Background: an optimization exercise with open tools, aiming at small area. Do not read the settings as production practice.
Where RTL was checked, it was by simulation tests only, not by an equivalence proof against the original.
Not every run is shown, and edits may drop behaviour that the tests do not exercise.
The RTL of runs 2 to 7 was laid out without a check of its function.
The clock cells of run 11 come from the design's own scripts or RTL, not from TritonCTS.
The clock port is modelled as an ideal driver, which makes a skipped or thinned clock tree look cheaper than it is; a real chip needs a root buffer or a tree.
Power figures rest on the tool's default switching activity, not on a simulated workload.

**design/flow/design.v**
```verilog
`timescale 1ns / 1ps
module DigitalClock(
    input clk,  
    input rst,  
    input btnC, btnU, btnL, btnR, btnD,  
    input [2:0] sw, 
    output reg [6:0] seg,
    output reg [3:0] an,  
    output reg [0:0] led  
    );
    reg [31:0] counter;
    reg [31:0] d_counter;
    parameter max_counter = 32767;  
    parameter set_counter = 8191;  
    parameter display_counter = 163;  
    reg [5:0] Hours, Minutes, Seconds; 
    reg [3:0] D0,D1, D2, D3; 
    reg current_bit;       
    reg [1:0] current_LED;
    reg [7:0] LED_out [3:0];
    reg [5:0] Seconds_alarm;
    reg [5:0] Minutes_alarm;
    reg [5:0] Seconds_alarm_reset;
    reg [5:0] Minutes_alarm_reset;
    parameter Hours_And_Minutes = 1'b0;  
    parameter Set_Clock = 1'b1;          
    reg Current_Mode;  
    wire [3:0] four_bit_data [3:0]; 
    assign  four_bit_data[0] = D0;
    assign  four_bit_data[1] = D1;
    assign  four_bit_data[2] = D2;
    assign  four_bit_data[3] = D3;
    integer i;
    always @(posedge clk) begin
      if (rst) begin
        counter <= 0;
        d_counter <= 0;
        Hours <= 0;
        Minutes <= 0;
        Seconds <= 0;
        D0 <= 0;
        D1 <= 0;
        D2 <= 0;
        D3 <= 0;
        current_bit <= 0;
        current_LED <= 0;
        for (i = 0; i < 4; i = i + 1)
            LED_out[i] <= 0;
        Seconds_alarm <= 0;
        Minutes_alarm <= 12;
        Seconds_alarm_reset <= 0;
        Minutes_alarm_reset <= 12;
        Current_Mode <= Set_Clock;
        seg <= 0;
        an <= 0;
        led <= 0;
      end else begin
        if (counter < max_counter) begin
            counter <= counter+1;
        end 
        else begin
            counter <= 0;
        end
        if(d_counter < display_counter) begin
            d_counter <= d_counter + 1; 
        end 
        else begin
            current_LED <= current_LED + 1;
            d_counter <= 0;
        end
		case(four_bit_data[current_LED])  
			 4'b0000 : LED_out[current_LED] <= 7'b1000000;  
			 4'b0001 : LED_out[current_LED] <= 7'b1111001;  
			 4'b0010 : LED_out[current_LED] <= 7'b0100100;  
			 4'b0011 : LED_out[current_LED] <= 7'b0110000;  
			 4'b0100 : LED_out[current_LED] <= 7'b0011001;  
			 4'b0101 : LED_out[current_LED] <= 7'b0010010;  
			 4'b0110 : LED_out[current_LED] <= 7'b0000010;  
			 4'b0111 : LED_out[current_LED] <= 7'b1111000;  
			 4'b1000 : LED_out[current_LED] <= 7'b0000000;  
			 4'b1001 : LED_out[current_LED] <= 7'b0011000;  
			 default : LED_out[current_LED] <= 7'b1000000;  
		 endcase
        case(current_LED)
            0: begin
                an <= 4'b1110; 
                seg <= LED_out[0];
            end
            1: begin
                an <= 4'b1101;
                seg <= LED_out[1];            
            end
            2: begin
                an <= 4'b1011;
                seg <= LED_out[2];
            end
            3: begin
                an <= 4'b0111;
                seg <= LED_out[3];
            end                
        endcase 
        case(Current_Mode)
            Hours_And_Minutes: begin  
                if (btnC) begin
                    Current_Mode <= Set_Clock;  
                    counter <= 0;
                    current_bit <= 0;
                    Seconds <= 59;  
                end
                if (counter < max_counter) begin  
                    counter <= counter + 1;
                end 
                else begin
                    counter <= 0;
                    Seconds <= Seconds + 1;
                end                                
            end  
            Set_Clock: begin
                if (btnC) begin  
                    Current_Mode <= Hours_And_Minutes;
                    Seconds_alarm_reset <= Seconds;  
                    Minutes_alarm_reset <= Minutes;  
                end
                if (counter < set_counter) begin  
                    counter <= counter + 1;
                end 
                else begin
                    counter <= 0;
                    case (current_bit)
                        1'b0: begin  
                            if (btnU) begin  
                                Seconds <= Seconds + 1;
                            end
                            if (btnD) begin  
                                if (Seconds > 0) begin
                                    Seconds <= Seconds - 1;
                                end 
                                else if (Minutes > 1) begin
                                    Minutes <= Minutes - 1;
                                    Seconds <= 59;
                                end 
                                else if (Minutes == 1) begin
                                    Minutes <= 12;
                                    Seconds <= 59;
                                end
                            end
                            if (btnL || btnR) begin  
                                current_bit <= 1;
                            end
                        end  
                        1'b1: begin  
                            if (btnU) begin  
                                Minutes <= Minutes + 1;
                            end
                            if (btnD) begin  
                                if (Minutes > 1) begin
                                    Minutes <= Minutes - 1;
                                end else if (Minutes == 1) begin
                                    Minutes <= 12;
                                end
                            end
                            if (btnL || btnR) begin  
                                current_bit <= 0;
                            end
                        end  
                endcase    
                if(sw[2] == 1)begin
                Seconds <= Seconds_alarm_reset;
                Minutes <= Minutes_alarm_reset;
                end
                if(sw[1] == 1)begin
                Seconds_alarm <= Seconds;
                Minutes_alarm <= Minutes;
                end
                if(sw[0] == 1) begin
                    if(Minutes_alarm == Minutes && Seconds_alarm == Seconds)
                        led <= 1; 
                     else 
                        led <= 0;
                    if (counter < max_counter) begin  
                        counter <= counter + 1;
                    end 
                    else begin
                    counter <= 0;
                    Seconds <= Seconds + 1;  
                    end    
                end  
                end                    
            end  
        endcase  
        if (Seconds >= 60) begin  
                Seconds <= 0;
                Minutes <= Minutes + 1;
        end
        if (Minutes >= 12) begin  
                Minutes <= 0;
                Hours <= Hours + 1;
        end
        if (Hours >= 24) begin  
            Hours <= 0;
        end
        D0 <= Seconds % 10;   
        D1 <= Seconds / 10;   
        if (Minutes < 12) begin
            if (Minutes == 0) begin  
                D2 <= 2;
                D3 <= 1;
            end else begin
                D2 <= Minutes % 10;     
                D3 <= Minutes / 10;     
            end
            end else begin  
                if (Minutes == 12) begin  
                    D2 <= 2;
                    D3 <= 1;
                end else begin
                    D2 <= (Minutes - 12) % 10;     
                    D3 <= (Minutes - 12) / 10;     
                end
        end  
      end  
    end  
endmodule
```
**design/flow/constraint.sdc**
```tcl
create_clock -name core_clock -period 10.0 [get_ports {clk}]
set_input_delay 2.0000 -clock core_clock [delete_from_list [all_inputs] [get_ports {clk}]]
set_output_delay 2.0000 -clock core_clock [all_outputs]
set_load 0.01 [all_outputs]
```
**design/flow/config.mk**
```make
export PLATFORM = sky130hd
export DESIGN_NAME = DigitalClock
export DESIGN_NICKNAME = DigitalClock
export VERILOG_FILES = /design/flow/design.v
export SDC_FILE = /design/flow/constraint.sdc
export NUM_CORES = 4
export LEC_CHECK = 0
export CAP_MARGIN = 20
export CORE_MARGIN = 2
export CORE_UTILIZATION = 40
export SLEW_MARGIN = 20
```
**design/flow/run.sh**
```bash
#!/bin/bash
# synth_recipe.tcl (not shown) runs the flow's synth.tcl, then flattens the netlist and writes it again
# the make line also repeats each setting of config.mk as NAME=value (left out here)
make -C /OpenROAD-flow-scripts/flow DESIGN_CONFIG=/design/flow/config.mk WORK_HOME=/design/flow/orfs CLKGATE_MAP_FILE= SYNTH_SCRIPT=/design/flow/synth_recipe.tcl finish
```
**Run 1: drive-strength map**

Scale: 3 px per um.
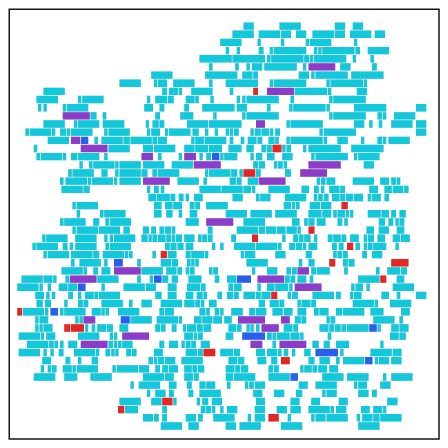
Key: x3 and x4 = blue [cells 13]; x6 and larger = purple [cells 27]; x2 = red [cells 20]; x1 and smaller = cyan [cells 845]

**Run 1: final layout**

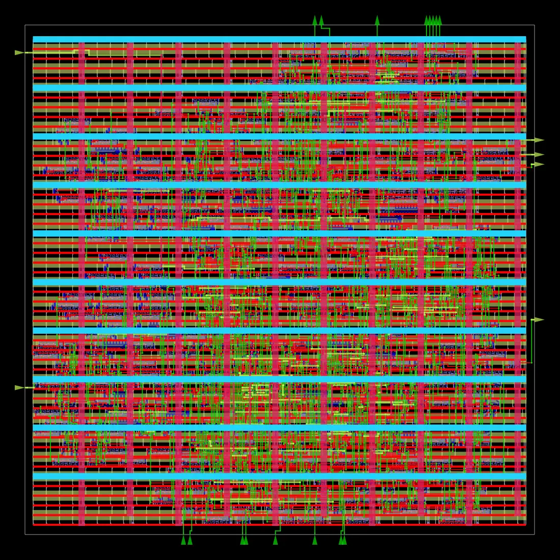
Layout Cells excl Fill: 1139
site row count: 50
die width: 143 um

==> out/results.tsv, run 1 <==
metric	value	unit
cp_max_fo	23	
ctsLongestPathBuffers	2	
slew_headroom	39.4	%
post-place-ws	5.53	ns
start_util	41.0	%
wire_per_inst	15.4	um
drc	0	
status	no timing/DRC/antenna violations	
via_count	6210	
synth_cell_types	79	
synth_edf_count	28	
grt_pass1_wl	29.7	mm
antenna_left	0	
fin_crit	4.09	ns
crit_type	in -> reg	
drt-initial-drc-count	528	
timing.fmax	244	MHz
cap_violations	0	
routabilityCongestion	0.884	
ir_drop	128	uV
yosysTopAreaCellShare	34.1	%
cts_buffers	17	
p_per_area	206	nW/um^2
syn_avg_cell_area	9.03	um^2
routed_via_density	5.45	
ios	22	
leakagePower	0.00337	uW
cp.arrival	4.43	ns
async_flop_share	0	%
hold_viol	0	
ys_ff_latch	159	
synthTopCellsByCount	131 x dfxtp_1, 127 x nor2_1, 58 x nand2_1	
cts-root-buf	clkbuf_16	
synth.most_common_cell	dfxtp_1	
finalClockSkew	0.0110	ns
cpPeakStageDelay	1.05	ns
core	18800	um^2
grt_overflow	0	
timing.setup.tns	0	ns
critPathLaunchType	primary input	
drive_above_1_share	6.63	%
diodes	0	
path_cells	clkdlybuf4s50_1, inv_1, a32o_1, a221oi_1, a21oi_1, a211o_1, a31oi_1	
ys.warnings.count	1	
wl	17.5	mm
rsz0062_at_grt	no	
dieArea	20400	um^2
final_max_slew_viol_count	0	
hold_buffers	0	
clk_latency	0.43	ns
holdCritPathClass	reg -> reg	
syn_to_final_growth	14.0	%
synth_area	7700	um^2
nNetsFinal	924	
yosysTopAreaCell	dfxtp_1	
grt_max_degree	58	
cts.htree.levels	4	
setup_viol	0	
synth_seq_area_share	45.0	%
min_period_over_period	40.9	%
antenna_found_initial	0	
track_usage	18.3	%
synth_area_leaders	dfxtp_1 34%, edfxtp_1 11%, nor2_1 6.2%, ha_1 3.6%, xnor2_1 3.4%	
grt_pass1_vias	5773	
worstMarginPinSlew	0.909	ns
syn_inst	853	
crit_required	10.34	ns
post_cts_resized	0	
nFillCells	1798	
clkTransAtPathRegs	0.07	ns
post-cts-setup-buffers	0	
slowest_stage	clkdlybuf4s50_1	
portBuffers	21	
fin_ws	5.91	ns
worst_setup_path_end_kind	flip-flop	
ys.flop_type	dfxtp_1	
clock_sinks	159	
cts_tree	done	
place.detailed.hpwl	11.5	mm
drtPass1Iterations	7	
**Run 1: cells coloured by class**

Scale: 4 px per um.
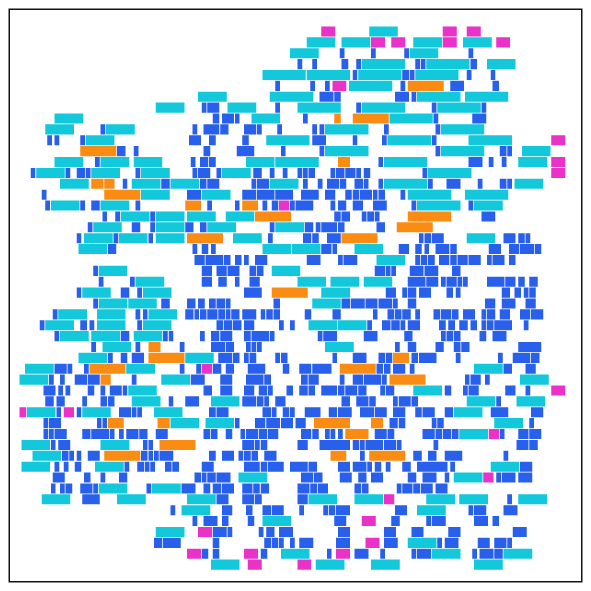
Key: remaining logic cells = blue [cells 687, share of their area 49%]; remaining buffers and delay cells = magenta [cells 27, share of their area 2.9%]; registers = cyan [cells 159, share of their area 41%]; clock drivers and dummy loads = orange [cells 32, share of their area 7.0%]

## run 1: stage by stage
stage	instances	util, %	hold WS (ns)	total power [uW]	area, um^2
CTS	1139	46.8	0.468	1820	8780
detailed placement	1107	43.6	0.450	1170	8180
floorplan	893	-	0.430	1070	7850
global placement	1107	43.6	0.443	1170	8180
global route	1139	46.8	0.508	1910	8780
finish	1139	46.8	0.461	1810	8780
## run 1: registers in the layout (all words and copies together), names as in the netlist, 3 cells and up
signal               cells
D0                       4
Seconds_alarm            6
d_counter               32
Minutes_alarm            6
Minutes                  6
D1                       3
counter                 32
Seconds                  6
LED_out                 28
Minutes_alarm_reset      6
D3                       4
Seconds_alarm_reset      6
an                       4
seg                      7
D2                       4
## run 1: kinds of logic after synthesis
logic type	share of synthesized area [%]
compound gates	17.2
xor+xnor	5.12
fa+ha+maj	3.84
buf+inv	4.21
flops	45.0
mux	3.54
other cells	0.0487
simple gates	21.1
## run 1: metal layers
layer,global-route usage (%),wire length [um],vias up
met1,25.5,8480,2881
met3,3.62,911,21
met2,28.1,7870,194
met5,0,0,-
li1,-,-,3114
met4,7.09,277,0
## run 1: power by group
group	leakage, uW	total (uW)	internal [uW]	switching, uW
Sequential	0.00137	747	703	43.8
Clock	0.000287	646	356	291
Combinational	0.00171	417	165	252
## run 1: worst max-delay path: cells and delay by family
| kind | cells | cell delay [ns] |
|---|---|---|
| AOI/OAI and AO/OA | 5 | 1.12 |
| buffers and inverters | 2 | 1.31 |
## run 1: cell type report
type                       instances  area, um^2  share of cell area, %
clock inverter                    15         166                   1.90
sequential                       159        3460                   39.5
tap                              234         293                   3.34
inverter                          31         116                   1.33
timing repair buffer              27         250                   2.85
clock buffer                      17         425                   4.85
multi-input combinational        656        4060                   46.3
## run 1: cells in the final DEF, fill, tap and decap left out, types with 11 or more instances in the layout
cell type	synthesis	final
dfxtp_1	131	131
clkbuf_16	0	17
o21ai_0	31	31
mux2i_1	25	25
clkdlybuf4s50_1	0	20
ha_1	22	22
conb_1	1	41
edfxtp_1	28	28
nor2_1	127	127
a222oi_1	11	11
nand4_1	13	13
nand2_1	58	58
nor2b_1	13	13
xnor2_1	30	30
a21oi_1	41	41
inv_1	29	29
nand3_1	41	41
nor3_1	19	19
xor2_1	15	15
## run 1: final timing paths
path                           start                      end  slack [ns]  cells past startpoint
max reg2reg  Minutes[3]$_SDFFE_PP0P_         D2[3]$_SDFF_PP0_        6.15                     11
min            counter[0]$_SDFF_PP0_    counter[0]$_SDFF_PP0_        0.46                      1
max                            sw[2]  Minutes[2]$_SDFFE_PP0P_        5.91                      7
min reg2reg    counter[0]$_SDFF_PP0_    counter[0]$_SDFF_PP0_        0.46                      1
--- run 2 (changed files replaced; the others as in run 1) ---
==> design/flow/design.v <==
`timescale 1ns / 1ps
module DigitalClock(
    input clk,  
    input rst,  
    input btnC, btnU, btnL, btnR, btnD,  
    input [2:0] sw,
    output reg [6:0] seg,
    output reg [3:0] an,
    output reg [0:0] led
    );
    reg [14:0] counter;
    reg [7:0]  d_counter;
    reg [1:0]  current_LED;
    reg [2:0]  Sec_t;   
    reg [3:0]  Sec_u;   
    wire [6:0] Seconds = {Sec_t, Sec_u};
    reg [3:0]  Minutes;
    reg        current_bit;
    reg        Current_Mode;       
    reg [6:0]  Seconds_alarm, Seconds_alarm_reset;
    reg [3:0]  Minutes_alarm, Minutes_alarm_reset;
    reg [3:0]  dig;                
    reg [3:0]  mem0, mem2;   
    reg [2:0]  mem1;         
    reg [1:0]  mem3;         
    reg [3:0]  seg_code;           
    wire full  = &counter;                                    
    wire tick  = Current_Mode & ((|counter[14:13]) | (&counter[12:0]));  
    wire sec_inc = full & (~Current_Mode | sw[0]);
    wire d_wrap = (d_counter == 8'd163);
    wire [1:0] cl_next = current_LED + {1'b0, d_wrap};
    wire S_pos   = |Seconds;
    wire S_ge60  = Sec_t[2] & Sec_t[1];
    wire [6:0] S_inc = (Sec_u == 4'd9) ? {Sec_t + 3'd1, 4'd0} : {Sec_t, Sec_u + 4'd1};
    wire [6:0] S_dec = (Sec_u == 4'd0) ? {Sec_t - 3'd1, 4'd9} : {Sec_t, Sec_u - 4'd1};
    wire M_gt1   = |Minutes[3:1];
    wire M_eq1   = (Minutes == 4'd1);
    wire M_ge12  = Minutes[3] & Minutes[2];
    reg [6:0] S1;
    reg [3:0] M1;
    always @* begin
        S1 = Seconds;
        M1 = Minutes;
        if (!Current_Mode) begin
            if (btnC) S1 = 7'h59;
        end else if (tick) begin
            if (!current_bit) begin
                if (btnU) S1 = S_inc;
                if (btnD) begin
                    if (S_pos) S1 = S_dec;
                    else if (M_gt1) begin M1 = Minutes - 4'd1; S1 = 7'h59; end
                    else if (M_eq1) begin M1 = 4'd12; S1 = 7'h59; end
                end
            end else begin
                if (btnU) M1 = Minutes + 4'd1;
                if (btnD) begin
                    if (M_gt1) M1 = Minutes - 4'd1;
                    else if (M_eq1) M1 = 4'd12;
                end
            end
            if (sw[2]) begin S1 = Seconds_alarm_reset; M1 = Minutes_alarm_reset; end
        end
        if (sec_inc) S1 = S_inc;
        if (S_ge60) begin S1 = 7'd0; M1 = Minutes + 4'd1; end
        if (M_ge12) M1 = 4'd0;
    end
    reg [3:0] dig_next;
    always @* begin
        case (cl_next)
            2'd0: dig_next = Sec_u;
            2'd1: dig_next = {1'b0, Sec_t};
            2'd2: dig_next = (Minutes == 4'd0 || Minutes >= 4'd12) ? 4'd2 : Minutes % 10;
            default: dig_next = (Minutes == 4'd0 || Minutes >= 4'd12) ? 4'd1 : Minutes / 10;
        endcase
    end
    reg [3:0] mem_cur;
    always @* begin
        case (current_LED)
            2'd0: mem_cur = mem0;
            2'd1: mem_cur = (&mem1) ? 4'd8 : {1'b0, mem1};
            2'd2: mem_cur = mem2;
            default: mem_cur = {mem3[1], 2'b00, mem3[0]};
        endcase
    end
    reg [6:0] pattern;
    always @* begin
        case (seg_code)
            4'd1: pattern = 7'b1111001;
            4'd2: pattern = 7'b0100100;
            4'd3: pattern = 7'b0110000;
            4'd4: pattern = 7'b0011001;
            4'd5: pattern = 7'b0010010;
            4'd6: pattern = 7'b0000010;
            4'd7: pattern = 7'b1111000;
            4'd8: pattern = 7'b0000000;
            4'd9: pattern = 7'b0011000;
            default: pattern = 7'b1000000;
        endcase
        seg = pattern;
    end
    always @(posedge clk) begin
        if (rst) begin
            counter <= 0;
            d_counter <= 0;
            current_LED <= 0;
            Sec_t <= 0;
            Sec_u <= 0;
            Minutes <= 0;
            current_bit <= 0;
            Current_Mode <= 1'b1;
            Seconds_alarm <= 0;
            Minutes_alarm <= 12;
            Seconds_alarm_reset <= 0;
            Minutes_alarm_reset <= 12;
            dig <= 0;
            mem0 <= 8; mem1 <= 7; mem2 <= 8; mem3 <= 2;
            seg_code <= 8;
            an <= 0;
            led <= 0;
        end else begin
            counter <= (tick & ~sw[0]) ? 15'd0 : counter + 15'd1;
            d_counter <= d_wrap ? 8'd0 : d_counter + 8'd1;
            current_LED <= cl_next;
            Current_Mode <= Current_Mode ^ btnC;
            if (!Current_Mode && btnC) current_bit <= 0;
            else if (tick && (btnL || btnR)) current_bit <= ~current_bit;
            if (Current_Mode && btnC) begin
                Seconds_alarm_reset <= Seconds;
                Minutes_alarm_reset <= Minutes;
            end
            if (tick && sw[1]) begin
                Seconds_alarm <= Seconds;
                Minutes_alarm <= Minutes;
            end
            if (tick && sw[0])
                led <= (Minutes_alarm == Minutes) && (Seconds_alarm == Seconds);
            {Sec_t, Sec_u} <= S1;
            Minutes <= M1;
            dig <= dig_next;
            case (current_LED)
                2'd0: mem0 <= dig;
                2'd1: mem1 <= dig[2:0] | {3{dig[3]}};
                2'd2: mem2 <= dig;
                default: mem3 <= {dig[3], dig[0]};
            endcase
            seg_code <= mem_cur;
            case (current_LED)
                2'd0: an <= 4'b1110;
                2'd1: an <= 4'b1101;
                2'd2: an <= 4'b1011;
                default: an <= 4'b0111;
            endcase
        end
    end
endmodule
==> design/flow/config.mk <==
export PLATFORM = sky130hd
export DESIGN_NAME = DigitalClock
export DESIGN_NICKNAME = DigitalClock
export VERILOG_FILES = /design/flow/design.v
export SDC_FILE = /design/flow/constraint.sdc
export NUM_CORES = 4
export LEC_CHECK = 0
export ABC_AREA = 1
export CAP_MARGIN = 20
export CORE_MARGIN = 2
export CORE_UTILIZATION = 40
export SLEW_MARGIN = 20
**Run 2: final layout**

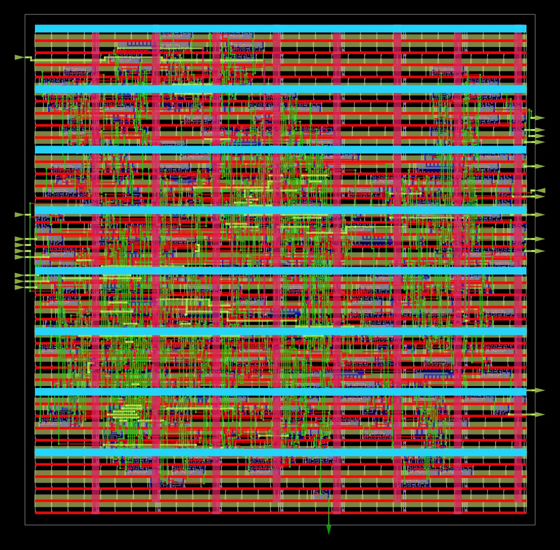
Finished Cell Area: 5460 um^2
site row count: 40
die width: 115 um
Die ar.: 13200 um^2

**Run 2: signal wires by layer**

Scale: 4 px per um.
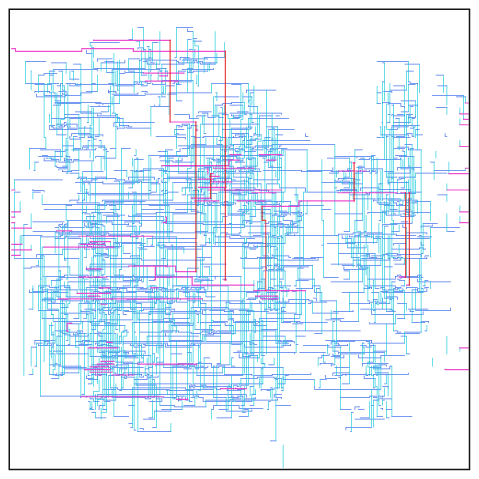
Key: M2 = cyan [wire length 5650 um]; M3 = magenta [wire length 579 um]; M4 = red [wire length 197 um]; M1 = blue [wire length 5470 um]

==> out/results.tsv, run 2 <==
metric	value	unit	change
postPlaceCellArea	5180	um^2	was 8180 um^2
synth_area	4900	um^2	was 7700 um^2
layout_commonest_cell	nand2_1		was dfxtp_1
grt_overflow	0		unchanged
clk_latency	0.35	ns	was 0.43 ns
ys.flop_type	dfxtp_1		unchanged
hold_viol	0		unchanged
yosysTopAreaCellShare	36.3	%	was 34.1%
final_util	45.5	%	was 46.8%
synth_area_leaders	dfxtp_1 36%, nand2_1 11%, nor2_1 8.1%, inv_1 5.9%, o21ai_0 5.4%		was dfxtp_1 34%, edfxtp_1 11%, nor2_1 6.2%, ha_1 3.6%, xnor2_1 3.4%
ys_ff_latch	89		was 159
grt_busiest_layer	met2		unchanged
min_period_over_period	43.2	%	was 40.9%
grt_pass1_vias	4285		was 5773
synth_cell_types	44		was 79
clock_sinks	89		was 159
worstMarginPinSlew	0.816	ns	was 0.909 ns
status	no timing/DRC/antenna violations		unchanged
syn_avg_cell_area	6.91	um^2	was 9.03 um^2
antenna_found_initial	0		unchanged
drt-initial-drc-count	317		was 528
post_cts_resized	0		unchanged
async_flop_share	0	%	unchanged
routabilityCongestion	0.905		was 0.884
yosysTopAreaCell	dfxtp_1		unchanged
regMostFlops	counter		
track_usage	19.0	%	was 18.3%
worst_setup_path_end_kind	flip-flop		unchanged
crit_required	10.28	ns	was 10.34 ns
final_max_slew_viol_count	0		unchanged
core	12000	um^2	was 18800 um^2
leakagePower	0.00240	uW	was 0.00337 uW
crit_type	in -> reg		unchanged
gr-usage-met1	24.1	%	was 25.5%
wire_per_inst	13.7	um	was 15.4 um
cts_buffers	9		was 17
synth_seq_area_share	36.3	%	was 45.0%
rsz0062_at_grt	no		unchanged
drc	0		unchanged
cp.arrival	4.60	ns	was 4.43 ns
post-cts-setup-buffers	0		unchanged
grt_pass1_wl	20.0	mm	was 29.7 mm
timing.fmax	232	MHz	was 244 MHz
critPathLaunchType	primary input		unchanged
syn_to_final_growth	11.4	%	was 14.0%
top_regs	counter (15), d_counter (8)		was counter (32), d_counter (32), LED_out (28)
routed_via_density	5.23		was 5.45
holdCritPathClass	reg -> reg		unchanged
setup_viol	0		unchanged
cap_violations	0		unchanged
portBuffers	21		unchanged
gr-usage-met2	31.6	%	was 28.1%
cp_max_fo	39		was 23
grtUsageMet3	3.81	%	was 3.62%
ios	22		unchanged
cts-root-buf	clkbuf_16		unchanged
wl	11.9	mm	was 17.5 mm
finalClockSkew	0.00930	ns	was 0.0110 ns
via_count	4546		was 6210
drtPass1Iterations	5		was 7
timing.setup.tns	0	ns	unchanged
cts_tree	done		unchanged
synth.most_common_cell	nand2_1		was dfxtp_1
drive_above_1_share	7.33	%	was 6.63%
syn_inst	709		was 853
antenna_left	0		unchanged
diodes	0		unchanged
fin_crit	4.32	ns	was 4.09 ns
largest_register_ffs	15		
start_util	40.8	%	was 41.0%
slew_headroom	45.4	%	was 39.4%
ctsLongestPathBuffers	2		unchanged
clkTransAtPathRegs	0.07	ns	about the same
cts.htree.levels	3		was 4
synth_edf_count	0		was 28
nNetsFinal	748		was 924
p_per_area	152	nW/um^2	was 206 nW/um^2
synthTopCellsByCount	139 x nand2_1, 106 x nor2_1, 89 x dfxtp_1		was 131 x dfxtp_1, 127 x nor2_1, 58 x nand2_1
ys.warnings.count	1		unchanged
nFillCells	1205		was 1798
place.detailed.hpwl	8.45	mm	was 11.5 mm
hold_buffers	0		unchanged
grt_max_degree	40		was 58
ir_drop	115	uV	was 128 uV
most-common-layout-cells	139 x nand2_1, 106 x nor2_1, 89 x dfxtp_1, 76 x inv_1, 53 x o21ai_0		was 131 x dfxtp_1, 127 x nor2_1, 58 x nand2_1
[run 2: cell count changes after synthesis, sizes merged, moves of 25 or more]
| cell | before | now |
|---|---|---|
| nand2 | 58 | 149 |
| inv | 29 | 80 |
| o21ai | 33 | 58 |
| mux2i | 25 | 0 |
| edfxtp | 28 | 0 |
| dfxtp | 131 | 89 |
[run 2: critical path: stages]
cell	delay (ns)
clkdlybuf4s50_1	0.83
inv_2	0.71
nand2_1	0.11
a21oi_1	0.33
inv_1	0.12
ha_1	0.32
o21ai_0	0.16
[run 2: final timing paths]
kind	depth (start not counted)	start	end	slack, ns
setup reg to reg	10	Sec_u[0]$_SDFFE_PP0P_	Sec_t[0]$_SDFFE_PP0P_	7.75
hold reg to reg	1	counter[0]$_SDFF_PP0_	counter[0]$_SDFF_PP0_	0.44
setup / recovery	7	rst	seg[3]$_DFF_P_	5.68
hold / removal	1	counter[0]$_SDFF_PP0_	counter[0]$_SDFF_PP0_	0.44
[run 2: logic make-up after synthesis]
logic type | synth area share, %
adder cells (fa/ha/maj) | 5.10
flip-flops | 36.3
AND/OR/NAND/NOR | 31.4
buffers and inverters | 8.52
XOR/XNOR | 3.75
AO/OA/AOI/OAI | 14.9
[run 2: power by group]
group | total [uW] | switching, uW | internal [uW] | leakage [uW]
Clock | 324 | 152 | 172 | 0.000127
Sequential | 385 | 16.7 | 368 | 0.000724
Combinational | 123 | 79.8 | 43.4 | 0.00154
Total | 831 | 248 | 583 | 0.00240
[run 2: metrics by stage]
step / total power, uW / setup WS, ns / cells / hold slack [ns]
floorplan: 479 / 6.60 / 709 / 0.413
global placement: 511 / 5.10 / 854 / 0.425
detailed placement: 513 / 4.96 / 854 / 0.432
CTS: 839 / 5.30 / 870 / 0.444
global route: 872 / 5.44 / 870 / 0.478
finish: 831 / 5.68 / 870 / 0.440
[run 2: routing by layer]
metal / vias to the layer above / part of all wire, %
met5: - / 0
met4: 0 / 1.6
li1: 2311 / -
met2: 138 / 48
met1: 2080 / 46
met3: 17 / 4.9
[run 2: layout make-up]
type | instances | area [um^2] | share of cell area, %
multi-input cells | 516 | 2700 | 49.5
flip-flops and latches | 89 | 1780 | 32.6
inverters | 81 | 304 | 5.57
clock buffers | 10 | 229 | 4.19
repair buffers | 21 | 210 | 3.85
well taps | 147 | 184 | 3.37
clock inverters | 6 | 51.3 | 0.939
==> run 3, diff against run 2 <==
--- a/design/flow/design.v
+++ b/design/flow/design.v
@@ -9,5 +9,6 @@
     output reg [0:0] led
     );
-    reg [14:0] counter;
+    reg [1:0]  cnt_hi;
+    reg [12:0] cnt_lo;
     reg [7:0]  d_counter;
     reg [1:0]  current_LED;
@@ -25,8 +26,12 @@
     reg [1:0]  mem3;         
     reg [3:0]  seg_code;           
-    wire full  = &counter;                                    
-    wire tick  = Current_Mode & ((|counter[14:13]) | (&counter[12:0]));  
+    wire lo_zero12 = ~|cnt_lo[11:0];
+    wire lo_last = cnt_lo[12] & lo_zero12;                    
+    wire [12:0] lo_next = {cnt_lo[11:0], cnt_lo[12] ^ cnt_lo[3] ^ cnt_lo[2] ^ cnt_lo[0] ^ lo_zero12};
+    wire full  = lo_last & (&cnt_hi);                         
+    wire tick  = Current_Mode & ((|cnt_hi) | lo_last);        
     wire sec_inc = full & (~Current_Mode | sw[0]);
-    wire d_wrap = (d_counter == 8'd163);
+    wire d_wrap = d_counter[1] & d_counter[2] & d_counter[3] & d_counter[4] & d_counter[6];
+    wire [7:0] d_next = {d_counter[6:0], ~(d_counter[7] ^ d_counter[3] ^ d_counter[2] ^ d_counter[1])};
     wire [1:0] cl_next = current_LED + {1'b0, d_wrap};
     wire S_pos   = |Seconds;
@@ -101,6 +106,7 @@
     always @(posedge clk) begin
         if (rst) begin
-            counter <= 0;
-            d_counter <= 0;
+            cnt_hi <= 0;
+            cnt_lo <= 0;
+            d_counter <= 8'h60;
             current_LED <= 0;
             Sec_t <= 0;
@@ -119,6 +125,12 @@
             led <= 0;
         end else begin
-            counter <= (tick & ~sw[0]) ? 15'd0 : counter + 15'd1;
-            d_counter <= d_wrap ? 8'd0 : d_counter + 8'd1;
+            if (tick & ~sw[0]) begin
+                cnt_hi <= 0;
+                cnt_lo <= 0;
+            end else begin
+                cnt_hi <= cnt_hi + {1'b0, lo_last};
+                cnt_lo <= lo_next;
+            end
+            d_counter <= d_wrap ? 8'h60 : d_next;
             current_LED <= cl_next;
             Current_Mode <= Current_Mode ^ btnC;
--- a/design/flow/config.mk
+++ b/design/flow/config.mk
@@ -6,7 +6,8 @@
 export NUM_CORES = 4
 export LEC_CHECK = 0
-export ABC_AREA = 1
 export CAP_MARGIN = 20
 export CORE_MARGIN = 2
 export CORE_UTILIZATION = 40
+export CTS_CLUSTER_DIAMETER = 500
+export CTS_CLUSTER_SIZE = 100
 export SLEW_MARGIN = 20
**Run 3: final layout**

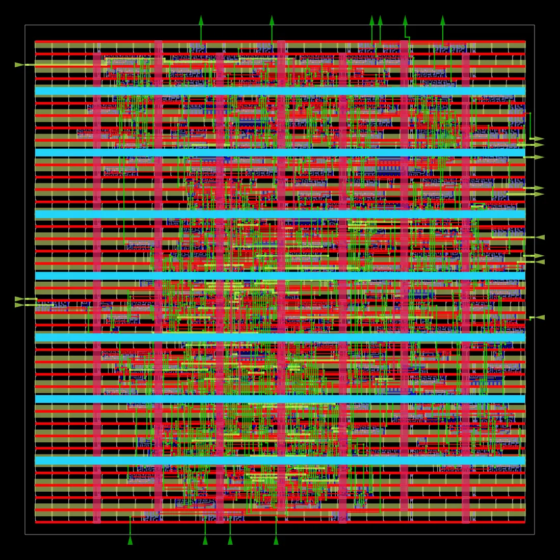
Die ar.: 12700 um^2
site row count: 39

**Run 3: register map, names as in the netlist**

Scale: 3 px per um.
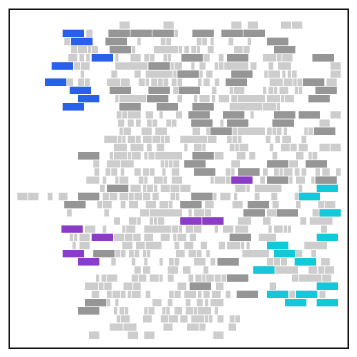
Key: Seconds_alarm_reset = purple [flops 7]; cnt_lo = cyan [flops 13]; d_counter = blue [flops 8, where top left]
Another 61 sequential cells are not coloured.

==> out/results.tsv, run 3 <==
metric	value	unit	change
fin_crit	4.08	ns	was 4.32 ns
syn_avg_cell_area	8.58	um^2	was 6.91 um^2
clk_latency	0.34	ns	was 0.35 ns
cpPeakStageDelay	0.83	ns	about the same
clkTransAtPathRegs	0.07	ns	about the same
timing.fmax	245	MHz	was 232 MHz
synth_area_leaders	dfxtp_1 38%, ha_1 6.1%, xnor2_1 4.5%, nand2_1 4.3%, mux2i_1 4.0%		was dfxtp_1 36%, nand2_1 11%, nor2_1 8.1%, inv_1 5.9%, o21ai_0 5.4%
slew_headroom	45.0	%	was 45.4%
antenna_found_initial	0		unchanged
die_w	112	um	was 115 um
path_cells	clkdlybuf4s50_1, clkinv_1, nand2_1, nor3b_1, o221ai_2, a21oi_1, a211oi_1		was clkdlybuf4s50_1, inv_2, nand2_1, a21oi_1, inv_1, ha_1, o21ai_0
grt_max_degree	51		was 40
ys_ff_latch	89		unchanged
critPathLaunchType	primary input		unchanged
postPlaceCellArea	4960	um^2	was 5180 um^2
cts_buffers	9		unchanged
regMostFlops	cnt_lo		was counter
cp_max_fo	15		was 39
leakagePower	0.00198	uW	was 0.00240 uW
nFillCells	1108		was 1205
grt_pass1_vias	3444		was 4285
syn_to_final_growth	12.5	%	was 11.4%
design_area	5300	um^2	was 5460 um^2
routabilityCongestion	0.967		was 0.905
cts_tree	done		unchanged
drive_above_1_share	6.17	%	was 7.33%
via_count	3867		was 4546
synth_edf_count	0		unchanged
cts-root-buf	clkbuf_16		unchanged
whs_path_depth	1		unchanged
ys.flop_type	dfxtp_1		unchanged
core	11500	um^2	was 12000 um^2
grt_pass1_wl	17.8	mm	was 20.0 mm
wire_per_inst	15.6	um	was 13.7 um
status	no timing/DRC/antenna violations		unchanged
top_regs	cnt_lo (13), d_counter (8)		was counter (15), d_counter (8)
nNetsFinal	580		was 748
start_util	41.1	%	was 40.8%
synth_cell_types	65		was 44
p_per_area	164	nW/um^2	was 152 nW/um^2
cap_violations	0		unchanged
place_inst	679		was 854
post-cts-setup-buffers	0		unchanged
p_total	867	uW	was 831 uW
hold_viol	0		unchanged
yosysTopAreaCell	dfxtp_1		unchanged
holdCritPathClass	reg -> reg		unchanged
yosysTopAreaCellShare	37.8	%	was 36.3%
min_period_over_period	40.8	%	was 43.2%
drtPass1Iterations	5		unchanged
drc	0		unchanged
setup_viol	0		unchanged
drt-initial-drc-count	293		was 317
synth_seq_area_share	37.8	%	was 36.3%
timing.setup.tns	0	ns	unchanged
cp.arrival	4.32	ns	was 4.60 ns
ios	22		unchanged
cts.htree.levels	3		unchanged
wl	10.8	mm	was 11.9 mm
ys.warnings.count	1		unchanged
most-common-layout-cells	89 x dfxtp_1, 54 x nand2_1, 43 x nor2_1, 36 x a21oi_1		was 139 x nand2_1, 106 x nor2_1, 89 x dfxtp_1, 76 x inv_1, 53 x o21ai_0
rsz0062_at_grt	no		unchanged
post_cts_resized	0		unchanged
clock_sinks	89		unchanged
synth.most_common_cell	dfxtp_1		was nand2_1
diodes	0		unchanged
crit_type	in -> reg		unchanged
slowest_stage	clkdlybuf4s50_1		unchanged
holdWs	0.434	ns	was 0.440 ns
ff2ff_path_depth	8		was 10
synthTopCellsByCount	89 x dfxtp_1, 54 x nand2_1, 43 x nor2_1		was 139 x nand2_1, 106 x nor2_1, 89 x dfxtp_1
largest_register_ffs	13		was 15
worst_setup_path_end_kind	flip-flop		unchanged
grt_overflow	0		unchanged
ir_drop	82.2	uV	was 115 uV
ctsLongestPathBuffers	2		unchanged
final_max_slew_viol_count	0		unchanged
layout_commonest_cell	dfxtp_1		was nand2_1
stdcell_count	694		was 870
crit_required	10.25	ns	was 10.28 ns
synth_area	4710	um^2	was 4900 um^2
worstMarginPinSlew	0.819	ns	was 0.816 ns
portBuffers	21		unchanged
place.detailed.hpwl	7.63	mm	was 8.45 mm
finalClockSkew	0.00659	ns	was 0.00930 ns
syn_inst	549		was 709
==> run 3: kinds of logic (layout without fill, tap and decap cells) <==
family / count (synthesis) / in the layout / share of synthesized area (%)
XOR/XNOR: 29 / 29 / 5.39
buffers and inverters: 55 / 57 / 4.46
flip-flops: 89 / 89 / 37.8
AO/OA/AOI/OAI: 122 / 122 / 17.5
AND/OR/NAND/NOR: 207 / 207 / 23.0
multiplexers: 24 / 24 / 5.71
adder cells (fa/ha/maj): 23 / 23 / 6.11
==> run 3: critical path: cells and delay by family <==
kind,cells,cell delay [ns]
simple gates,2,0.40
buf+inv,2,1.26
compound gates,3,0.65
==> run 3: layout make-up <==
cell class / count / area, um^2 / share of cell area, %
Tap cell: 143 / 179 / 3.38
Clock inverter: 5 / 104 / 1.96
Sequential cell: 89 / 1780 / 33.6
Multi-Input combinational cell: 405 / 2720 / 51.3
Timing Repair Buffer: 22 / 213 / 4.02
Clock buffer: 10 / 229 / 4.32
Inverter: 20 / 75.1 / 1.42
==> run 3: power breakdown <==
| group | internal (uW) | total (uW) | leakage (uW) | switching (uW) |
|---|---|---|---|---|
| Combinational | 45.9 | 96.9 | 0.00109 | 51.0 |
| Sequential | 367 | 387 | 0.000723 | 20.2 |
| Clock | 243 | 383 | 0.000163 | 140 |
| Total | 656 | 867 | 0.00198 | 211 |
==> run 3: final timing paths <==
path | start | end | slack, ns
setup reg to reg | Minutes[1]$_SDFFE_PP0P_ | Minutes[0]$_SDFFE_PP0P_ | 7.36
setup / recovery | sw[2] | Sec_t[2]$_SDFFE_PP0P_ | 5.92
hold / removal | d_counter[5]$_SDFF_PP1_ | d_counter[6]$_SDFF_PP1_ | 0.43
hold reg to reg | d_counter[5]$_SDFF_PP1_ | d_counter[6]$_SDFF_PP1_ | 0.43
==> run 3: through the flow <==
| stage | setup WS, ns | utilization [%] |
|---|---|---|
| 2_1_floorplan | 6.62 | - |
| 3_3_place_gp | 5.75 | 43.3 |
| 6_report | 5.92 | 46.2 |
| 3_5_place_dp | 5.61 | 43.3 |
| 5_1_grt | 5.72 | 46.2 |
| 4_1_cts | 5.95 | 46.2 |
==> run 3: metal layers <==
metal,part of all wire (%),track usage [%]
met2,43,26.0
met4,1.2,5.93
met3,5.5,2.32
met1,50,25.9
met5,0,0
==> run 4, diff against run 3 <==
--- a/design/flow/config.mk
+++ b/design/flow/config.mk
@@ -9,4 +9,5 @@
 export CORE_MARGIN = 2
 export CORE_UTILIZATION = 40
+export CTS_BUF_LIST = sky130_fd_sc_hd__clkbuf_8
 export CTS_CLUSTER_DIAMETER = 500
 export CTS_CLUSTER_SIZE = 100
**Run 4: drive-strength map**

Scale: 4 px per um.
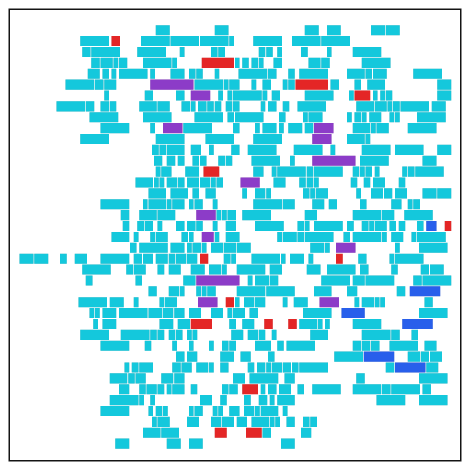
Key: x3 and x4 = blue [cells 6]; x6 and larger = purple [cells 13]; x1 and smaller = cyan [cells 517]; x2 = red [cells 15]

**Run 4: register map, names as in the netlist**

Scale: 3 px per um.
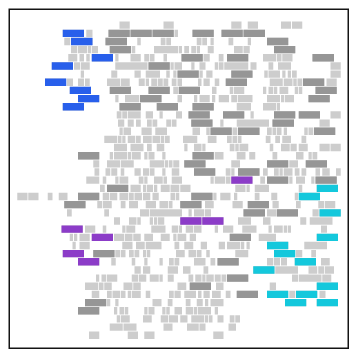
Key: Seconds_alarm_reset = purple [flops 7]; d_counter = blue [flops 8, where top left]; cnt_lo = cyan [flops 13]
Another 61 sequential cells are not coloured.

==> out/results.tsv, run 4 <==
metric	value	unit	change
status	no timing/DRC/antenna violations		unchanged
syn_inst	549		unchanged
leakagePower	0.00194	uW	was 0.00198 uW
synth_area_leaders	dfxtp_1 38%, ha_1 6.1%, xnor2_1 4.5%, nand2_1 4.3%, mux2i_1 4.0%		unchanged
ff2ff_path_depth	8		unchanged
via_count	3867		unchanged
top_layer	met4		unchanged
grt_overflow	0		unchanged
fin_crit	4.07	ns	was 4.08 ns
post-place-ws	5.61	ns	unchanged
hold_buffers	0		unchanged
post-cts-setup-buffers	0		unchanged
ys.flop_type	dfxtp_1		unchanged
wl	10.8	mm	about the same
slew_headroom	44.8	%	was 45.0%
met1_length	5.56	mm	was 5.45 mm
design_area	5200	um^2	was 5300 um^2
ir_drop	78.1	uV	was 82.2 uV
grt_pass1_wl	17.9	mm	was 17.8 mm
top_regs	cnt_lo (13), d_counter (8)		unchanged
internal_power	577	uW	was 656 uW
crit_type	in -> reg		unchanged
worst_setup_path_end_kind	flip-flop		unchanged
pwr-share-comb	12.5	%	was 11.2%
regMostFlops	cnt_lo		unchanged
synth_seq_area_share	37.8	%	unchanged
diodes	0		unchanged
synth_cell_types	65		unchanged
synth_area	4710	um^2	unchanged
met3WireLength	545	um	was 595 um
postPlaceCellArea	4960	um^2	unchanged
grt_pass1_vias	3448		was 3444
antenna_found_initial	0		unchanged
place_inst	679		unchanged
ios	22		unchanged
cts_buffers	9		unchanged
dr_wl_met2	4.58	mm	was 4.65 mm
routed_via_density	5.57		unchanged
cpPeakStageDelay	0.84	ns	was 0.83 ns
rsz0062_at_grt	no		unchanged
cts-root-buf	clkbuf_8		was clkbuf_16
worstMarginPinSlew	0.822	ns	was 0.819 ns
post_cts_resized	0		unchanged
p_sw	201	uW	was 211 uW
antenna_left	0		unchanged
clk_latency	0.36	ns	was 0.34 ns
holdCritPathClass	reg -> reg		unchanged
final_max_slew_viol_count	0		unchanged
p_seq_share	49.8	%	was 44.6%
slowest_stage	clkdlybuf4s50_1		unchanged
stdcell_count	694		unchanged
clkTransAtPathRegs	0.09	ns	was 0.07 ns
p_sw_share	25.8	%	was 24.3%
die_w	112	um	unchanged
synth_edf_count	0		unchanged
track_usage	17.4	%	about the same
crit_required	10.27	ns	was 10.25 ns
cts_tree	done		unchanged
ys.warnings.count	1		unchanged
ctsLongestPathBuffers	2		unchanged
crit_cells	7		unchanged
ys_ff_latch	89		unchanged
yosysTopAreaCell	dfxtp_1		unchanged
layout_commonest_cell	dfxtp_1		unchanged
drive_above_1_share	6.17	%	unchanged
async_flop_share	0	%	unchanged
p_per_area	150	nW/um^2	was 164 nW/um^2
largest_register_ffs	13		unchanged
p_total	777	uW	was 867 uW
core	11500	um^2	unchanged
cap_violations	0		unchanged
synthTopCellsByCount	89 x dfxtp_1, 54 x nand2_1, 43 x nor2_1		unchanged
run 4: final timing paths:
path	slack, ns	endpoint	startpoint
worst min-delay path	0.44	d_counter[6]$_SDFF_PP1_	d_counter[5]$_SDFF_PP1_
worst max-delay path	5.93	Sec_t[2]$_SDFFE_PP0P_	sw[2]
worst max register to register	7.36	Minutes[0]$_SDFFE_PP0P_	Minutes[1]$_SDFFE_PP0P_
worst min register to register	0.44	d_counter[6]$_SDFF_PP1_	d_counter[5]$_SDFF_PP1_
run 4: layer usage:
layer  track usage [%]  vias to the layer above
met3              2.48                       14
met2              25.9                      118
met4              5.69                        0
met1              26.0                     1807
met5                 0                        -
li1                  -                     1928
run 4: cells by family (layout without fill, tap and decap cells):
family | count (synthesis) | after routing | share of synthesized area (%)
adders and majority gates | 23 | 23 | 6.11
and+or+nand+nor | 207 | 207 | 23.0
xor gates and xnor gates | 29 | 29 | 5.39
muxes | 24 | 24 | 5.71
AOI/OAI and AO/OA | 122 | 122 | 17.5
buffers and inverters | 55 | 57 | 4.46
DFF | 89 | 89 | 37.8
run 4: power groups by stage:
stage / clock, uW / sequential [uW] / combinational (uW)
after floorplan: 0 / 384 / 80.3
after global placement: 0 / 395 / 94.9
after detailed placement: 0 / 396 / 95.9
after CTS: 299 / 387 / 96.6
after global routing: 315 / 389 / 107
final: 293 / 387 / 97.2
run 4: worst register-to-register path, cell delays in order (launching register included):
cell and delay [ns]:
dfxtp_1 0.59, inv_1 0.24, ha_1 0.23, nor2b_1 0.13, o21ai_0 0.43, nor2_1 0.11, o31ai_1 0.42, o21ai_0 0.18
a211oi_1 0.24
run 4: through the flow:
step,util [%],hold slack [ns]
2_1_floorplan,-,0.390
5_1_grt,45.3,0.473
3_3_place_gp,43.3,0.403
3_5_place_dp,43.3,0.429
4_1_cts,45.3,0.446
6_report,45.3,0.439
run 4: layout make-up:
cell class	count	area, um^2	area share [%]
timing repair buffer	22	213	4.09
inverter	20	75.1	1.44
sequential	89	1780	34.3
tap	143	179	3.44
clock buffer	9	124	2.38
multi-input combinational	405	2720	52.3
clock inverter	6	108	2.07
## Run 5: files that changed since run 4, shown whole
removed: design/flow/run.sh
==> design/flow/design.v <==
`timescale 1ns / 1ps
module DigitalClock(
    input clk,  
    input rst,  
    input btnC, btnU, btnL, btnR, btnD,  
    input [2:0] sw,
    output reg [6:0] seg,
    output reg [3:0] an,
    output reg [0:0] led
    );
    reg [1:0]  cnt_hi;
    reg [12:0] cnt_lo;
    reg [7:0]  d_counter;
    reg [1:0]  current_LED;
    reg [2:0]  Sec_t;   
    reg [3:0]  Sec_u;   
    wire [6:0] Seconds = {Sec_t, Sec_u};
    reg [3:0]  Minutes;
    reg        current_bit;
    reg        Current_Mode;       
    reg [6:0]  Seconds_alarm, Seconds_alarm_reset;
    reg [3:0]  Minutes_alarm, Minutes_alarm_reset;
    reg [3:0]  dig;                
    reg [3:0]  mem0, mem2;   
    reg [2:0]  mem1;         
    reg [1:0]  mem3;         
    reg [3:0]  seg_code;           
    wire lo_zero12 = ~|cnt_lo[11:0];
    wire lo_last = cnt_lo[12] & lo_zero12;                    
    wire [12:0] lo_next = {cnt_lo[11:0], cnt_lo[12] ^ cnt_lo[3] ^ cnt_lo[2] ^ cnt_lo[0] ^ lo_zero12};
    wire full  = lo_last & (&cnt_hi);                         
    wire tick  = Current_Mode & ((|cnt_hi) | lo_last);        
    wire sec_inc = full & (~Current_Mode | sw[0]);
    wire d_wrap = d_counter[1] & d_counter[2] & d_counter[3] & d_counter[4] & d_counter[6];
    wire [7:0] d_next = {d_counter[6:0], ~(d_counter[7] ^ d_counter[3] ^ d_counter[2] ^ d_counter[1])};
    wire [1:0] cl_next = current_LED + {1'b0, d_wrap};
    wire S_zero  = ~|Seconds;
    wire S_ge60  = Sec_t[2] & Sec_t[1];
    wire M_zero  = ~|Minutes;
    wire M_ge12  = Minutes[3] & Minutes[2];
    wire u9 = Sec_u[3] & Sec_u[0];
    wire u0 = ~|Sec_u;
    wire [6:0] S_inc = u9 ? {Sec_t + 3'd1, 4'd0} : {Sec_t, Sec_u + 4'd1};
    wire [6:0] S_dec = u0 ? {(Sec_t == 3'd0) ? 3'd5 : Sec_t - 3'd1, 4'd9} : {Sec_t, Sec_u - 4'd1};
    wire [3:0] M_inc = Minutes + 4'd1;
    wire [3:0] M_dec = (Minutes == 4'd1) ? 4'd12 : Minutes - 4'd1;
    wire restore = tick & sw[2];
    wire bt   = tick & ~sw[2];                    
    wire dS   = btnD & ~(S_zero & M_zero);        
    wire zS   = rst | S_ge60;
    wire sInc = ~zS & (sec_inc | (bt & ~current_bit & btnU & ~dS));
    wire sSr  = ~zS & ~sec_inc & restore;
    wire sDec = ~zS & ~sec_inc & bt & ~current_bit & dS;
    wire s59  = ~zS & ~sec_inc & ~Current_Mode & btnC;
    wire sHold = ~(zS | sInc | sSr | sDec | s59);
    wire [6:0] S1 = ({7{sInc}} & S_inc) | ({7{sSr}} & Seconds_alarm_reset) | ({7{sDec}} & S_dec)
                  | ({7{s59}} & 7'h59) | ({7{sHold}} & Seconds);
    wire zM   = rst | M_ge12;
    wire dM   = btnD & ~M_zero & (current_bit | S_zero);
    wire mInc = ~zM & (S_ge60 | (bt & current_bit & btnU & ~btnD) | (bt & current_bit & btnU & M_zero));
    wire mMr  = ~zM & ~S_ge60 & restore;
    wire mDec = ~zM & ~S_ge60 & bt & dM;
    wire mHold = ~(zM | mInc | mMr | mDec);
    wire [3:0] M1 = ({4{mInc}} & M_inc) | ({4{mMr}} & Minutes_alarm_reset) | ({4{mDec}} & M_dec)
                  | ({4{mHold}} & Minutes);
    reg [3:0] dig_next;
    always @* begin
        case (cl_next)
            2'd0: dig_next = Sec_u;
            2'd1: dig_next = {1'b0, Sec_t};
            2'd2: dig_next = (Minutes == 4'd0 || Minutes >= 4'd12) ? 4'd2 : Minutes % 10;
            default: dig_next = (Minutes == 4'd0 || Minutes >= 4'd12) ? 4'd1 : Minutes / 10;
        endcase
    end
    reg [3:0] mem_cur;
    always @* begin
        case (current_LED)
            2'd0: mem_cur = mem0;
            2'd1: mem_cur = (&mem1) ? 4'd8 : {1'b0, mem1};
            2'd2: mem_cur = mem2;
            default: mem_cur = {mem3[1], 2'b00, mem3[0]};
        endcase
    end
    reg [6:0] pattern;
    always @* begin
        case (seg_code)
            4'd1: pattern = 7'b1111001;
            4'd2: pattern = 7'b0100100;
            4'd3: pattern = 7'b0110000;
            4'd4: pattern = 7'b0011001;
            4'd5: pattern = 7'b0010010;
            4'd6: pattern = 7'b0000010;
            4'd7: pattern = 7'b1111000;
            4'd8: pattern = 7'b0000000;
            4'd9: pattern = 7'b0011000;
            default: pattern = 7'b1000000;
        endcase
        seg = pattern;
    end
    always @(posedge clk) begin
        {Sec_t, Sec_u} <= S1;    
        Minutes <= M1;
        if (rst) begin
            cnt_hi <= 0;
            cnt_lo <= 0;
            d_counter <= 8'h60;
            current_LED <= 0;
            current_bit <= 0;
            Current_Mode <= 1'b1;
            Seconds_alarm <= 0;
            Minutes_alarm <= 12;
            Seconds_alarm_reset <= 0;
            Minutes_alarm_reset <= 12;
            dig <= 0;
            mem0 <= 8; mem1 <= 7; mem2 <= 8; mem3 <= 2;
            seg_code <= 8;
            an <= 0;
            led <= 0;
        end else begin
            if (tick & ~sw[0]) begin
                cnt_hi <= 0;
                cnt_lo <= 0;
            end else begin
                cnt_hi <= cnt_hi + {1'b0, lo_last};
                cnt_lo <= lo_next;
            end
            d_counter <= d_wrap ? 8'h60 : d_next;
            current_LED <= cl_next;
            Current_Mode <= Current_Mode ^ btnC;
            if (!Current_Mode && btnC) current_bit <= 0;
            else if (tick && (btnL || btnR)) current_bit <= ~current_bit;
            if (Current_Mode && btnC) begin
                Seconds_alarm_reset <= Seconds;
                Minutes_alarm_reset <= Minutes;
            end
            if (tick && sw[1]) begin
                Seconds_alarm <= Seconds;
                Minutes_alarm <= Minutes;
            end
            if (tick && sw[0])
                led <= (Minutes_alarm == Minutes) && (Seconds_alarm == Seconds);
            dig <= dig_next;
            case (current_LED)
                2'd0: mem0 <= dig;
                2'd1: mem1 <= dig[2:0] | {3{dig[3]}};
                2'd2: mem2 <= dig;
                default: mem3 <= {dig[3], dig[0]};
            endcase
            seg_code <= mem_cur;
            case (current_LED)
                2'd0: an <= 4'b1110;
                2'd1: an <= 4'b1101;
                2'd2: an <= 4'b1011;
                default: an <= 4'b0111;
            endcase
        end
    end
endmodule
==> design/flow/flow/run.sh <==
#!/bin/bash
# Own layout flow: the standard ORFS flow, with a smaller clock tree (one cluster,
# no dummy loads) and the smallest buffer cell on the ports.
set -euo pipefail
export BUFFER_PORTS_ARGS="-buffer_cell sky130_fd_sc_hd__buf_1"
export CTS_ARGS="-sink_clustering_enable -repair_clock_nets -sink_clustering_size 100 -sink_clustering_max_diameter 1000 -buf_list sky130_fd_sc_hd__clkbuf_16 -dont_use_dummy_load"
bash standard.sh finish > standard.log 2>&1
==> design/flow/standard.sh <==
#!/bin/bash
# synth_recipe.tcl (not shown) runs the flow's synth.tcl, then flattens the netlist and writes it again
# the make line also repeats each setting of config.mk as NAME=value (left out here)
make -C /OpenROAD-flow-scripts/flow DESIGN_CONFIG=/design/flow/config.mk WORK_HOME=/design/flow/orfs CLKGATE_MAP_FILE= SYNTH_SCRIPT=/design/flow/synth_recipe.tcl "${@:-finish}"
==> design/flow/config.mk <==
export PLATFORM = sky130hd
export DESIGN_NAME = DigitalClock
export DESIGN_NICKNAME = DigitalClock
export VERILOG_FILES = /design/flow/design.v
export SDC_FILE = /design/flow/constraint.sdc
export NUM_CORES = 4
export LEC_CHECK = 0
export CAP_MARGIN = 20
export CORE_MARGIN = 2
export CORE_UTILIZATION = 40
export SLEW_MARGIN = 20
**Run 5: signal wires by layer**

Scale: 4 px per um.
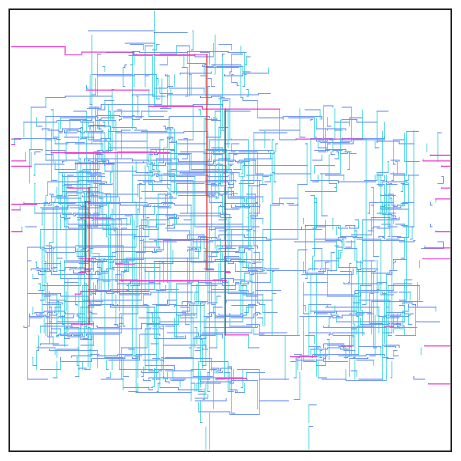
Key: M1 = blue [wire length 4510 um]; M3 = magenta [wire length 373 um]; M2 = cyan [wire length 4390 um]; M4 = red [wire length 161 um]

**Run 5: drive-strength map**

Scale: 4 px per um.
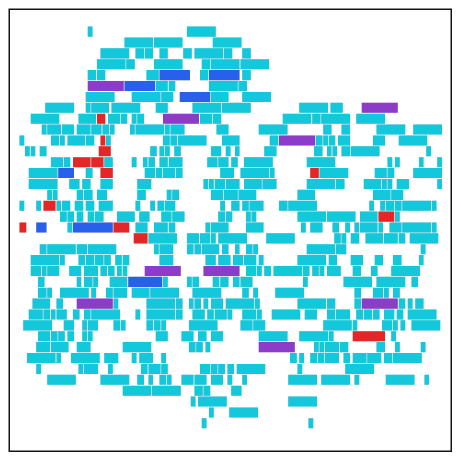
Key: x3 and x4 = blue [cells 8]; x6 and larger = purple [cells 9]; x2 = red [cells 13]; x1 and smaller = cyan [cells 473]

==> out/results.tsv, run 5 <==
metric	value	unit	change
wire_per_inst	14.7	um	was 15.6 um
place_inst	634		was 679
cp_max_fo	65		was 15
leakagePower	0.00189	uW	was 0.00194 uW
synth.most_common_cell	dfxtp_1		unchanged
min_period_over_period	38.4	%	was 40.7%
start_util	41.2	%	was 41.1%
p_sw_share	25.5	%	was 25.8%
clkTransAtPathRegs	0.07	ns	was 0.09 ns
syn_inst	504		was 549
syn_avg_cell_area	8.94	um^2	was 8.58 um^2
top_regs	cnt_lo (13), d_counter (8)		unchanged
hold_viol	0		unchanged
core	10900	um^2	was 11500 um^2
setup_viol	0		unchanged
routed_via_density	5.44		was 5.57
drtPass1Iterations	4		was 5
timing.fmax	260	MHz	was 246 MHz
cts-root-buf	clkbuf_16		was clkbuf_8
via_count	3496		was 3867
grt_pass1_wl	16.0	mm	was 17.9 mm
hold_buffers	0		unchanged
crit_type	in -> reg		unchanged
ys.flop_type	dfxtp_1		unchanged
clock_sinks	89		unchanged
grt_pass1_vias	3226		was 3448
slew_headroom	35.9	%	was 44.8%
drt-initial-drc-count	217		was 322
timing.setup.tns	0	ns	unchanged
ys.warnings.count	1		unchanged
post-cts-setup-buffers	0		unchanged
synth_top_family_by_area	simple AND/OR/NAND/NOR gates		unchanged
synth_fa_ha_area_share	5.83	%	was 6.11%
fin_ws	6.16	ns	was 5.93 ns
async_flop_share	0	%	unchanged
synthSimpleGateAreaFrac	22.9	%	was 23.0%
final_max_slew_viol_count	0		unchanged
rsz0062_at_grt	no		unchanged
p_per_area	159	nW/um^2	was 150 nW/um^2
synth_compound_area_share	17.3	%	was 17.5%
routabilityCongestion	0.884		was 0.967
synthTopCellsByCount	89 x dfxtp_1, 45 x nor2_1, 39 x nand2_1		was 89 x dfxtp_1, 54 x nand2_1, 43 x nor2_1
stdcell_count	643		was 694
post-place-ws	5.78	ns	was 5.61 ns
die-height	110	um	was 112 um
regMostFlops	cnt_lo		unchanged
ys_ff_latch	89		unchanged
synth_area	4510	um^2	was 4710 um^2
critPathLaunchType	primary input		unchanged
post_cts_resized	0		unchanged
worstMarginPinSlew	0.955	ns	was 0.822 ns
cp.arrival	4.08	ns	was 4.34 ns
dieArea	12100	um^2	was 12700 um^2
synth_area_leaders	dfxtp_1 40%, ha_1 5.8%, mux2i_1 4.2%, a21oi_1 4.1%, xnor2_1 3.9%		was dfxtp_1 38%, ha_1 6.1%, xnor2_1 4.5%, nand2_1 4.3%, mux2i_1 4.0%
synth_seq_area_share	39.5	%	was 37.8%
ctsLongestPathBuffers	2		unchanged
status	no timing/DRC/antenna violations		unchanged
ios	22		unchanged
cts.htree.levels	3		unchanged
yosys.area_share.xor_xnor	4.47	%	was 5.39%
drive_above_1_share	5.96	%	was 6.17%
yosysTopAreaCellShare	39.5	%	was 37.8%
pwr-share-clk	36.2	%	was 37.7%
die_w	110	um	was 112 um
p_sw	197	uW	was 201 uW
yosysTopAreaCell	dfxtp_1		unchanged
grt_max_degree	66		was 51
layout_commonest_cell	dfxtp_1		unchanged
holdWs	0.425	ns	was 0.439 ns
nNetsFinal	536		was 580
synthMuxAreaShare	5.22	%	was 5.71%
antenna_found_initial	0		unchanged
track_usage	17.0	%	was 17.4%
wl	9.43	mm	was 10.8 mm
cap_violations	0		unchanged
most-common-layout-cells	89 x dfxtp_1, 45 x nor2_1, 39 x nand2_1, 37 x a21oi_1		was 89 x dfxtp_1, 54 x nand2_1, 43 x nor2_1, 36 x a21oi_1
place.detailed.hpwl	6.53	mm	was 7.63 mm
syn_to_final_growth	7.41	%	was 10.4%
clk_latency	0.34	ns	was 0.36 ns
finalClockSkew	0.0171	ns	was 0.0105 ns
antenna_left	0		unchanged
crit_required	10.24	ns	was 10.27 ns
internal_power	574	uW	was 577 uW
nFillCells	1077		was 1123
rows	38		was 39
holdCritPathClass	reg -> reg		unchanged
diodes	0		unchanged
synth_cell_types	68		was 65
largest_register_ffs	13		unchanged
cts_buffers	9		unchanged
worst_setup_path_end_kind	flip-flop		unchanged
pwr-share-comb	13.1	%	was 12.5%
ir_drop	113	uV	was 78.1 uV
p_total	771	uW	was 777 uW
fin_crit	3.84	ns	was 4.07 ns
drc	0		unchanged
cts_tree	done		unchanged
p_seq_share	50.7	%	was 49.8%
synth_edf_count	0		unchanged
portBuffers	21		unchanged
grt_overflow	0		unchanged
run 5: cell types whose count changed after synthesis, sizes merged, moves of 4 or more:
cell | before | now
o21ai | 21 | 17
a211o | 3 | 8
a21oi | 37 | 41
and2 | 25 | 19
xnor2 | 24 | 20
o21a | 4 | 0
clkbuf | 26 | 20
nand2 | 54 | 39
o31ai | 5 | 1
a31oi | 6 | 1
run 5: cell type report:
class,instances,area (um^2),share of cell area (%)
Tap cell,140,175,3.62
Clock buffer,9,225,4.65
Sequential cell,89,1780,36.8
Inverter,16,60.1,1.24
Multi-Input combinational cell,367,2510,51.9
Timing Repair Buffer,22,87.6,1.81
run 5: cells by family (layout without fill, tap and decap cells):
kind of cell	Yosys count	count (layout)
fa+ha+maj	21	21
buf+inv	48	47
xor+xnor	23	23
flops	89	89
compound gates	113	113
simple gates	188	188
mux	22	22
run 5: worst paths after layout:
kind / start / cells after the start / end / slack (ns)
min reg2reg: d_counter[5]$_SDFF_PP1_ / 1 / d_counter[6]$_SDFF_PP1_ / 0.42
min: d_counter[5]$_SDFF_PP1_ / 1 / d_counter[6]$_SDFF_PP1_ / 0.42
max reg2reg: Minutes[1]$_DFF_P_ / 8 / Sec_t[0]$_DFF_P_ / 7.28
max: rst / 8 / Sec_t[0]$_DFF_P_ / 6.16
run 5: power by group through the flow:
stage | combinational, uW | sequential, uW | clock, uW
after detailed placement | 101 | 399 | 0
after global placement | 99.9 | 398 | 0
final | 101 | 391 | 279
after CTS | 101 | 391 | 289
after global routing | 113 | 393 | 302
after floorplan | 90.2 | 387 | 0
run 5: critical path: stages:
cell,delay (ns)
clkbuf_2,0.07
buf_4,0.50
a21oi_1,0.23
and2_1,0.28
a21bo_1,0.21
a2111oi_4,0.53
o21ai_1,0.14
o311ai_1,0.10
run 5: per-stage QoR:
step	utilization, %	cell area (um^2)
3_3_place_gp	42.2	4610
4_1_cts	44.3	4840
5_1_grt	44.3	4840
6_report	44.3	4840
3_5_place_dp	42.2	4610
2_1_floorplan	-	4510
run 5: routing by layer:
layer  share of wire [%]  vias up  GRT usage [%]
met1                  48     1643           22.3
met3                 3.9        9           4.76
met2                  47       66           26.7
met4                 1.7        0           5.80
met5                   0        -              0
li1                    -     1778              -
==> run 6, diff against run 5 <==
--- a/design/flow/design.v
+++ b/design/flow/design.v
@@ -82,19 +82,13 @@
         endcase
     end
-    reg [6:0] pattern;
+    wire [3:0] c = seg_code;
     always @* begin
-        case (seg_code)
-            4'd1: pattern = 7'b1111001;
-            4'd2: pattern = 7'b0100100;
-            4'd3: pattern = 7'b0110000;
-            4'd4: pattern = 7'b0011001;
-            4'd5: pattern = 7'b0010010;
-            4'd6: pattern = 7'b0000010;
-            4'd7: pattern = 7'b1111000;
-            4'd8: pattern = 7'b0000000;
-            4'd9: pattern = 7'b0011000;
-            default: pattern = 7'b1000000;
-        endcase
-        seg = pattern;
+        seg[0] = (~c[0] & ~c[1] & c[2]) | (c[0] & ~c[1] & ~c[2] & ~c[3]);
+        seg[1] = c[2] & (c[0] ^ c[1]);
+        seg[2] = ~c[0] & c[1] & ~c[2];
+        seg[3] = (c[0] & ~c[1] & ~c[2]) | (~c[0] & ~c[1] & c[2]) | (c[0] & c[1] & c[2]);
+        seg[4] = c[0] | (~c[1] & c[2]);
+        seg[5] = (c[0] & c[1]) | (c[1] & ~c[2]) | (c[0] & ~c[2] & ~c[3]);
+        seg[6] = (c[0] & c[1] & c[2]) | (~c[1] & ~c[2] & ~c[3]);
     end
     always @(posedge clk) begin
==> design/flow/flow/run.sh (replaced) <==
#!/bin/bash
# Own layout flow: the standard ORFS flow with a smaller clock tree (small leaf
# buffers, no dummy loads) and the smallest buffer cell on the ports.
set -euo pipefail
export BUFFER_PORTS_ARGS="-buffer_cell sky130_fd_sc_hd__buf_1"
export CTS_ARGS="-sink_clustering_enable -repair_clock_nets -sink_clustering_size 100 -sink_clustering_max_diameter 1000 -root_buf sky130_fd_sc_hd__clkbuf_16 -buf_list sky130_fd_sc_hd__clkbuf_4 -dont_use_dummy_load"
bash standard.sh finish > standard.log 2>&1
**Run 6: drive-strength map**

Scale: 4 px per um.
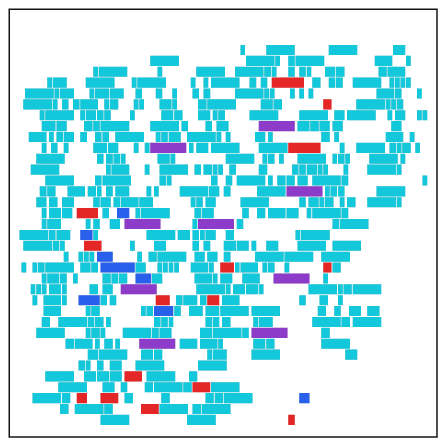
Key: x2 = red [cells 15]; x3 and x4 = blue [cells 8]; x6 and larger = purple [cells 9]; x1 and smaller = cyan [cells 457]

**Run 6: final layout**

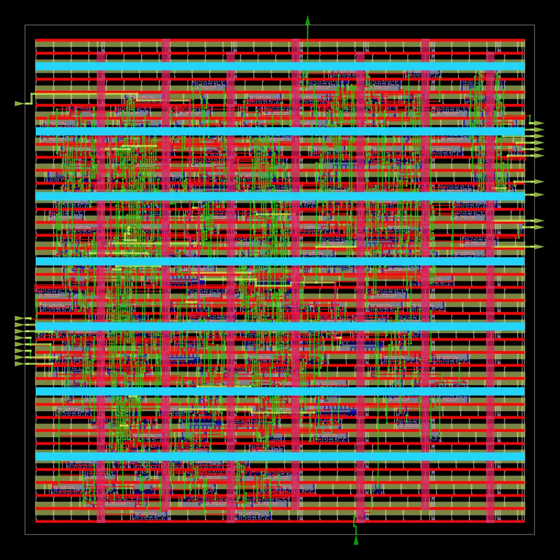
Finished Cell Area: 4580 um^2
Core Util, Final: 44.6%
die width: 107 um

==> out/results.tsv, run 6 <==
metric	value	unit	change
worstMarginPinSlew	0.949	ns	was 0.955 ns
wl	8.69	mm	was 9.43 mm
cpLargestDelayFamily	simple AND/OR/NAND/NOR gates		was compound AO/OA/AOI/OAI gates
synth_cell_types	62		was 68
grt_pass1_wl	15.0	mm	was 16.0 mm
drc	0		unchanged
r2r-start	Minutes[1]$_DFF_P_		unchanged
cap_violations	0		unchanged
fin_ws	5.90	ns	was 6.16 ns
synth.most_common_cell	dfxtp_1		unchanged
synth_area	4210	um^2	was 4510 um^2
syn_inst	485		was 504
critPathLaunchType	primary input		unchanged
cp_max_fo	64		was 65
slowest_stage	nor4b_4		was a2111oi_4
whs_path_depth	1		unchanged
largest_register_ffs	13		unchanged
cpPeakStageDelay	0.58	ns	was 0.53 ns
synth_edf_count	0		unchanged
cts-root-buf	clkbuf_16		unchanged
synth_top_family_by_area	simple AND/OR/NAND/NOR gates		unchanged
setup_viol	0		unchanged
portBuffers	21		unchanged
holdCritPathClass	reg -> reg		unchanged
regMostFlops	cnt_lo		unchanged
routed_via_density	5.26		was 5.44
synth_fa_ha_area_share	5.95	%	was 5.83%
path_cells	clkbuf_2, buf_4, or2_4, or3_4, nor4b_4, nor4b_2, a221oi_1, o2111ai_1		was clkbuf_2, buf_4, a21oi_1, and2_1, a21bo_1, a2111oi_4, o21ai_1, o311ai_1
place.detailed.hpwl	6.07	mm	was 6.53 mm
core	10300	um^2	was 10900 um^2
cp.arrival	4.29	ns	was 4.08 ns
syn_to_final_growth	8.89	%	was 7.41%
synthMuxAreaShare	3.69	%	was 5.22%
diodes	0		unchanged
track_usage	16.4	%	was 17.0%
path_buf_inv	2		unchanged
antenna_left	0		unchanged
start_util	40.9	%	was 41.2%
status	no timing/DRC/antenna violations		unchanged
ios	22		unchanged
clkTransAtPathRegs	0.05	ns	was 0.07 ns
clock_sinks	86		was 89
layout_commonest_cell	dfxtp_1		unchanged
most-common-layout-cells	86 x dfxtp_1, 60 x nor2_1, 45 x a21oi_1, 34 x nand2_1		was 89 x dfxtp_1, 45 x nor2_1, 39 x nand2_1, 37 x a21oi_1
crit_required	10.19	ns	was 10.24 ns
via_count	3286		was 3496
ys.flop_type	dfxtp_1		unchanged
drt-initial-drc-count	246		was 217
clk_latency	0.33	ns	was 0.34 ns
ys_ff_latch	86		was 89
crit_type	in -> reg		unchanged
grt_overflow	0		unchanged
drive_above_1_share	6.54	%	was 5.96%
syn_avg_cell_area	8.67	um^2	was 8.94 um^2
cts_buffers	9		unchanged
async_flop_share	0	%	unchanged
r2r-end	Sec_t[2]$_DFF_P_		was Sec_t[0]$_DFF_P_
worst_setup_path_end_kind	flip-flop		unchanged
post_cts_resized	0		unchanged
dieArea	11400	um^2	was 12100 um^2
ys.warnings.count	1		unchanged
yosysTopAreaCellShare	40.9	%	was 39.5%
hold_start	d_counter[5]$_SDFF_PP1_		unchanged
hold-path-endpoint	d_counter[6]$_SDFF_PP1_		unchanged
top_regs	cnt_lo (13), d_counter (8)		unchanged
wire_per_inst	13.9	um	was 14.7 um
synthTopCellsByCount	86 x dfxtp_1, 60 x nor2_1, 45 x a21oi_1		was 89 x dfxtp_1, 45 x nor2_1, 39 x nand2_1
final_max_slew_viol_count	0		unchanged
synth_compound_area_share	16.4	%	was 17.3%
grt_pass1_vias	3116		was 3226
p_per_area	152	nW/um^2	was 159 nW/um^2
finalClockSkew	0.0140	ns	was 0.0171 ns
post-place-ws	5.56	ns	was 5.78 ns
hold_buffers	0		unchanged
holdWs	0.413	ns	was 0.425 ns
cts_tree	done		unchanged
routabilityCongestion	0.781		was 0.884
rsz0062_at_grt	no		unchanged
synthSimpleGateAreaFrac	24.5	%	was 22.9%
timing.setup.tns	0	ns	unchanged
hold_viol	0		unchanged
fin_crit	4.10	ns	was 3.84 ns
drtPass1Iterations	4		unchanged
grt_max_degree	65		was 66
yosysTopAreaCell	dfxtp_1		unchanged
synth_area_leaders	dfxtp_1 41%, ha_1 5.9%, a21oi_1 5.4%, nor2_1 5.4%, xnor2_1 4.0%		was dfxtp_1 40%, ha_1 5.8%, mux2i_1 4.2%, a21oi_1 4.1%, xnor2_1 3.9%
synth_seq_area_share	40.9	%	was 39.5%
post-cts-setup-buffers	0		unchanged
antenna_found_initial	0		unchanged
min_period_over_period	41.0	%	was 38.4%
cts.htree.levels	3		unchanged
yosys.area_share.xor_xnor	4.37	%	was 4.47%
ctsLongestPathBuffers	2		unchanged
ir_drop	71.1	uV	was 113 uV
timing.fmax	244	MHz	was 260 MHz
slew_headroom	36.3	%	was 35.9%
ff2ff_path_depth	9		was 8
leakagePower	0.00172	uW	was 0.00189 uW
rows	37		was 38
r2r_slack	7.06	ns	was 7.28 ns
nNetsFinal	521		was 536
-- run 6: worst max path at each step --
stage,endpoint,cells past startpoint,slack (ns),startpoint
after floorplan,Minutes[1]$_DFF_P_,6,6.09,rst
after global placement,Sec_u[1]$_DFF_P_,8,5.66,rst
after detailed placement,Sec_t[2]$_DFF_P_,8,5.56,rst
after CTS,Sec_t[2]$_DFF_P_,8,5.91,rst
after global routing,Sec_t[2]$_DFF_P_,8,5.73,rst
final,Sec_t[2]$_DFF_P_,8,5.90,rst
-- run 6: cells by family after synthesis --
logic type      after synthesis
xor+xnor                     21
compound gates              108
flops                        86
fa+ha+maj                    20
simple gates                192
mux                          13
buf+inv                      45
-- run 6: where the power goes --
group          switching [uW]  internal [uW]
clock                     117            158
combinational            31.5           27.9
sequential               9.68            353
total                     158            539
-- run 6: routing by layer --
| metal | track usage (%) | vias up | wire length [um] |
|---|---|---|---|
| met3 | 3.00 | 9 | 285 |
| met4 | 5.84 | 0 | 98 |
| met1 | 22.1 | 1529 | 4320 |
| li1 | - | 1692 | - |
| met5 | 0 | - | 0 |
| met2 | 26.3 | 56 | 3980 |
-- run 6: final cells by class --
class	count	area (um^2)
Fill cell	1056	5700
Multi-Input combinational cell	354	2310
Sequential cell	86	1720
Clock buffer	9	225
Tap cell	136	170
Timing Repair Buffer	22	87.6
Inverter	18	67.6
-- run 6: stage by stage --
step / util [%] / total power (uW) / instance area [um^2] / std cells
6_report: 44.6 / 697 / 4580 / 625
5_1_grt: 44.6 / 731 / 4580 / 625
4_1_cts: 44.6 / 706 / 4580 / 625
3_5_place_dp: 42.4 / 430 / 4360 / 616
3_3_place_gp: 42.4 / 429 / 4360 / 616
2_1_floorplan: - / 417 / 4210 / 485
-- run 6: worst reg2reg max path: cells and delay by family (launching register included) --
family,cells,cell delay [ns]
compound gates,5,1.04
simple gates,2,0.80
flops,1,0.52
fa+ha+maj,1,0.29
buf+inv,1,0.20
==> run 7, diff against run 6 <==
==> design/flow/flow/run.sh (replaced) <==
#!/bin/bash
# Own layout flow: the standard ORFS flow with a smaller clock tree (small leaf
# buffers, no dummy loads) and the smallest buffer cell on the ports.
set -euo pipefail
export BUFFER_PORTS_ARGS="-buffer_cell sky130_fd_sc_hd__buf_1"
export CTS_ARGS="-sink_clustering_enable -repair_clock_nets -sink_clustering_size 100 -sink_clustering_max_diameter 1000 -root_buf sky130_fd_sc_hd__clkbuf_8 -buf_list sky130_fd_sc_hd__clkbuf_2 -dont_use_dummy_load"
bash standard.sh finish > standard.log 2>&1
**Run 7: signal wires by layer**

Scale: 6 px per um.
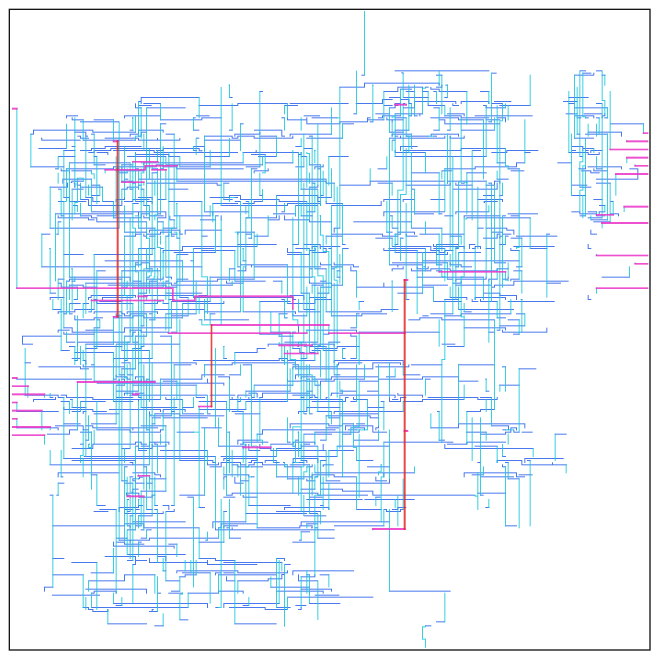
Key: M3 = magenta [wire length 280 um]; M2 = cyan [wire length 3920 um]; M4 = red [wire length 84.3 um]; M1 = blue [wire length 4400 um]

**Run 7: drive-strength map**

Scale: 4 px per um.
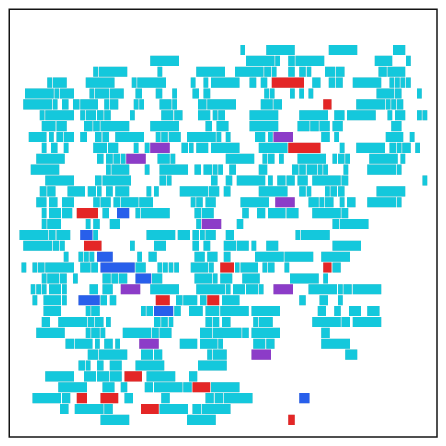
Key: x2 = red [cells 15]; x3 and x4 = blue [cells 8]; x1 and smaller = cyan [cells 457]; x6 and larger = purple [cells 9]

==> out/results.tsv, run 7 <==
metric	value	unit	change
status	no timing/DRC/antenna violations		unchanged
diodes	0		unchanged
dieArea	11400	um^2	unchanged
cap_violations	0		unchanged
start_util	40.9	%	unchanged
post_cts_resized	0		unchanged
synth_area_leaders	dfxtp_1 41%, ha_1 5.9%, a21oi_1 5.4%, nor2_1 5.4%, xnor2_1 4.0%		unchanged
drtPass1Iterations	5		was 4
crit_type	in -> reg		unchanged
rsz0062_at_grt	no		unchanged
synth_seq_area_share	40.9	%	unchanged
top_regs	cnt_lo (13), d_counter (8)		unchanged
synth_edf_count	0		unchanged
antenna_left	0		unchanged
p_total	609	uW	was 697 uW
hold_buffers	0		unchanged
finalClockSkew	0.0268	ns	was 0.0140 ns
critPathLaunchType	primary input		unchanged
clock_sinks	86		unchanged
r2r-start	Minutes[1]$_DFF_P_		unchanged
min_period_over_period	41.2	%	was 41.0%
synth.most_common_cell	dfxtp_1		unchanged
largest_register_ffs	13		unchanged
setup_viol	0		unchanged
cts_buffers	9		unchanged
drt-initial-drc-count	248		was 246
regMostFlops	cnt_lo		unchanged
yosysTopAreaCellShare	40.9	%	unchanged
routed_via_density	5.28		was 5.26
routabilityCongestion	0.781		unchanged
rows	37		unchanged
ff2ff_path_depth	9		unchanged
via_count	3297		was 3286
crit_end	Sec_u[1]$_DFF_P_		was Sec_t[2]$_DFF_P_
synth_area	4210	um^2	unchanged
cp_max_fo	64		unchanged
worst_setup_path_end_kind	flip-flop		unchanged
die_w	107	um	unchanged
place.detailed.hpwl	6.07	mm	unchanged
worstMarginPinSlew	0.944	ns	was 0.949 ns
cp.arrival	4.32	ns	was 4.29 ns
core	10300	um^2	unchanged
p_per_area	136	nW/um^2	was 152 nW/um^2
crit_required	10.21	ns	was 10.19 ns
track_usage	16.2	%	was 16.4%
wire_per_inst	13.9	um	about the same
slew_headroom	36.6	%	was 36.3%
timing.setup.tns	0	ns	unchanged
syn_inst	485		unchanged
ir_drop	70.9	uV	was 71.1 uV
grt_max_degree	65		unchanged
r2r_slack	7.05	ns	was 7.06 ns
syn_to_final_growth	6.48	%	was 8.89%
hold_viol	0		unchanged
antenna_found_initial	0		unchanged
ys_ff_latch	86		unchanged
synth_cell_types	62		unchanged
ys.warnings.count	1		unchanged
nNetsFinal	521		unchanged
drc	0		unchanged
cts_tree	done		unchanged
leakagePower	0.00168	uW	was 0.00172 uW
wl	8.68	mm	was 8.69 mm
-- run 7: worst min path at each step --
| stage | from | end | depth (start not counted) |
|---|---|---|---|
| after floorplan | d_counter[5]$_SDFF_PP1_ | d_counter[6]$_SDFF_PP1_ | 1 |
| after global placement | d_counter[5]$_SDFF_PP1_ | d_counter[6]$_SDFF_PP1_ | 1 |
| after detailed placement | d_counter[5]$_SDFF_PP1_ | d_counter[6]$_SDFF_PP1_ | 1 |
| after CTS | d_counter[5]$_SDFF_PP1_ | d_counter[6]$_SDFF_PP1_ | 1 |
| after global routing | d_counter[0]$_SDFF_PP0_ | d_counter[1]$_SDFF_PP0_ | 1 |
| final | d_counter[5]$_SDFF_PP1_ | d_counter[6]$_SDFF_PP1_ | 1 |
-- run 7: layout make-up --
type	instances	area, um^2
Multi-Input combinational cell	354	2310
Fill cell	1070	5800
Timing Repair Buffer	22	87.6
Tap cell	136	170
Clock buffer	9	124
Inverter	18	67.6
Sequential cell	86	1720
-- run 7: where the power goes --
group,internal (uW),switching (uW),leakage (uW)
clock,80.7,106,0.0000647
combinational,27.9,31.6,0.000915
sequential,353,9.66,0.000699
total,462,147,0.00168
-- run 7: critical path, cell delays in order --
cell	delay (ns)
clkbuf_2	0.08
buf_4	0.31
or2_4	0.35
or3_4	0.35
nor4b_4	0.60
nor4b_2	0.21
a222oi_1	0.32
nand2_1	0.08
-- run 7: logic make-up (layout without fill, tap and decap cells) --
| logic type | Yosys count | count (layout) | synth area share, % |
|---|---|---|---|
| buffers and inverters | 45 | 49 | 4.19 |
| adders and majority gates | 20 | 20 | 5.95 |
| DFF | 86 | 86 | 40.9 |
| AOI/OAI and AO/OA | 108 | 108 | 16.4 |
| xor gates and xnor gates | 21 | 21 | 4.37 |
| muxes | 13 | 13 | 3.69 |
| and+or+nand+nor | 192 | 192 | 24.5 |
-- run 7: per-layer routing --
metal	vias up	global-route usage, %	part of all wire (%)
met2	66	26.1	45
met1	1530	21.9	51
met4	0	6.40	0.97
li1	1693	-	-
met3	8	2.45	3.2
met5	-	0	0
-- run 7: metrics by stage --
| stage | std cells | instance area, um^2 | setup slack (ns) | util, % |
|---|---|---|---|---|
| 2_1_floorplan | 485 | 4210 | 6.09 | - |
| 3_3_place_gp | 616 | 4360 | 5.66 | 42.4 |
| 3_5_place_dp | 616 | 4360 | 5.56 | 42.4 |
| 4_1_cts | 625 | 4480 | 5.93 | 43.6 |
| 5_1_grt | 625 | 4480 | 5.74 | 43.6 |
| 6_report | 625 | 4480 | 5.88 | 43.6 |
==> run 8, diff against run 7 <==
--- a/design/flow/design.v
+++ b/design/flow/design.v
@@ -6,5 +6,5 @@
     input [2:0] sw,
     output reg [6:0] seg,
-    output reg [3:0] an,
+    output [3:0] an,
     output reg [0:0] led
     );
@@ -26,4 +26,5 @@
     reg [1:0]  mem3;         
     reg [3:0]  seg_code;           
+    reg        fresh;              
     wire lo_zero12 = ~|cnt_lo[11:0];
     wire lo_last = cnt_lo[12] & lo_zero12;                    
@@ -32,6 +33,8 @@
     wire tick  = Current_Mode & ((|cnt_hi) | lo_last);        
     wire sec_inc = full & (~Current_Mode | sw[0]);
-    wire d_wrap = d_counter[1] & d_counter[2] & d_counter[3] & d_counter[4] & d_counter[6];
-    wire [7:0] d_next = {d_counter[6:0], ~(d_counter[7] ^ d_counter[3] ^ d_counter[2] ^ d_counter[1])};
+    wire d_z = ~(d_counter[0] | d_counter[3] | d_counter[4] | d_counter[7]);
+    wire d_wrap  = d_z & d_counter[5];     
+    wire d_start = d_z & ~d_counter[1];    
+    wire [7:0] d_next = {d_counter[6:0], ~(d_counter[7] ^ d_counter[6] ^ d_counter[5] ^ d_counter[0])};
     wire [1:0] cl_next = current_LED + {1'b0, d_wrap};
     wire S_zero  = ~|Seconds;
@@ -64,4 +67,5 @@
     wire [3:0] M1 = ({4{mInc}} & M_inc) | ({4{mMr}} & Minutes_alarm_reset) | ({4{mDec}} & M_dec)
                   | ({4{mHold}} & Minutes);
+    wire M_ge10 = Minutes[3] & (Minutes[2] | Minutes[1]);
     reg [3:0] dig_next;
     always @* begin
@@ -69,6 +73,6 @@
             2'd0: dig_next = Sec_u;
             2'd1: dig_next = {1'b0, Sec_t};
-            2'd2: dig_next = (Minutes == 4'd0 || Minutes >= 4'd12) ? 4'd2 : Minutes % 10;
-            default: dig_next = (Minutes == 4'd0 || Minutes >= 4'd12) ? 4'd1 : Minutes / 10;
+            2'd2: dig_next = M_zero ? 4'd2 : M_ge10 ? {2'b00, Minutes[2], Minutes[0]} : Minutes;
+            default: dig_next = {3'b000, M_zero | M_ge10};
         endcase
     end
@@ -82,4 +86,6 @@
         endcase
     end
+    wire [1:0] shown = current_LED - {1'b0, d_start};
+    assign an = fresh ? 4'b0000 : ~(4'b0001 << shown);
     wire [3:0] c = seg_code;
     always @* begin
@@ -94,9 +100,10 @@
     always @(posedge clk) begin
         {Sec_t, Sec_u} <= S1;    
+        fresh <= rst;
         Minutes <= M1;
         if (rst) begin
             cnt_hi <= 0;
             cnt_lo <= 0;
-            d_counter <= 8'h60;
+            d_counter <= 8'h00;
             current_LED <= 0;
             current_bit <= 0;
@@ -109,5 +116,4 @@
             mem0 <= 8; mem1 <= 7; mem2 <= 8; mem3 <= 2;
             seg_code <= 8;
-            an <= 0;
             led <= 0;
         end else begin
@@ -119,5 +125,5 @@
                 cnt_lo <= lo_next;
             end
-            d_counter <= d_wrap ? 8'h60 : d_next;
+            d_counter <= d_wrap ? 8'h00 : d_next;
             current_LED <= cl_next;
             Current_Mode <= Current_Mode ^ btnC;
@@ -142,10 +148,4 @@
             endcase
             seg_code <= mem_cur;
-            case (current_LED)
-                2'd0: an <= 4'b1110;
-                2'd1: an <= 4'b1101;
-                2'd2: an <= 4'b1011;
-                default: an <= 4'b0111;
-            endcase
         end
     end
--- a/design/flow/config.mk
+++ b/design/flow/config.mk
@@ -6,6 +6,6 @@
 export NUM_CORES = 4
 export LEC_CHECK = 0
-export CAP_MARGIN = 20
+export CAP_MARGIN = 0
 export CORE_MARGIN = 2
 export CORE_UTILIZATION = 40
-export SLEW_MARGIN = 20
+export SLEW_MARGIN = 0
**Run 8: final layout**

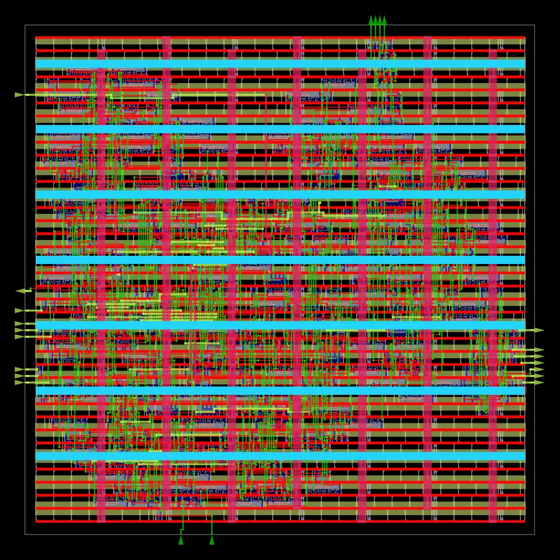
Layout Cells excl Fill: 627
Core Util, Final: 43.4%

**Run 8: signal wires by layer**

Scale: 6 px per um.
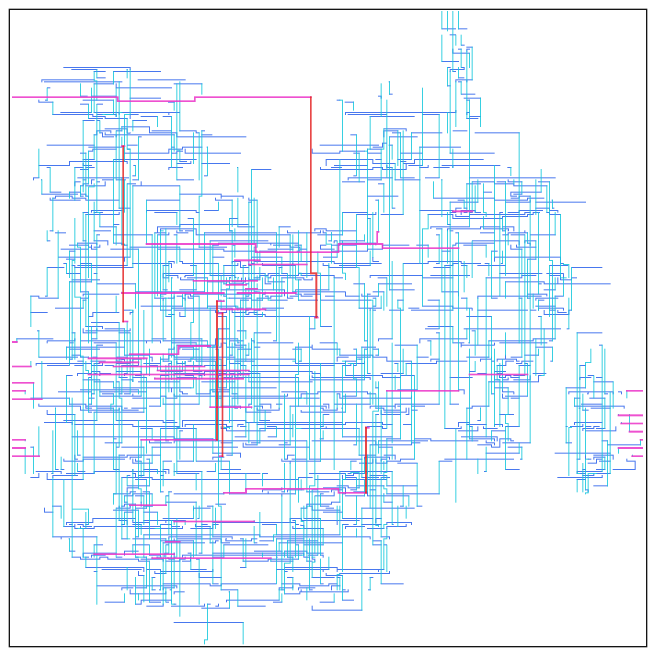
Key: M4 = red [wire length 125 um]; M1 = blue [wire length 4220 um]; M2 = cyan [wire length 4220 um]; M3 = magenta [wire length 443 um]

==> out/results.tsv, run 8 <==
metric	value	unit	change
min_period_over_period	40.5	%	was 41.2%
synth_edf_count	0		unchanged
ir_drop	66.8	uV	was 70.9 uV
hold_buffers	0		unchanged
async_flop_share	0	%	unchanged
clkTransAtPathRegs	0.07	ns	was 0.06 ns
rows	37		unchanged
hold-path-endpoint	d_counter[3]$_SDFF_PP0_		was d_counter[6]$_SDFF_PP1_
p_per_area	146	nW/um^2	was 136 nW/um^2
final_max_slew_viol_count	0		unchanged
place.detailed.hpwl	6.28	mm	was 6.07 mm
setup_viol	0		unchanged
crit_required	10.25	ns	was 10.21 ns
worstMarginPinSlew	0.912	ns	was 0.944 ns
synth.most_common_cell	dfxtp_1		unchanged
ys.warnings.count	1		unchanged
routed_via_density	5.34		was 5.28
core	10200	um^2	was 10300 um^2
cap_violations	0		unchanged
p_sw	182	uW	was 147 uW
crit_type	in -> reg		unchanged
p_sw_share	28.0	%	was 24.2%
p_seq_share	55.7	%	was 59.5%
path_buf_inv	2		unchanged
antenna_left	0		unchanged
die_w	106	um	was 107 um
drtPass1Iterations	5		unchanged
portBuffers	21		unchanged
finalClockSkew	0.0209	ns	was 0.0268 ns
syn_avg_cell_area	8.54	um^2	was 8.67 um^2
regMostFlops	cnt_lo		unchanged
grt_pass1_wl	15.6	mm	was 14.9 mm
internal_power	467	uW	was 462 uW
grt_pass1_vias	3236		was 3107
leakagePower	0.00176	uW	was 0.00168 uW
grt_overflow	0		unchanged
start_util	40.7	%	was 40.9%
synth_cell_types	57		was 62
pwr-share-clk	28.8	%	was 30.7%
r2r-end	Sec_t[1]$_DFF_P_		was Sec_t[2]$_DFF_P_
drc	0		unchanged
cpPeakStageDelay	0.65	ns	was 0.60 ns
r2r-start	Minutes[0]$_DFF_P_		was Minutes[1]$_DFF_P_
slew_headroom	38.8	%	was 36.6%
largest_register_ffs	13		unchanged
die-height	106	um	was 107 um
clock_sinks	83		was 86
clk_latency	0.35	ns	about the same
pwr-share-comb	15.5	%	was 9.8%
via_count	3350		was 3297
synthTopCellsByCount	83 x dfxtp_1, 75 x nor2_1, 37 x a21oi_1		was 86 x dfxtp_1, 60 x nor2_1, 45 x a21oi_1
track_usage	17.1	%	was 16.2%
dieArea	11200	um^2	was 11400 um^2
rsz0062_at_grt	no		unchanged
fin_crit	4.05	ns	was 4.12 ns
yosysTopAreaCellShare	39.9	%	was 40.9%
syn_to_final_growth	6.74	%	was 6.48%
post-cts-setup-buffers	0		unchanged
most-common-layout-cells	83 x dfxtp_1, 75 x nor2_1, 37 x a21oi_1, 23 x nand2_1		was 86 x dfxtp_1, 60 x nor2_1, 45 x a21oi_1, 34 x nand2_1
ios	22		unchanged
status	no timing/DRC/antenna violations		unchanged
holdCritPathClass	reg -> reg		unchanged
run 8: changes by cell type in the layout (fill, tap and decap cells not counted), sizes merged, moves of 4 or more:
cell	previous run	this run
nor2	60	75
xor2	2	13
nand2	34	24
a21oi	45	37
mux2i	11	19
xnor2	19	11
nand2b	8	3
nor4	5	10
o21ai	18	14
run 8: cell families after synthesis:
family	after synthesis	share of synthesized area (%)
AO/OA/AOI/OAI	100	16.2
XOR/XNOR	24	5.05
adder cells (fa/ha/maj)	17	5.11
buffers and inverters	47	4.24
flip-flops	83	39.9
multiplexers	22	5.65
AND/OR/NAND/NOR	194	23.8
run 8: per-layer routing:
metal | wire [um] | global-route usage (%) | vias to the layer above
li1 | - | - | 1714
met2 | 4220 | 28.1 | 81
met1 | 4220 | 22.2 | 1545
met3 | 442 | 4.17 | 10
met4 | 124 | 5.55 | 0
met5 | 0 | 0 | -
run 8: final cells by class:
| class | count | area [um^2] | area share, % |
|---|---|---|---|
| Tap cell | 136 | 170 | 3.83 |
| Inverter | 20 | 75.1 | 1.69 |
| Sequential cell | 83 | 1660 | 37.4 |
| Clock buffer | 9 | 124 | 2.79 |
| Timing Repair Buffer | 22 | 87.6 | 1.97 |
| Multi-Input combinational cell | 357 | 2320 | 52.3 |
run 8: worst max path at each step:
stage                     from                to  slack [ns]  cells after the start
after floorplan            rst  Sec_u[2]$_DFF_P_        6.58                      6
after global placement     rst  Sec_u[2]$_DFF_P_        5.70                      8
after detailed placement   rst  Sec_u[2]$_DFF_P_        5.62                      8
after CTS                  rst  Sec_t[1]$_DFF_P_        5.99                      8
after global routing       rst  Sec_u[2]$_DFF_P_        5.68                      8
final                      rst  Sec_t[1]$_DFF_P_        5.95                      8
run 8: power by group through the flow:
| stage | Sequential (uW) | Combinational [uW] | Clock [uW] |
|---|---|---|---|
| finish | 362 | 100 | 187 |
| global route | 364 | 113 | 209 |
| CTS | 362 | 100 | 195 |
| detailed placement | 370 | 99.6 | 0 |
| global placement | 370 | 99.0 | 0 |
| floorplan | 358 | 85.6 | 0 |
run 8: worst register-to-register path: cells and delay by family, from the launching register on:
family,cells,cell delay [ns]
DFF,1,0.41
AOI/OAI and AO/OA,4,0.83
buffers and inverters,1,0.17
adders and majority gates,1,0.26
and+or+nand+nor,2,1.07
run 8: metrics by stage:
step,utilization [%],instances,cell area (um^2),setup slack [ns],total power [uW]
after floorplan,-,487,4160,6.58,443
after global placement,42.2,618,4320,5.70,469
after detailed placement,42.2,618,4320,5.62,469
after CTS,43.4,627,4440,5.99,657
after global routing,43.4,627,4440,5.68,687
final,43.4,627,4440,5.95,649
==> run 9, diff against run 8 <==
--- a/design/flow/config.mk
+++ b/design/flow/config.mk
@@ -6,6 +6,6 @@
 export NUM_CORES = 4
 export LEC_CHECK = 0
-export CAP_MARGIN = 0
+export CAP_MARGIN = 20
 export CORE_MARGIN = 2
 export CORE_UTILIZATION = 40
-export SLEW_MARGIN = 0
+export SLEW_MARGIN = 20
**Run 9: register map, names as in the netlist**

Scale: 4 px per um.
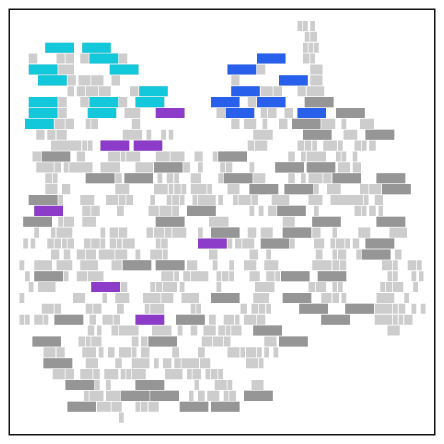
Key: cnt_lo = cyan [flops 13, where top left]; Seconds_alarm_reset = purple [flops 7]; d_counter = blue [flops 8, where top middle]

**Run 9: drive-strength map**

Scale: 4 px per um.
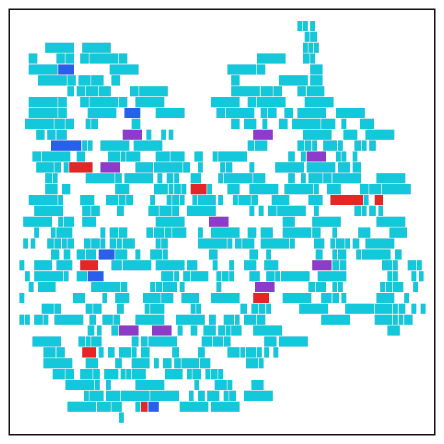
Key: x1 and smaller = cyan [cells 468]; x6 and larger = purple [cells 9]; x2 = red [cells 8]; x3 and x4 = blue [cells 6]

==> out/results.tsv, run 9 <==
metric	value	unit	change
status	no timing/DRC/antenna violations		unchanged
drive_above_1_share	4.68	%	unchanged
timing.setup.tns	0	ns	unchanged
top_regs	cnt_lo (13), d_counter (8)		unchanged
async_flop_share	0	%	unchanged
worstMarginPinSlew	0.912	ns	unchanged
die-height	106	um	unchanged
ys.warnings.count	1		unchanged
clk_latency	0.35	ns	about the same
post-place-ws	5.62	ns	unchanged
cts_buffers	9		unchanged
antenna_left	0		unchanged
drtPass1Iterations	5		unchanged
ctsLongestPathBuffers	2		unchanged
cp.arrival	4.30	ns	about the same
ys.flop_type	dfxtp_1		unchanged
die_w	106	um	unchanged
synth_area_leaders	dfxtp_1 40%, nor2_1 6.8%, ha_1 5.1%, mux2i_1 4.6%, a21oi_1 4.5%		unchanged
leakagePower	0.00176	uW	unchanged
r2r_slack	7.17	ns	about the same
crit_required	10.25	ns	about the same
diodes	0		unchanged
r2r-end	Sec_t[1]$_DFF_P_		unchanged
hold-path-endpoint	d_counter[3]$_SDFF_PP0_		unchanged
place_inst	618		unchanged
cts_tree	done		unchanged
crit_type	in -> reg		unchanged
clkTransAtPathRegs	0.07	ns	about the same
wl	9.01	mm	unchanged
routed_via_density	5.34		unchanged
fin_ws	5.95	ns	unchanged
rows	37		unchanged
synth_seq_area_share	39.9	%	unchanged
portBuffers	21		unchanged
syn_to_final_growth	6.74	%	unchanged
nNetsFinal	520		unchanged
whs_path_depth	1		unchanged
slew_headroom	38.8	%	unchanged
post_cts_resized	0		unchanged
worst_setup_path_end_kind	flip-flop		unchanged
grt_overflow	0		unchanged
holdCritPathClass	reg -> reg		unchanged
multiInputGateArea	2320	um^2	unchanged
synth.most_common_cell	dfxtp_1		unchanged
grt_max_degree	60		unchanged
final_max_slew_viol_count	0		unchanged
r2r-start	Minutes[0]$_DFF_P_		unchanged
hold_start	d_counter[2]$_SDFF_PP0_		unchanged
min_period_over_period	40.5	%	unchanged
dieArea	11200	um^2	unchanged
post-cts-setup-buffers	0		unchanged
hold_buffers	0		unchanged
wire_per_inst	14.4	um	unchanged
routabilityCongestion	0.876		unchanged
setup_viol	0		unchanged
place.detailed.hpwl	6.28	mm	unchanged
layout_commonest_cell	dfxtp_1		unchanged
p_per_area	146	nW/um^2	unchanged
synthTopCellsByCount	83 x dfxtp_1, 75 x nor2_1, 37 x a21oi_1		unchanged
clock_sinks	83		unchanged
yosysTopAreaCell	dfxtp_1		unchanged
fin_crit	4.05	ns	unchanged
-- run 9: cell counts after synthesis --
Identical to the previous run, type by type.
-- run 9: cells by family (layout without fill, tap and decap cells) --
group	after synthesis	in the layout	synth area share, %
buffers and inverters	47	51	4.24
adder cells (fa/ha/maj)	17	17	5.11
AO/OA/AOI/OAI	100	100	16.2
flip-flops	83	83	39.9
XOR/XNOR	24	24	5.05
multiplexers	22	22	5.65
AND/OR/NAND/NOR	194	194	23.8
-- run 9: area by class of cell --
class / instances / area share (%)
Sequential cell: 83 / 37.4
Multi-Input combinational cell: 357 / 52.3
Timing Repair Buffer: 22 / 1.97
Clock buffer: 9 / 2.79
Inverter: 20 / 1.69
Tap cell: 136 / 3.83
-- run 9: per-stage QoR --
| stage | utilization (%) | hold WS, ns | area [um^2] | power (uW) |
|---|---|---|---|---|
| after CTS | 43.4 | 0.429 | 4440 | 657 |
| final | 43.4 | 0.426 | 4440 | 649 |
| after global placement | 42.2 | 0.412 | 4320 | 469 |
| after floorplan | - | 0.406 | 4160 | 443 |
| after detailed placement | 42.2 | 0.412 | 4320 | 469 |
| after global routing | 43.4 | 0.455 | 4440 | 687 |
-- run 9: critical path: stages --
cell	delay, ns
clkbuf_2	0.07
buf_4	0.49
a21oi_1	0.28
and3_1	0.28
o311a_1	0.23
nor4_2	0.65
a21oi_1	0.09
o221ai_1	0.19
-- run 9: worst max path at each step --
| stage | end | slack, ns | depth (start not counted) |
|---|---|---|---|
| floorplan | Sec_u[2]$_DFF_P_ | 6.58 | 6 |
| global placement | Sec_u[2]$_DFF_P_ | 5.70 | 8 |
| detailed placement | Sec_u[2]$_DFF_P_ | 5.62 | 8 |
| CTS | Sec_t[1]$_DFF_P_ | 5.99 | 8 |
| global route | Sec_u[2]$_DFF_P_ | 5.68 | 8 |
| finish | Sec_t[1]$_DFF_P_ | 5.95 | 8 |
-- run 9: per-layer routing --
| metal | vias up | track usage [%] | part of all wire [%] |
|---|---|---|---|
| li1 | 1714 | - | - |
| met1 | 1545 | 22.2 | 47 |
| met2 | 81 | 28.1 | 47 |
| met3 | 10 | 4.17 | 4.9 |
| met4 | 0 | 5.55 | 1.4 |
| met5 | - | 0 | 0 |
-- run 9: power by group --
| part | switching (uW) | internal (uW) |
|---|---|---|
| clock | 106 | 80.6 |
| sequential | 18.1 | 343 |
| combinational | 57.5 | 42.9 |
| total | 182 | 467 |
==> run 10, diff against run 9 <==
--- a/design/flow/design.v
+++ b/design/flow/design.v
@@ -91,5 +91,5 @@
     always @* begin
         seg[0] = (~c[0] & ~c[1] & c[2]) | (c[0] & ~c[1] & ~c[2] & ~c[3]);
-        seg[1] = c[2] & (c[0] ^ c[1]);
+        seg[1] = (c[0] & ~c[1] & c[2]) | (~c[0] & c[1] & c[2]);
         seg[2] = ~c[0] & c[1] & ~c[2];
         seg[3] = (c[0] & ~c[1] & ~c[2]) | (~c[0] & ~c[1] & c[2]) | (c[0] & c[1] & c[2]);
@@ -98,7 +98,12 @@
         seg[6] = (c[0] & c[1] & c[2]) | (~c[1] & ~c[2] & ~c[3]);
     end
+    wire [10:0] sm_r = rst ? {7'd0, 4'd12} : {Seconds, Minutes};
     always @(posedge clk) begin
         {Sec_t, Sec_u} <= S1;    
         fresh <= rst;
+        if (rst | (Current_Mode & btnC))
+            {Seconds_alarm_reset, Minutes_alarm_reset} <= sm_r;
+        if (rst | (tick & sw[1]))
+            {Seconds_alarm, Minutes_alarm} <= sm_r;
         Minutes <= M1;
         if (rst) begin
@@ -109,8 +114,4 @@
             current_bit <= 0;
             Current_Mode <= 1'b1;
-            Seconds_alarm <= 0;
-            Minutes_alarm <= 12;
-            Seconds_alarm_reset <= 0;
-            Minutes_alarm_reset <= 12;
             dig <= 0;
             mem0 <= 8; mem1 <= 7; mem2 <= 8; mem3 <= 2;
@@ -130,12 +131,4 @@
             if (!Current_Mode && btnC) current_bit <= 0;
             else if (tick && (btnL || btnR)) current_bit <= ~current_bit;
-            if (Current_Mode && btnC) begin
-                Seconds_alarm_reset <= Seconds;
-                Minutes_alarm_reset <= Minutes;
-            end
-            if (tick && sw[1]) begin
-                Seconds_alarm <= Seconds;
-                Minutes_alarm <= Minutes;
-            end
             if (tick && sw[0])
                 led <= (Minutes_alarm == Minutes) && (Seconds_alarm == Seconds);
==> design/flow/flow/run.sh (replaced) <==
#!/bin/bash
# Own layout flow: the standard ORFS flow (standard.sh) with three changes:
#  - synthesis maps the logic with an area-oriented ABC script and without
#    extracting half/full adder cells (registers are mapped exactly as before);
#  - the smallest buffer cell on the ports;
#  - a clock tree without dummy loads.
set -euo pipefail
here=$(pwd)
export BUFFER_PORTS_ARGS="-buffer_cell sky130_fd_sc_hd__buf_1"
export CTS_ARGS="-sink_clustering_enable -repair_clock_nets -sink_clustering_size 100 -sink_clustering_max_diameter 1000 -root_buf sky130_fd_sc_hd__clkbuf_8 -buf_list sky130_fd_sc_hd__clkbuf_2 -dont_use_dummy_load"
export ADDER_MAP_FILE=
export AREA_ABC_SCRIPT=$here/flow/area.abc
export FLOW_SYNTH_TCL=$here/synth_recipe.tcl
# synthesis: standard.sh's make command with the synthesis script above
sed -e "s#SYNTH_SCRIPT=[^ ]*#SYNTH_SCRIPT=$here/flow/synth_area.tcl#" standard.sh > synth_area.sh
bash synth_area.sh synth > synth.log 2>&1
bash standard.sh finish > standard.log 2>&1
==> design/flow/flow/area.abc (new file) <==
strash
dch -f
amap
topo
==> design/flow/flow/synth_area.tcl (new file) <==
# The standard synthesis (synth_recipe.tcl), with ABC's technology mapping of the
# combinational logic run with an area-oriented script (flow/area.abc) in place of
# ORFS's delay-oriented one. Flip-flop mapping, flattening and naming are unchanged.
proc abc {args} {
  set i [lsearch -exact $args -script]
  if { $i >= 0 } {
    set args [lreplace $args $i [expr {$i + 1}] -script $::env(AREA_ABC_SCRIPT)]
  }
  yosys abc {*}$args
}
source $::env(FLOW_SYNTH_TCL)
**Run 10: drive-strength map**

Scale: 4 px per um.
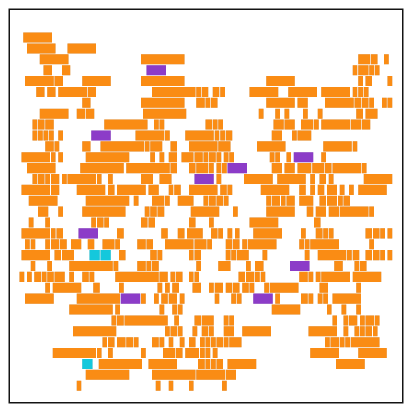
Key: x3 and x4 = cyan [cells 3]; x6 and larger = purple [cells 9]; x1 and smaller = orange [cells 439]

**Run 10: signal wires by layer**

Scale: 6 px per um.
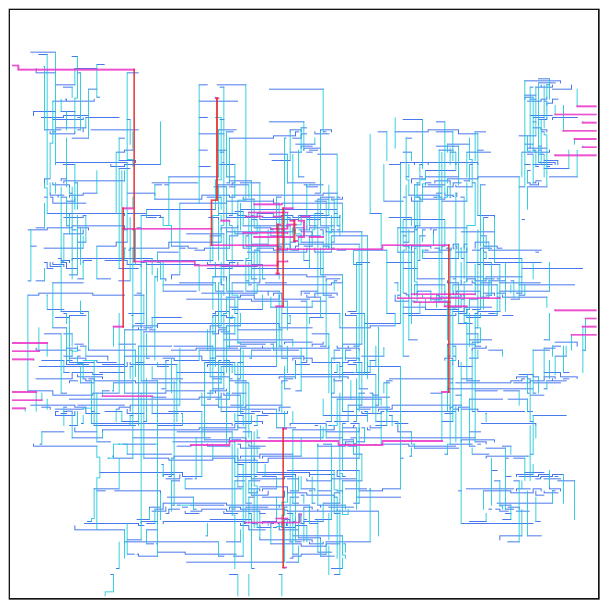
Key: M2 = cyan [wire length 3450 um]; M3 = magenta [wire length 327 um]; M1 = blue [wire length 3490 um]; M4 = red [wire length 153 um]

==> out/results.tsv, run 10 <==
metric	value	unit	change
timing.setup.tns	0	ns	unchanged
ff2ff_path_depth	9		was 8
nNetsFinal	463		was 520
synth_edf_count	22		was 0
ys_ff_latch	83		unchanged
die_w	98.0	um	was 106 um
fin_crit	3.75	ns	was 4.05 ns
seq_area	1880	um^2	was 1660 um^2
layout_commonest_cell	nor2_1		was dfxtp_1
hold_buffers	0		unchanged
status	no timing/DRC/antenna violations		unchanged
yosysTopAreaCellShare	34.5	%	was 39.9%
wl	7.42	mm	was 9.01 mm
finalClockSkew	0.0330	ns	was 0.0209 ns
synth_area_leaders	dfxtp_1 35%, edfxtp_1 19%, nor2_1 9.3%, clkinv_1 6.2%, o21ai_0 4.2%		was dfxtp_1 40%, nor2_1 6.8%, ha_1 5.1%, mux2i_1 4.6%, a21oi_1 4.5%
antenna_left	0		unchanged
most-common-layout-cells	88 x nor2_1, 61 x dfxtp_1, 58 x clkinv_1, 30 x o21ai_0, 29 x a21oi_1		was 83 x dfxtp_1, 75 x nor2_1, 37 x a21oi_1, 23 x nand2_1
synthTopCellsByCount	88 x nor2_1, 61 x dfxtp_1, 58 x clkinv_1		was 83 x dfxtp_1, 75 x nor2_1, 37 x a21oi_1
wire_per_inst	13.3	um	was 14.4 um
drc	0		unchanged
stdcell_count	559		was 627
synth_cell_types	32		was 57
syn_avg_cell_area	8.46	um^2	was 8.54 um^2
hold-path-endpoint	d_counter[5]$_SDFF_PP0_		was d_counter[3]$_SDFF_PP0_
syn_inst	418		was 487
r2r-start	cnt_lo[9]$_SDFF_PP0_		was Minutes[0]$_DFF_P_
start_util	40.9	%	was 40.7%
final_util	45.1	%	was 43.4%
worst_setup_path_end_kind	primary output		was flip-flop
min_period_over_period	37.5	%	was 40.5%
place_inst	550		was 618
ctsLongestPathBuffers	2		unchanged
synth_area	3530	um^2	was 4160 um^2
postPlaceCellArea	3770	um^2	was 4320 um^2
clock_sinks	83		unchanged
portBuffers	21		unchanged
largest_register_ffs	13		unchanged
slew_headroom	45.8	%	was 38.8%
ys.warnings.count	1		unchanged
cts-root-buf	clkbuf_8		unchanged
crit_required	8.00	ns	was 10.25 ns
async_flop_share	0	%	unchanged
antenna_found_initial	0		unchanged
top_regs	cnt_lo (13), d_counter (8)		unchanged
syn_to_final_growth	10.2	%	was 6.74%
worstMarginPinSlew	0.806	ns	was 0.912 ns
die-height	98.0	um	was 106 um
rows	34		was 37
routed_via_density	5.35		was 5.34
cp_max_fo	3		was 59
diodes	0		unchanged
drtPass1Iterations	5		unchanged
critPathLaunchType	flip-flop		was primary input
holdCritPathClass	reg -> reg		unchanged
post-cts-setup-buffers	0		unchanged
multiInputGateArea	1440	um^2	was 2320 um^2
via_count	2990		was 3350
setup_viol	0		unchanged
place.detailed.hpwl	5.49	mm	was 6.28 mm
core	8640	um^2	was 10200 um^2
drt-initial-drc-count	239		was 196
cts.htree.levels	3		unchanged
clkTransAtPathRegs	0.06	ns	was 0.07 ns
grt_pass1_wl	12.8	mm	was 15.6 mm
nFillCells	907		was 1016
rsz0062_at_grt	no		unchanged
synth.most_common_cell	nor2_1		was dfxtp_1
regMostFlops	cnt_lo		unchanged
track_usage	16.4	%	was 17.1%
grt_overflow	0		unchanged
whs_path_depth	2		was 1
clk_latency	0.37	ns	was 0.35 ns
routabilityCongestion	0.847		was 0.876
hold_start	d_counter[4]$_SDFF_PP0_		was d_counter[2]$_SDFF_PP0_
r2r_slack	6.77	ns	was 7.17 ns
ys.flop_type	dfxtp_1		unchanged
r2r-end	Sec_t[1]$_DFF_P_		unchanged
hold_viol	0		unchanged
leakagePower	0.00135	uW	was 0.00176 uW
dieArea	9600	um^2	was 11200 um^2
grt_max_degree	31		was 60
p_per_area	154	nW/um^2	was 146 nW/um^2
final_max_slew_viol_count	0		unchanged
cts_buffers	9		unchanged
cap_violations	0		unchanged
timing.fmax	267	MHz	was 247 MHz
grt_pass1_vias	2812		was 3236
drive_above_1_share	2.66	%	was 4.68%
cts_tree	done		unchanged
post_cts_resized	0		unchanged
ir_drop	89.0	uV	was 66.8 uV
crit_type	reg -> out		was in -> reg
yosysTopAreaCell	dfxtp_1		unchanged
cp.arrival	1.75	ns	was 4.30 ns
ios	22		unchanged
synth_seq_area_share	53.2	%	was 39.9%
design_area	3890	um^2	was 4440 um^2
run 10: cell types whose count changed after synthesis, sizes merged, moves of 16 or more:
cell	previous run	this run
and2	20	0
inv	19	0
dfxtp	83	61
clkbuf	23	0
clkinv	1	58
ha	17	0
edfxtp	0	22
mux2i	19	0
o21ai	14	30
run 10: kinds of logic after synthesis:
kind of cell	count (synthesis)	share of synthesized area [%]
simple gates	166	20.4
flops	83	53.2
buf+inv	58	6.16
compound gates	111	20.2
run 10: report_power, final:
| group | switching, uW | internal, uW | leakage (uW) | total, uW |
|---|---|---|---|---|
| registers | 7.67 | 358 | 0.000725 | 366 |
| logic | 34.3 | 18.1 | 0.000561 | 52.4 |
| clock network | 101 | 80.4 | 0.0000647 | 181 |
| total | 143 | 457 | 0.00135 | 600 |
run 10: layer usage:
metal  vias to the layer above  track usage, %  share of wire (%)
li1                       1547               -                  -
met1                      1351            20.7                 47
met2                        74            27.2                 47
met3                        18            4.29                4.4
met4                         0            5.56                2.0
met5                         -               0                  0
run 10: area by class of cell:
| cell class | count | share of cell area (%) |
|---|---|---|
| clock buffer | 9 | 3.18 |
| inverter | 58 | 5.59 |
| multi-input combinational | 277 | 36.8 |
| sequential | 83 | 48.3 |
| tap | 108 | 3.47 |
| timing repair buffer | 24 | 2.60 |
run 10: worst max path at each step:
stage,start,end,slack (ns),depth (start not counted)
2_1_floorplan,sw[0],Sec_u[3]$_DFF_P_,6.52,6
3_3_place_gp,rst,Sec_u[3]$_DFF_P_,6.06,7
3_5_place_dp,rst,Sec_u[0]$_DFF_P_,5.98,9
4_1_cts,d_counter[0]$_SDFF_PP0_,an[3],6.22,8
5_1_grt,d_counter[0]$_SDFF_PP0_,an[3],6.00,8
6_report,d_counter[0]$_SDFF_PP0_,an[3],6.25,8
run 10: through the flow:
stage / hold slack, ns / setup WS, ns / power (uW)
after floorplan: 0.403 / 6.52 / 409
after global placement: 0.418 / 6.06 / 426
after detailed placement: 0.425 / 5.98 / 427
after CTS: 0.436 / 6.22 / 608
after global routing: 0.443 / 6.00 / 632
final: 0.430 / 6.25 / 600
run 10: worst max-delay path: stages, from the launching register on:
cell and delay (ns):
dfxtp_1 0.31, clkinv_1 0.07, nand4_1 0.12, nor2_1 0.14, nand2_1 0.09, o21ai_0 0.23, clkinv_1 0.12, a21oi_1 0.16
buf_1 0.16
==> run 11, diff against run 10 <==
--- a/design/flow/design.v
+++ b/design/flow/design.v
@@ -102,4 +102,6 @@
         {Sec_t, Sec_u} <= S1;    
         fresh <= rst;
+        if (rst | (tick & sw[0]))
+            led <= ~rst & (Minutes_alarm == Minutes) & (Seconds_alarm == Seconds);
         if (rst | (Current_Mode & btnC))
             {Seconds_alarm_reset, Minutes_alarm_reset} <= sm_r;
@@ -117,5 +119,4 @@
             mem0 <= 8; mem1 <= 7; mem2 <= 8; mem3 <= 2;
             seg_code <= 8;
-            led <= 0;
         end else begin
             if (tick & ~sw[0]) begin
@@ -131,6 +132,4 @@
             if (!Current_Mode && btnC) current_bit <= 0;
             else if (tick && (btnL || btnR)) current_bit <= ~current_bit;
-            if (tick && sw[0])
-                led <= (Minutes_alarm == Minutes) && (Seconds_alarm == Seconds);
             dig <= dig_next;
             case (current_LED)
==> design/flow/flow/run.sh (replaced) <==
#!/bin/bash
# Own layout flow: the standard ORFS flow (standard.sh) with these changes:
#  - synthesis maps the logic with an area-oriented ABC script and without
#    extracting half/full adder cells (registers are mapped exactly as before);
#  - the smallest buffer cell on the ports;
#  - a one-level clock tree (flow/cts.tcl) in place of TritonCTS: four buf_12
#    buffers, each at the centre of a quarter of the flip-flops, driven by the
#    clock port.
set -euo pipefail
here=$(pwd)
export BUFFER_PORTS_ARGS="-buffer_cell sky130_fd_sc_hd__buf_1"
export ADDER_MAP_FILE=
export AREA_ABC_SCRIPT=$here/flow/area.abc
export FLOW_SYNTH_TCL=$here/synth_recipe.tcl
sed -e "s#SYNTH_SCRIPT=[^ ]*#SYNTH_SCRIPT=$here/flow/synth_area.tcl#" standard.sh > synth_area.sh
bash synth_area.sh synth > synth.log 2>&1
bash standard.sh place > place.log 2>&1
RESULTS_DIR=$here/orfs/results/sky130hd/DigitalClock/base CLK_K=4 CLK_LEAF=sky130_fd_sc_hd__buf_12 CLK_ROOT= \
  openroad -no_init -exit flow/cts.tcl > cts.log 2>&1
bash standard.sh finish > standard.log 2>&1
==> design/flow/flow/cts.tcl (new file) <==
# Clock tree for the standard flow's layout flow: the flip-flops are split into CLK_K groups by
# location (k-means); each group gets one CLK_LEAF buffer at its centre driving the
# group's clock pins. With CLK_ROOT set, one CLK_ROOT buffer at the centre of the
# leaf buffers drives them from the clock port; otherwise the port drives the leaves.
set plat $::env(FLOW_HOME)/platforms/sky130hd
read_liberty $plat/lib/sky130_fd_sc_hd__tt_025C_1v80.lib
read_db $::env(RESULTS_DIR)/3_place.odb
read_sdc $::env(RESULTS_DIR)/3_place.sdc
source $plat/setRC.tcl
set db [ord::get_db]
set block [ord::get_db_block]
set clknet [$block findNet clk]
set K $::env(CLK_K)
set leaf_master [$db findMaster $::env(CLK_LEAF)]
set pins {}
foreach iterm [$clknet getITerms] {
  set bb [[$iterm getInst] getBBox]
  lappend pins [list $iterm [expr {([$bb xMin] + [$bb xMax]) / 2.0}] [expr {([$bb yMin] + [$bb yMax]) / 2.0}]]
}
set n [llength $pins]
set sorted [lsort -real -index 1 $pins]
for {set k 0} {$k < $K} {incr k} {
  set p [lindex $sorted [expr {int(($k + 0.5) * $n / $K)}]]
  set cx($k) [lindex $p 1]; set cy($k) [lindex $p 2]
}
for {set it 0} {$it < 100} {incr it} {
  for {set k 0} {$k < $K} {incr k} { set sx($k) 0; set sy($k) 0; set cn($k) 0 }
  set assign {}
  foreach p $pins {
    set best 0; set bd 1e30
    for {set k 0} {$k < $K} {incr k} {
      set d [expr {abs([lindex $p 1] - $cx($k)) + abs([lindex $p 2] - $cy($k))}]
      if {$d < $bd} { set bd $d; set best $k }
    }
    lappend assign $best
    set sx($best) [expr {$sx($best) + [lindex $p 1]}]
    set sy($best) [expr {$sy($best) + [lindex $p 2]}]
    incr cn($best)
  }
  for {set k 0} {$k < $K} {incr k} {
    if {$cn($k) > 0} { set cx($k) [expr {$sx($k) / $cn($k)}]; set cy($k) [expr {$sy($k) / $cn($k)}] }
  }
}
set drv $clknet
if { [info exists ::env(CLK_ROOT)] && $::env(CLK_ROOT) ne "" } {
  set rx 0; set ry 0
  for {set k 0} {$k < $K} {incr k} { set rx [expr {$rx + $cx($k) / $K}]; set ry [expr {$ry + $cy($k) / $K}] }
  set root [odb::dbInst_create $block [$db findMaster $::env(CLK_ROOT)] clkbuf_root]
  set drv [odb::dbNet_create $block clknet_root]
  $drv setSigType CLOCK
  [$root findITerm A] connect $clknet
  [$root findITerm X] connect $drv
  $root setLocation [expr {int($rx)}] [expr {int($ry)}]
  $root setPlacementStatus PLACED
}
for {set k 0} {$k < $K} {incr k} {
  set inst($k) [odb::dbInst_create $block $leaf_master clkbuf_leaf_$k]
  set net($k) [odb::dbNet_create $block clknet_leaf_$k]
  $net($k) setSigType CLOCK
  [$inst($k) findITerm A] connect $drv
  [$inst($k) findITerm X] connect $net($k)
  $inst($k) setLocation [expr {int($cx($k))}] [expr {int($cy($k))}]
  $inst($k) setPlacementStatus PLACED
  puts "group $k: $cn($k) flip-flops"
}
foreach p $pins a $assign {
  set iterm [lindex $p 0]
  $iterm disconnect
  $iterm connect $net($a)
}
global_connect
detailed_placement
check_placement
set_propagated_clock [all_clocks]
estimate_parasitics -placement
set worst 0
for {set k 0} {$k < $K} {incr k} {
  foreach p [get_pins -of_objects [get_nets clknet_leaf_$k]] {
    set s [get_property $p slew_max]
    if {$s > $worst} { set worst $s }
  }
}
puts "worst clock slew: $worst"
report_clock_skew
report_worst_slack -max
report_worst_slack -min
# the files ORFS's CTS step leaves, in the order make expects them
set res $::env(RESULTS_DIR)
write_db $res/4_1_cts.odb
write_db $res/4_cts.odb
write_sdc -no_timestamp $res/4_cts.sdc
--- a/design/flow/config.mk
+++ b/design/flow/config.mk
@@ -6,6 +6,7 @@
 export NUM_CORES = 4
 export LEC_CHECK = 0
-export CAP_MARGIN = 20
+export CAP_MARGIN = 0
 export CORE_MARGIN = 2
 export CORE_UTILIZATION = 40
-export SLEW_MARGIN = 20
+export GPL_TIMING_DRIVEN = 0
+export SLEW_MARGIN = 0
**Run 11: register map, names as in the netlist**

Scale: 4 px per um.
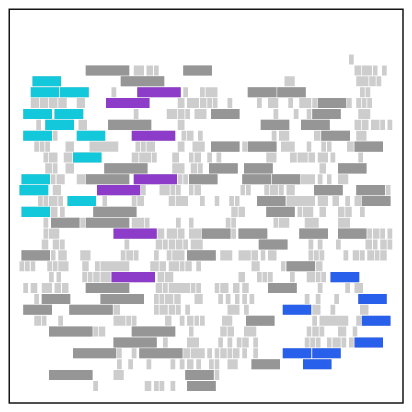
Key: Seconds_alarm_reset = purple [flops 7]; d_counter = blue [flops 8, where bottom right]; cnt_lo = cyan [flops 13]
Another 55 sequential cells are not coloured.

**Run 11: signal wires by layer**

Scale: 6 px per um.
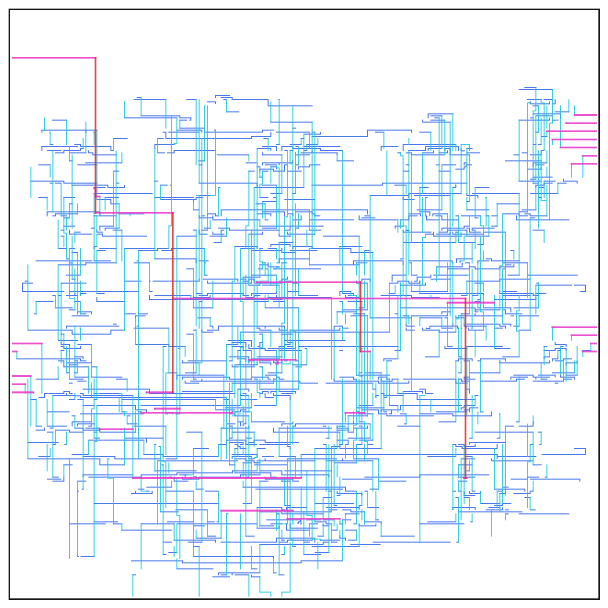
Key: M1 = blue [wire length 3380 um]; M4 = red [wire length 97.2 um]; M2 = cyan [wire length 3270 um]; M3 = magenta [wire length 259 um]

==> out/results.tsv, run 11 <==
metric	value	unit	change
grt_pass1_vias	2694		was 2812
routed_via_density	5.17		was 5.35
crit_type	in -> reg		was reg -> out
portBuffers	21		unchanged
ys_ff_latch	83		unchanged
hold_viol	0		unchanged
synth_area	3540	um^2	was 3530 um^2
ys.flop_type	dfxtp_1		unchanged
crit_end	Seconds_alarm_reset[5]$_DFFE_PP_		was an[3]
critPathLaunchType	primary input		was flip-flop
drt-initial-drc-count	145		was 239
synth.most_common_cell	nor2_1		unchanged
cap_violations	0		unchanged
rows	34		unchanged
diodes	0		unchanged
grt_max_degree	31		unchanged
syn_avg_cell_area	8.49	um^2	was 8.46 um^2
drive_above_1_share	1.57	%	was 2.66%
synthMuxAreaShare	0	%	unchanged
final_max_slew_viol_count	0		unchanged
ys.warnings.count	1		unchanged
track_usage	14.3	%	was 16.4%
routabilityCongestion	0.865		was 0.847
synthSimpleGateAreaFrac	20.3	%	was 20.4%
top_regs	cnt_lo (13), d_counter (8)		unchanged
r2r-end	Sec_t[2]$_DFF_P_		was Sec_t[1]$_DFF_P_
fin_crit	4.24	ns	was 3.75 ns
yosysTopAreaCellShare	33.9	%	was 34.5%
min_period_over_period	42.4	%	was 37.5%
start_util	41.0	%	was 40.9%
worst_setup_path_end_kind	flip-flop		was primary output
async_flop_share	0	%	unchanged
drc	0		unchanged
synth_top_family_by_area	simple AND/OR/NAND/NOR gates		unchanged
slew_headroom	42.6	%	was 45.8%
grt_pass1_wl	12.1	mm	was 12.8 mm
core	8640	um^2	unchanged
layout_commonest_cell	nor2_1		unchanged
synth_area_leaders	dfxtp_1 34%, edfxtp_1 20%, nor2_1 9.7%, clkinv_1 6.2%, a21oi_1 3.7%		was dfxtp_1 35%, edfxtp_1 19%, nor2_1 9.3%, clkinv_1 6.2%, o21ai_0 4.2%
dieArea	9620	um^2	was 9600 um^2
syn_to_final_growth	9.16	%	was 10.2%
place.detailed.hpwl	5.31	mm	was 5.49 mm
status	no timing/DRC/antenna violations		unchanged
cp_max_fo	20		was 3
syn_inst	417		was 418
drtPass1Iterations	5		unchanged
antenna_left	0		unchanged
r2r_slack	6.81	ns	was 6.77 ns
ff2ff_path_depth	9		unchanged
synth_edf_count	23		was 22
synth_compound_area_share	20.1	%	was 20.2%
p_per_area	146	nW/um^2	was 154 nW/um^2
clkTransAtPathRegs	0.07	ns	was 0.06 ns
leakagePower	0.00133	uW	was 0.00135 uW
synthTopCellsByCount	91 x nor2_1, 60 x dfxtp_1, 58 x clkinv_1		was 88 x nor2_1, 61 x dfxtp_1, 58 x clkinv_1
regMostFlops	cnt_lo		unchanged
die-height	98.1	um	was 98.0 um
cp.arrival	4.07	ns	was 1.75 ns
yosys.area_share.xor_xnor	0	%	unchanged
antenna_found_initial	0		unchanged
ir_drop	103	uV	was 89.0 uV
wl	7.01	mm	was 7.42 mm
nNetsFinal	457		was 463
synth_cell_types	31		was 32
crit_required	9.83	ns	was 8.00 ns
final_util	44.7	%	was 45.1%
die_w	98.1	um	was 98.0 um
most-common-layout-cells	91 x nor2_1, 60 x dfxtp_1, 58 x clkinv_1, 28 x nand2_1, 26 x a21oi_1		was 88 x nor2_1, 61 x dfxtp_1, 58 x clkinv_1, 30 x o21ai_0, 29 x a21oi_1
startpoint	rst		was d_counter[0]$_SDFF_PP0_
wire_per_inst	12.7	um	was 13.3 um
timing.setup.tns	0	ns	unchanged
finalClockSkew	0.0312	ns	was 0.0330 ns
holdCritPathClass	reg -> reg		unchanged
largest_register_ffs	13		unchanged
synth_fa_ha_area_share	0	%	unchanged
grt_overflow	0		unchanged
clk_latency	0.13	ns	was 0.37 ns
nFillCells	871		was 907
setup_viol	0		unchanged
worstMarginPinSlew	0.854	ns	was 0.806 ns
ios	22		unchanged
yosysTopAreaCell	dfxtp_1		unchanged
via_count	2859		was 2990
synth_seq_area_share	53.4	%	was 53.2%
rsz0062_at_grt	no		unchanged
r2r-start	cnt_lo[5]$_SDFF_PP0_		was cnt_lo[9]$_SDFF_PP0_
timing.fmax	236	MHz	was 267 MHz
==> run 11: cell types whose count changed in the layout (fill, tap and decap cells not counted), sizes merged, moves of 4 or more <==
cell    change
nor4        -4
buf         +4
a211oi      +5
clkbuf      -9
o21ai       -4
==> run 11: worst max-delay path, cell delays in order <==
cell,delay [ns]
buf_1,0.50
buf_8,0.25
clkinv_1,0.51
o21ai_1,0.54
buf_4,0.26
==> run 11: cell type report <==
type | instances | area [um^2] | share of cell area (%)
inverter | 58 | 218 | 5.63
buffer | 4 | 80.1 | 2.07
sequential | 83 | 1890 | 49.0
tap | 108 | 135 | 3.50
multi-input combinational | 276 | 1430 | 37.0
timing repair buffer | 24 | 109 | 2.82
==> run 11: how the worst min path moves through the flow <==
| stage | startpoint | end | slack, ns | depth (start not counted) |
|---|---|---|---|---|
| floorplan | d_counter[3]$_SDFF_PP0_ | d_counter[4]$_SDFF_PP0_ | 0.40 | 2 |
| global placement | d_counter[3]$_SDFF_PP0_ | d_counter[4]$_SDFF_PP0_ | 0.42 | 2 |
| detailed placement | d_counter[3]$_SDFF_PP0_ | d_counter[4]$_SDFF_PP0_ | 0.42 | 2 |
| global route | d_counter[3]$_SDFF_PP0_ | d_counter[4]$_SDFF_PP0_ | 0.44 | 2 |
| finish | d_counter[3]$_SDFF_PP0_ | d_counter[4]$_SDFF_PP0_ | 0.42 | 2 |
==> run 11: where the power goes <==
part / switching (uW) / leakage [uW] / internal [uW]
logic: 33.5 / 0.000560 / 18.5
clock network: 80.1 / 0.0000376 / 64.8
registers: 7.76 / 0.000728 / 359
==> run 11: cells by family after synthesis <==
kind of cell           Yosys count
AND/OR/NAND/NOR                167
AO/OA/AOI/OAI                  109
flip-flops                      83
buffers and inverters           58
==> run 11: per-layer routing <==
| layer | GRT usage, % | vias to the layer above | share of wire (%) |
|---|---|---|---|
| met2 | 25.6 | 44 | 47 |
| met3 | 1.07 | 9 | 3.7 |
| met1 | 19.4 | 1286 | 48 |
| li1 | - | 1520 | - |
| met5 | 0 | - | 0 |
| met4 | 2.03 | 0 | 1.4 |
==> run 11: metrics by stage <==
stage	setup WS (ns)	hold WS, ns	cells	cell area [um^2]	total power (uW)
after floorplan	6.51	0.403	417	3540	410
after global placement	4.62	0.419	546	3750	425
after detailed placement	4.84	0.420	548	3770	426
after global routing	5.55	0.438	553	3860	590
final	5.76	0.425	553	3860	564

afterwards: timing with drivers on the ports:
Ports are ideal in the flow. The routed layouts listed here were re-timed in OpenROAD.
Step 1 (the two cells are an assumption about what drives the block):
set clk [get_ports {clk}]
set_driving_cell -lib_cell sky130_fd_sc_hd__clkbuf_16 $clk
set_driving_cell -lib_cell sky130_fd_sc_hd__buf_2 [delete_from_list [all_inputs] $clk]
Step 2 also shifts input and output timing later by t, the mid clock arrival at the registers, as if the neighbouring blocks saw the same clock.
Three values: no drivers, after step 1, after step 2; two values: the first two.
run | shift t [ns] | setup slack, ns | worst slew at a driven data input, ns
run 1 | 0.461 | 5.909 / 5.922 / 5.461 | 0.03
run 2 | 0.387 | 5.682 / 5.698 / 5.311 | 0.03
run 3 | 0.371 | 5.922 / 5.939 / 5.568 | 0.03
run 4 | 0.386 | 5.927 / 5.939 / 5.554 | 0.03
run 5 | 0.377 | 6.157 / 6.175 / 5.799 | 0.03
run 6 | 0.359 | 5.899 / 5.914 / 5.555 | 0.03
run 7 | 0.365 | 5.885 / 5.894 / 5.529 | 0.03
run 8 | 0.372 | 5.950 / 5.956 / 5.584 | 0.03
run 9 | 0.372 | 5.950 / 5.956 / 5.584 | 0.03
run 10 | 0.384 | 6.254 / 6.223 / 5.955 | 0.03
run 11 | 0.203 | 5.755 / 5.817 / 5.614 | 0.03
After both steps every run listed still meets setup and hold. For run 1, which loses most, drivers alone change the setup slack by +0.013 ns; drivers and shift together by -0.448 ns.
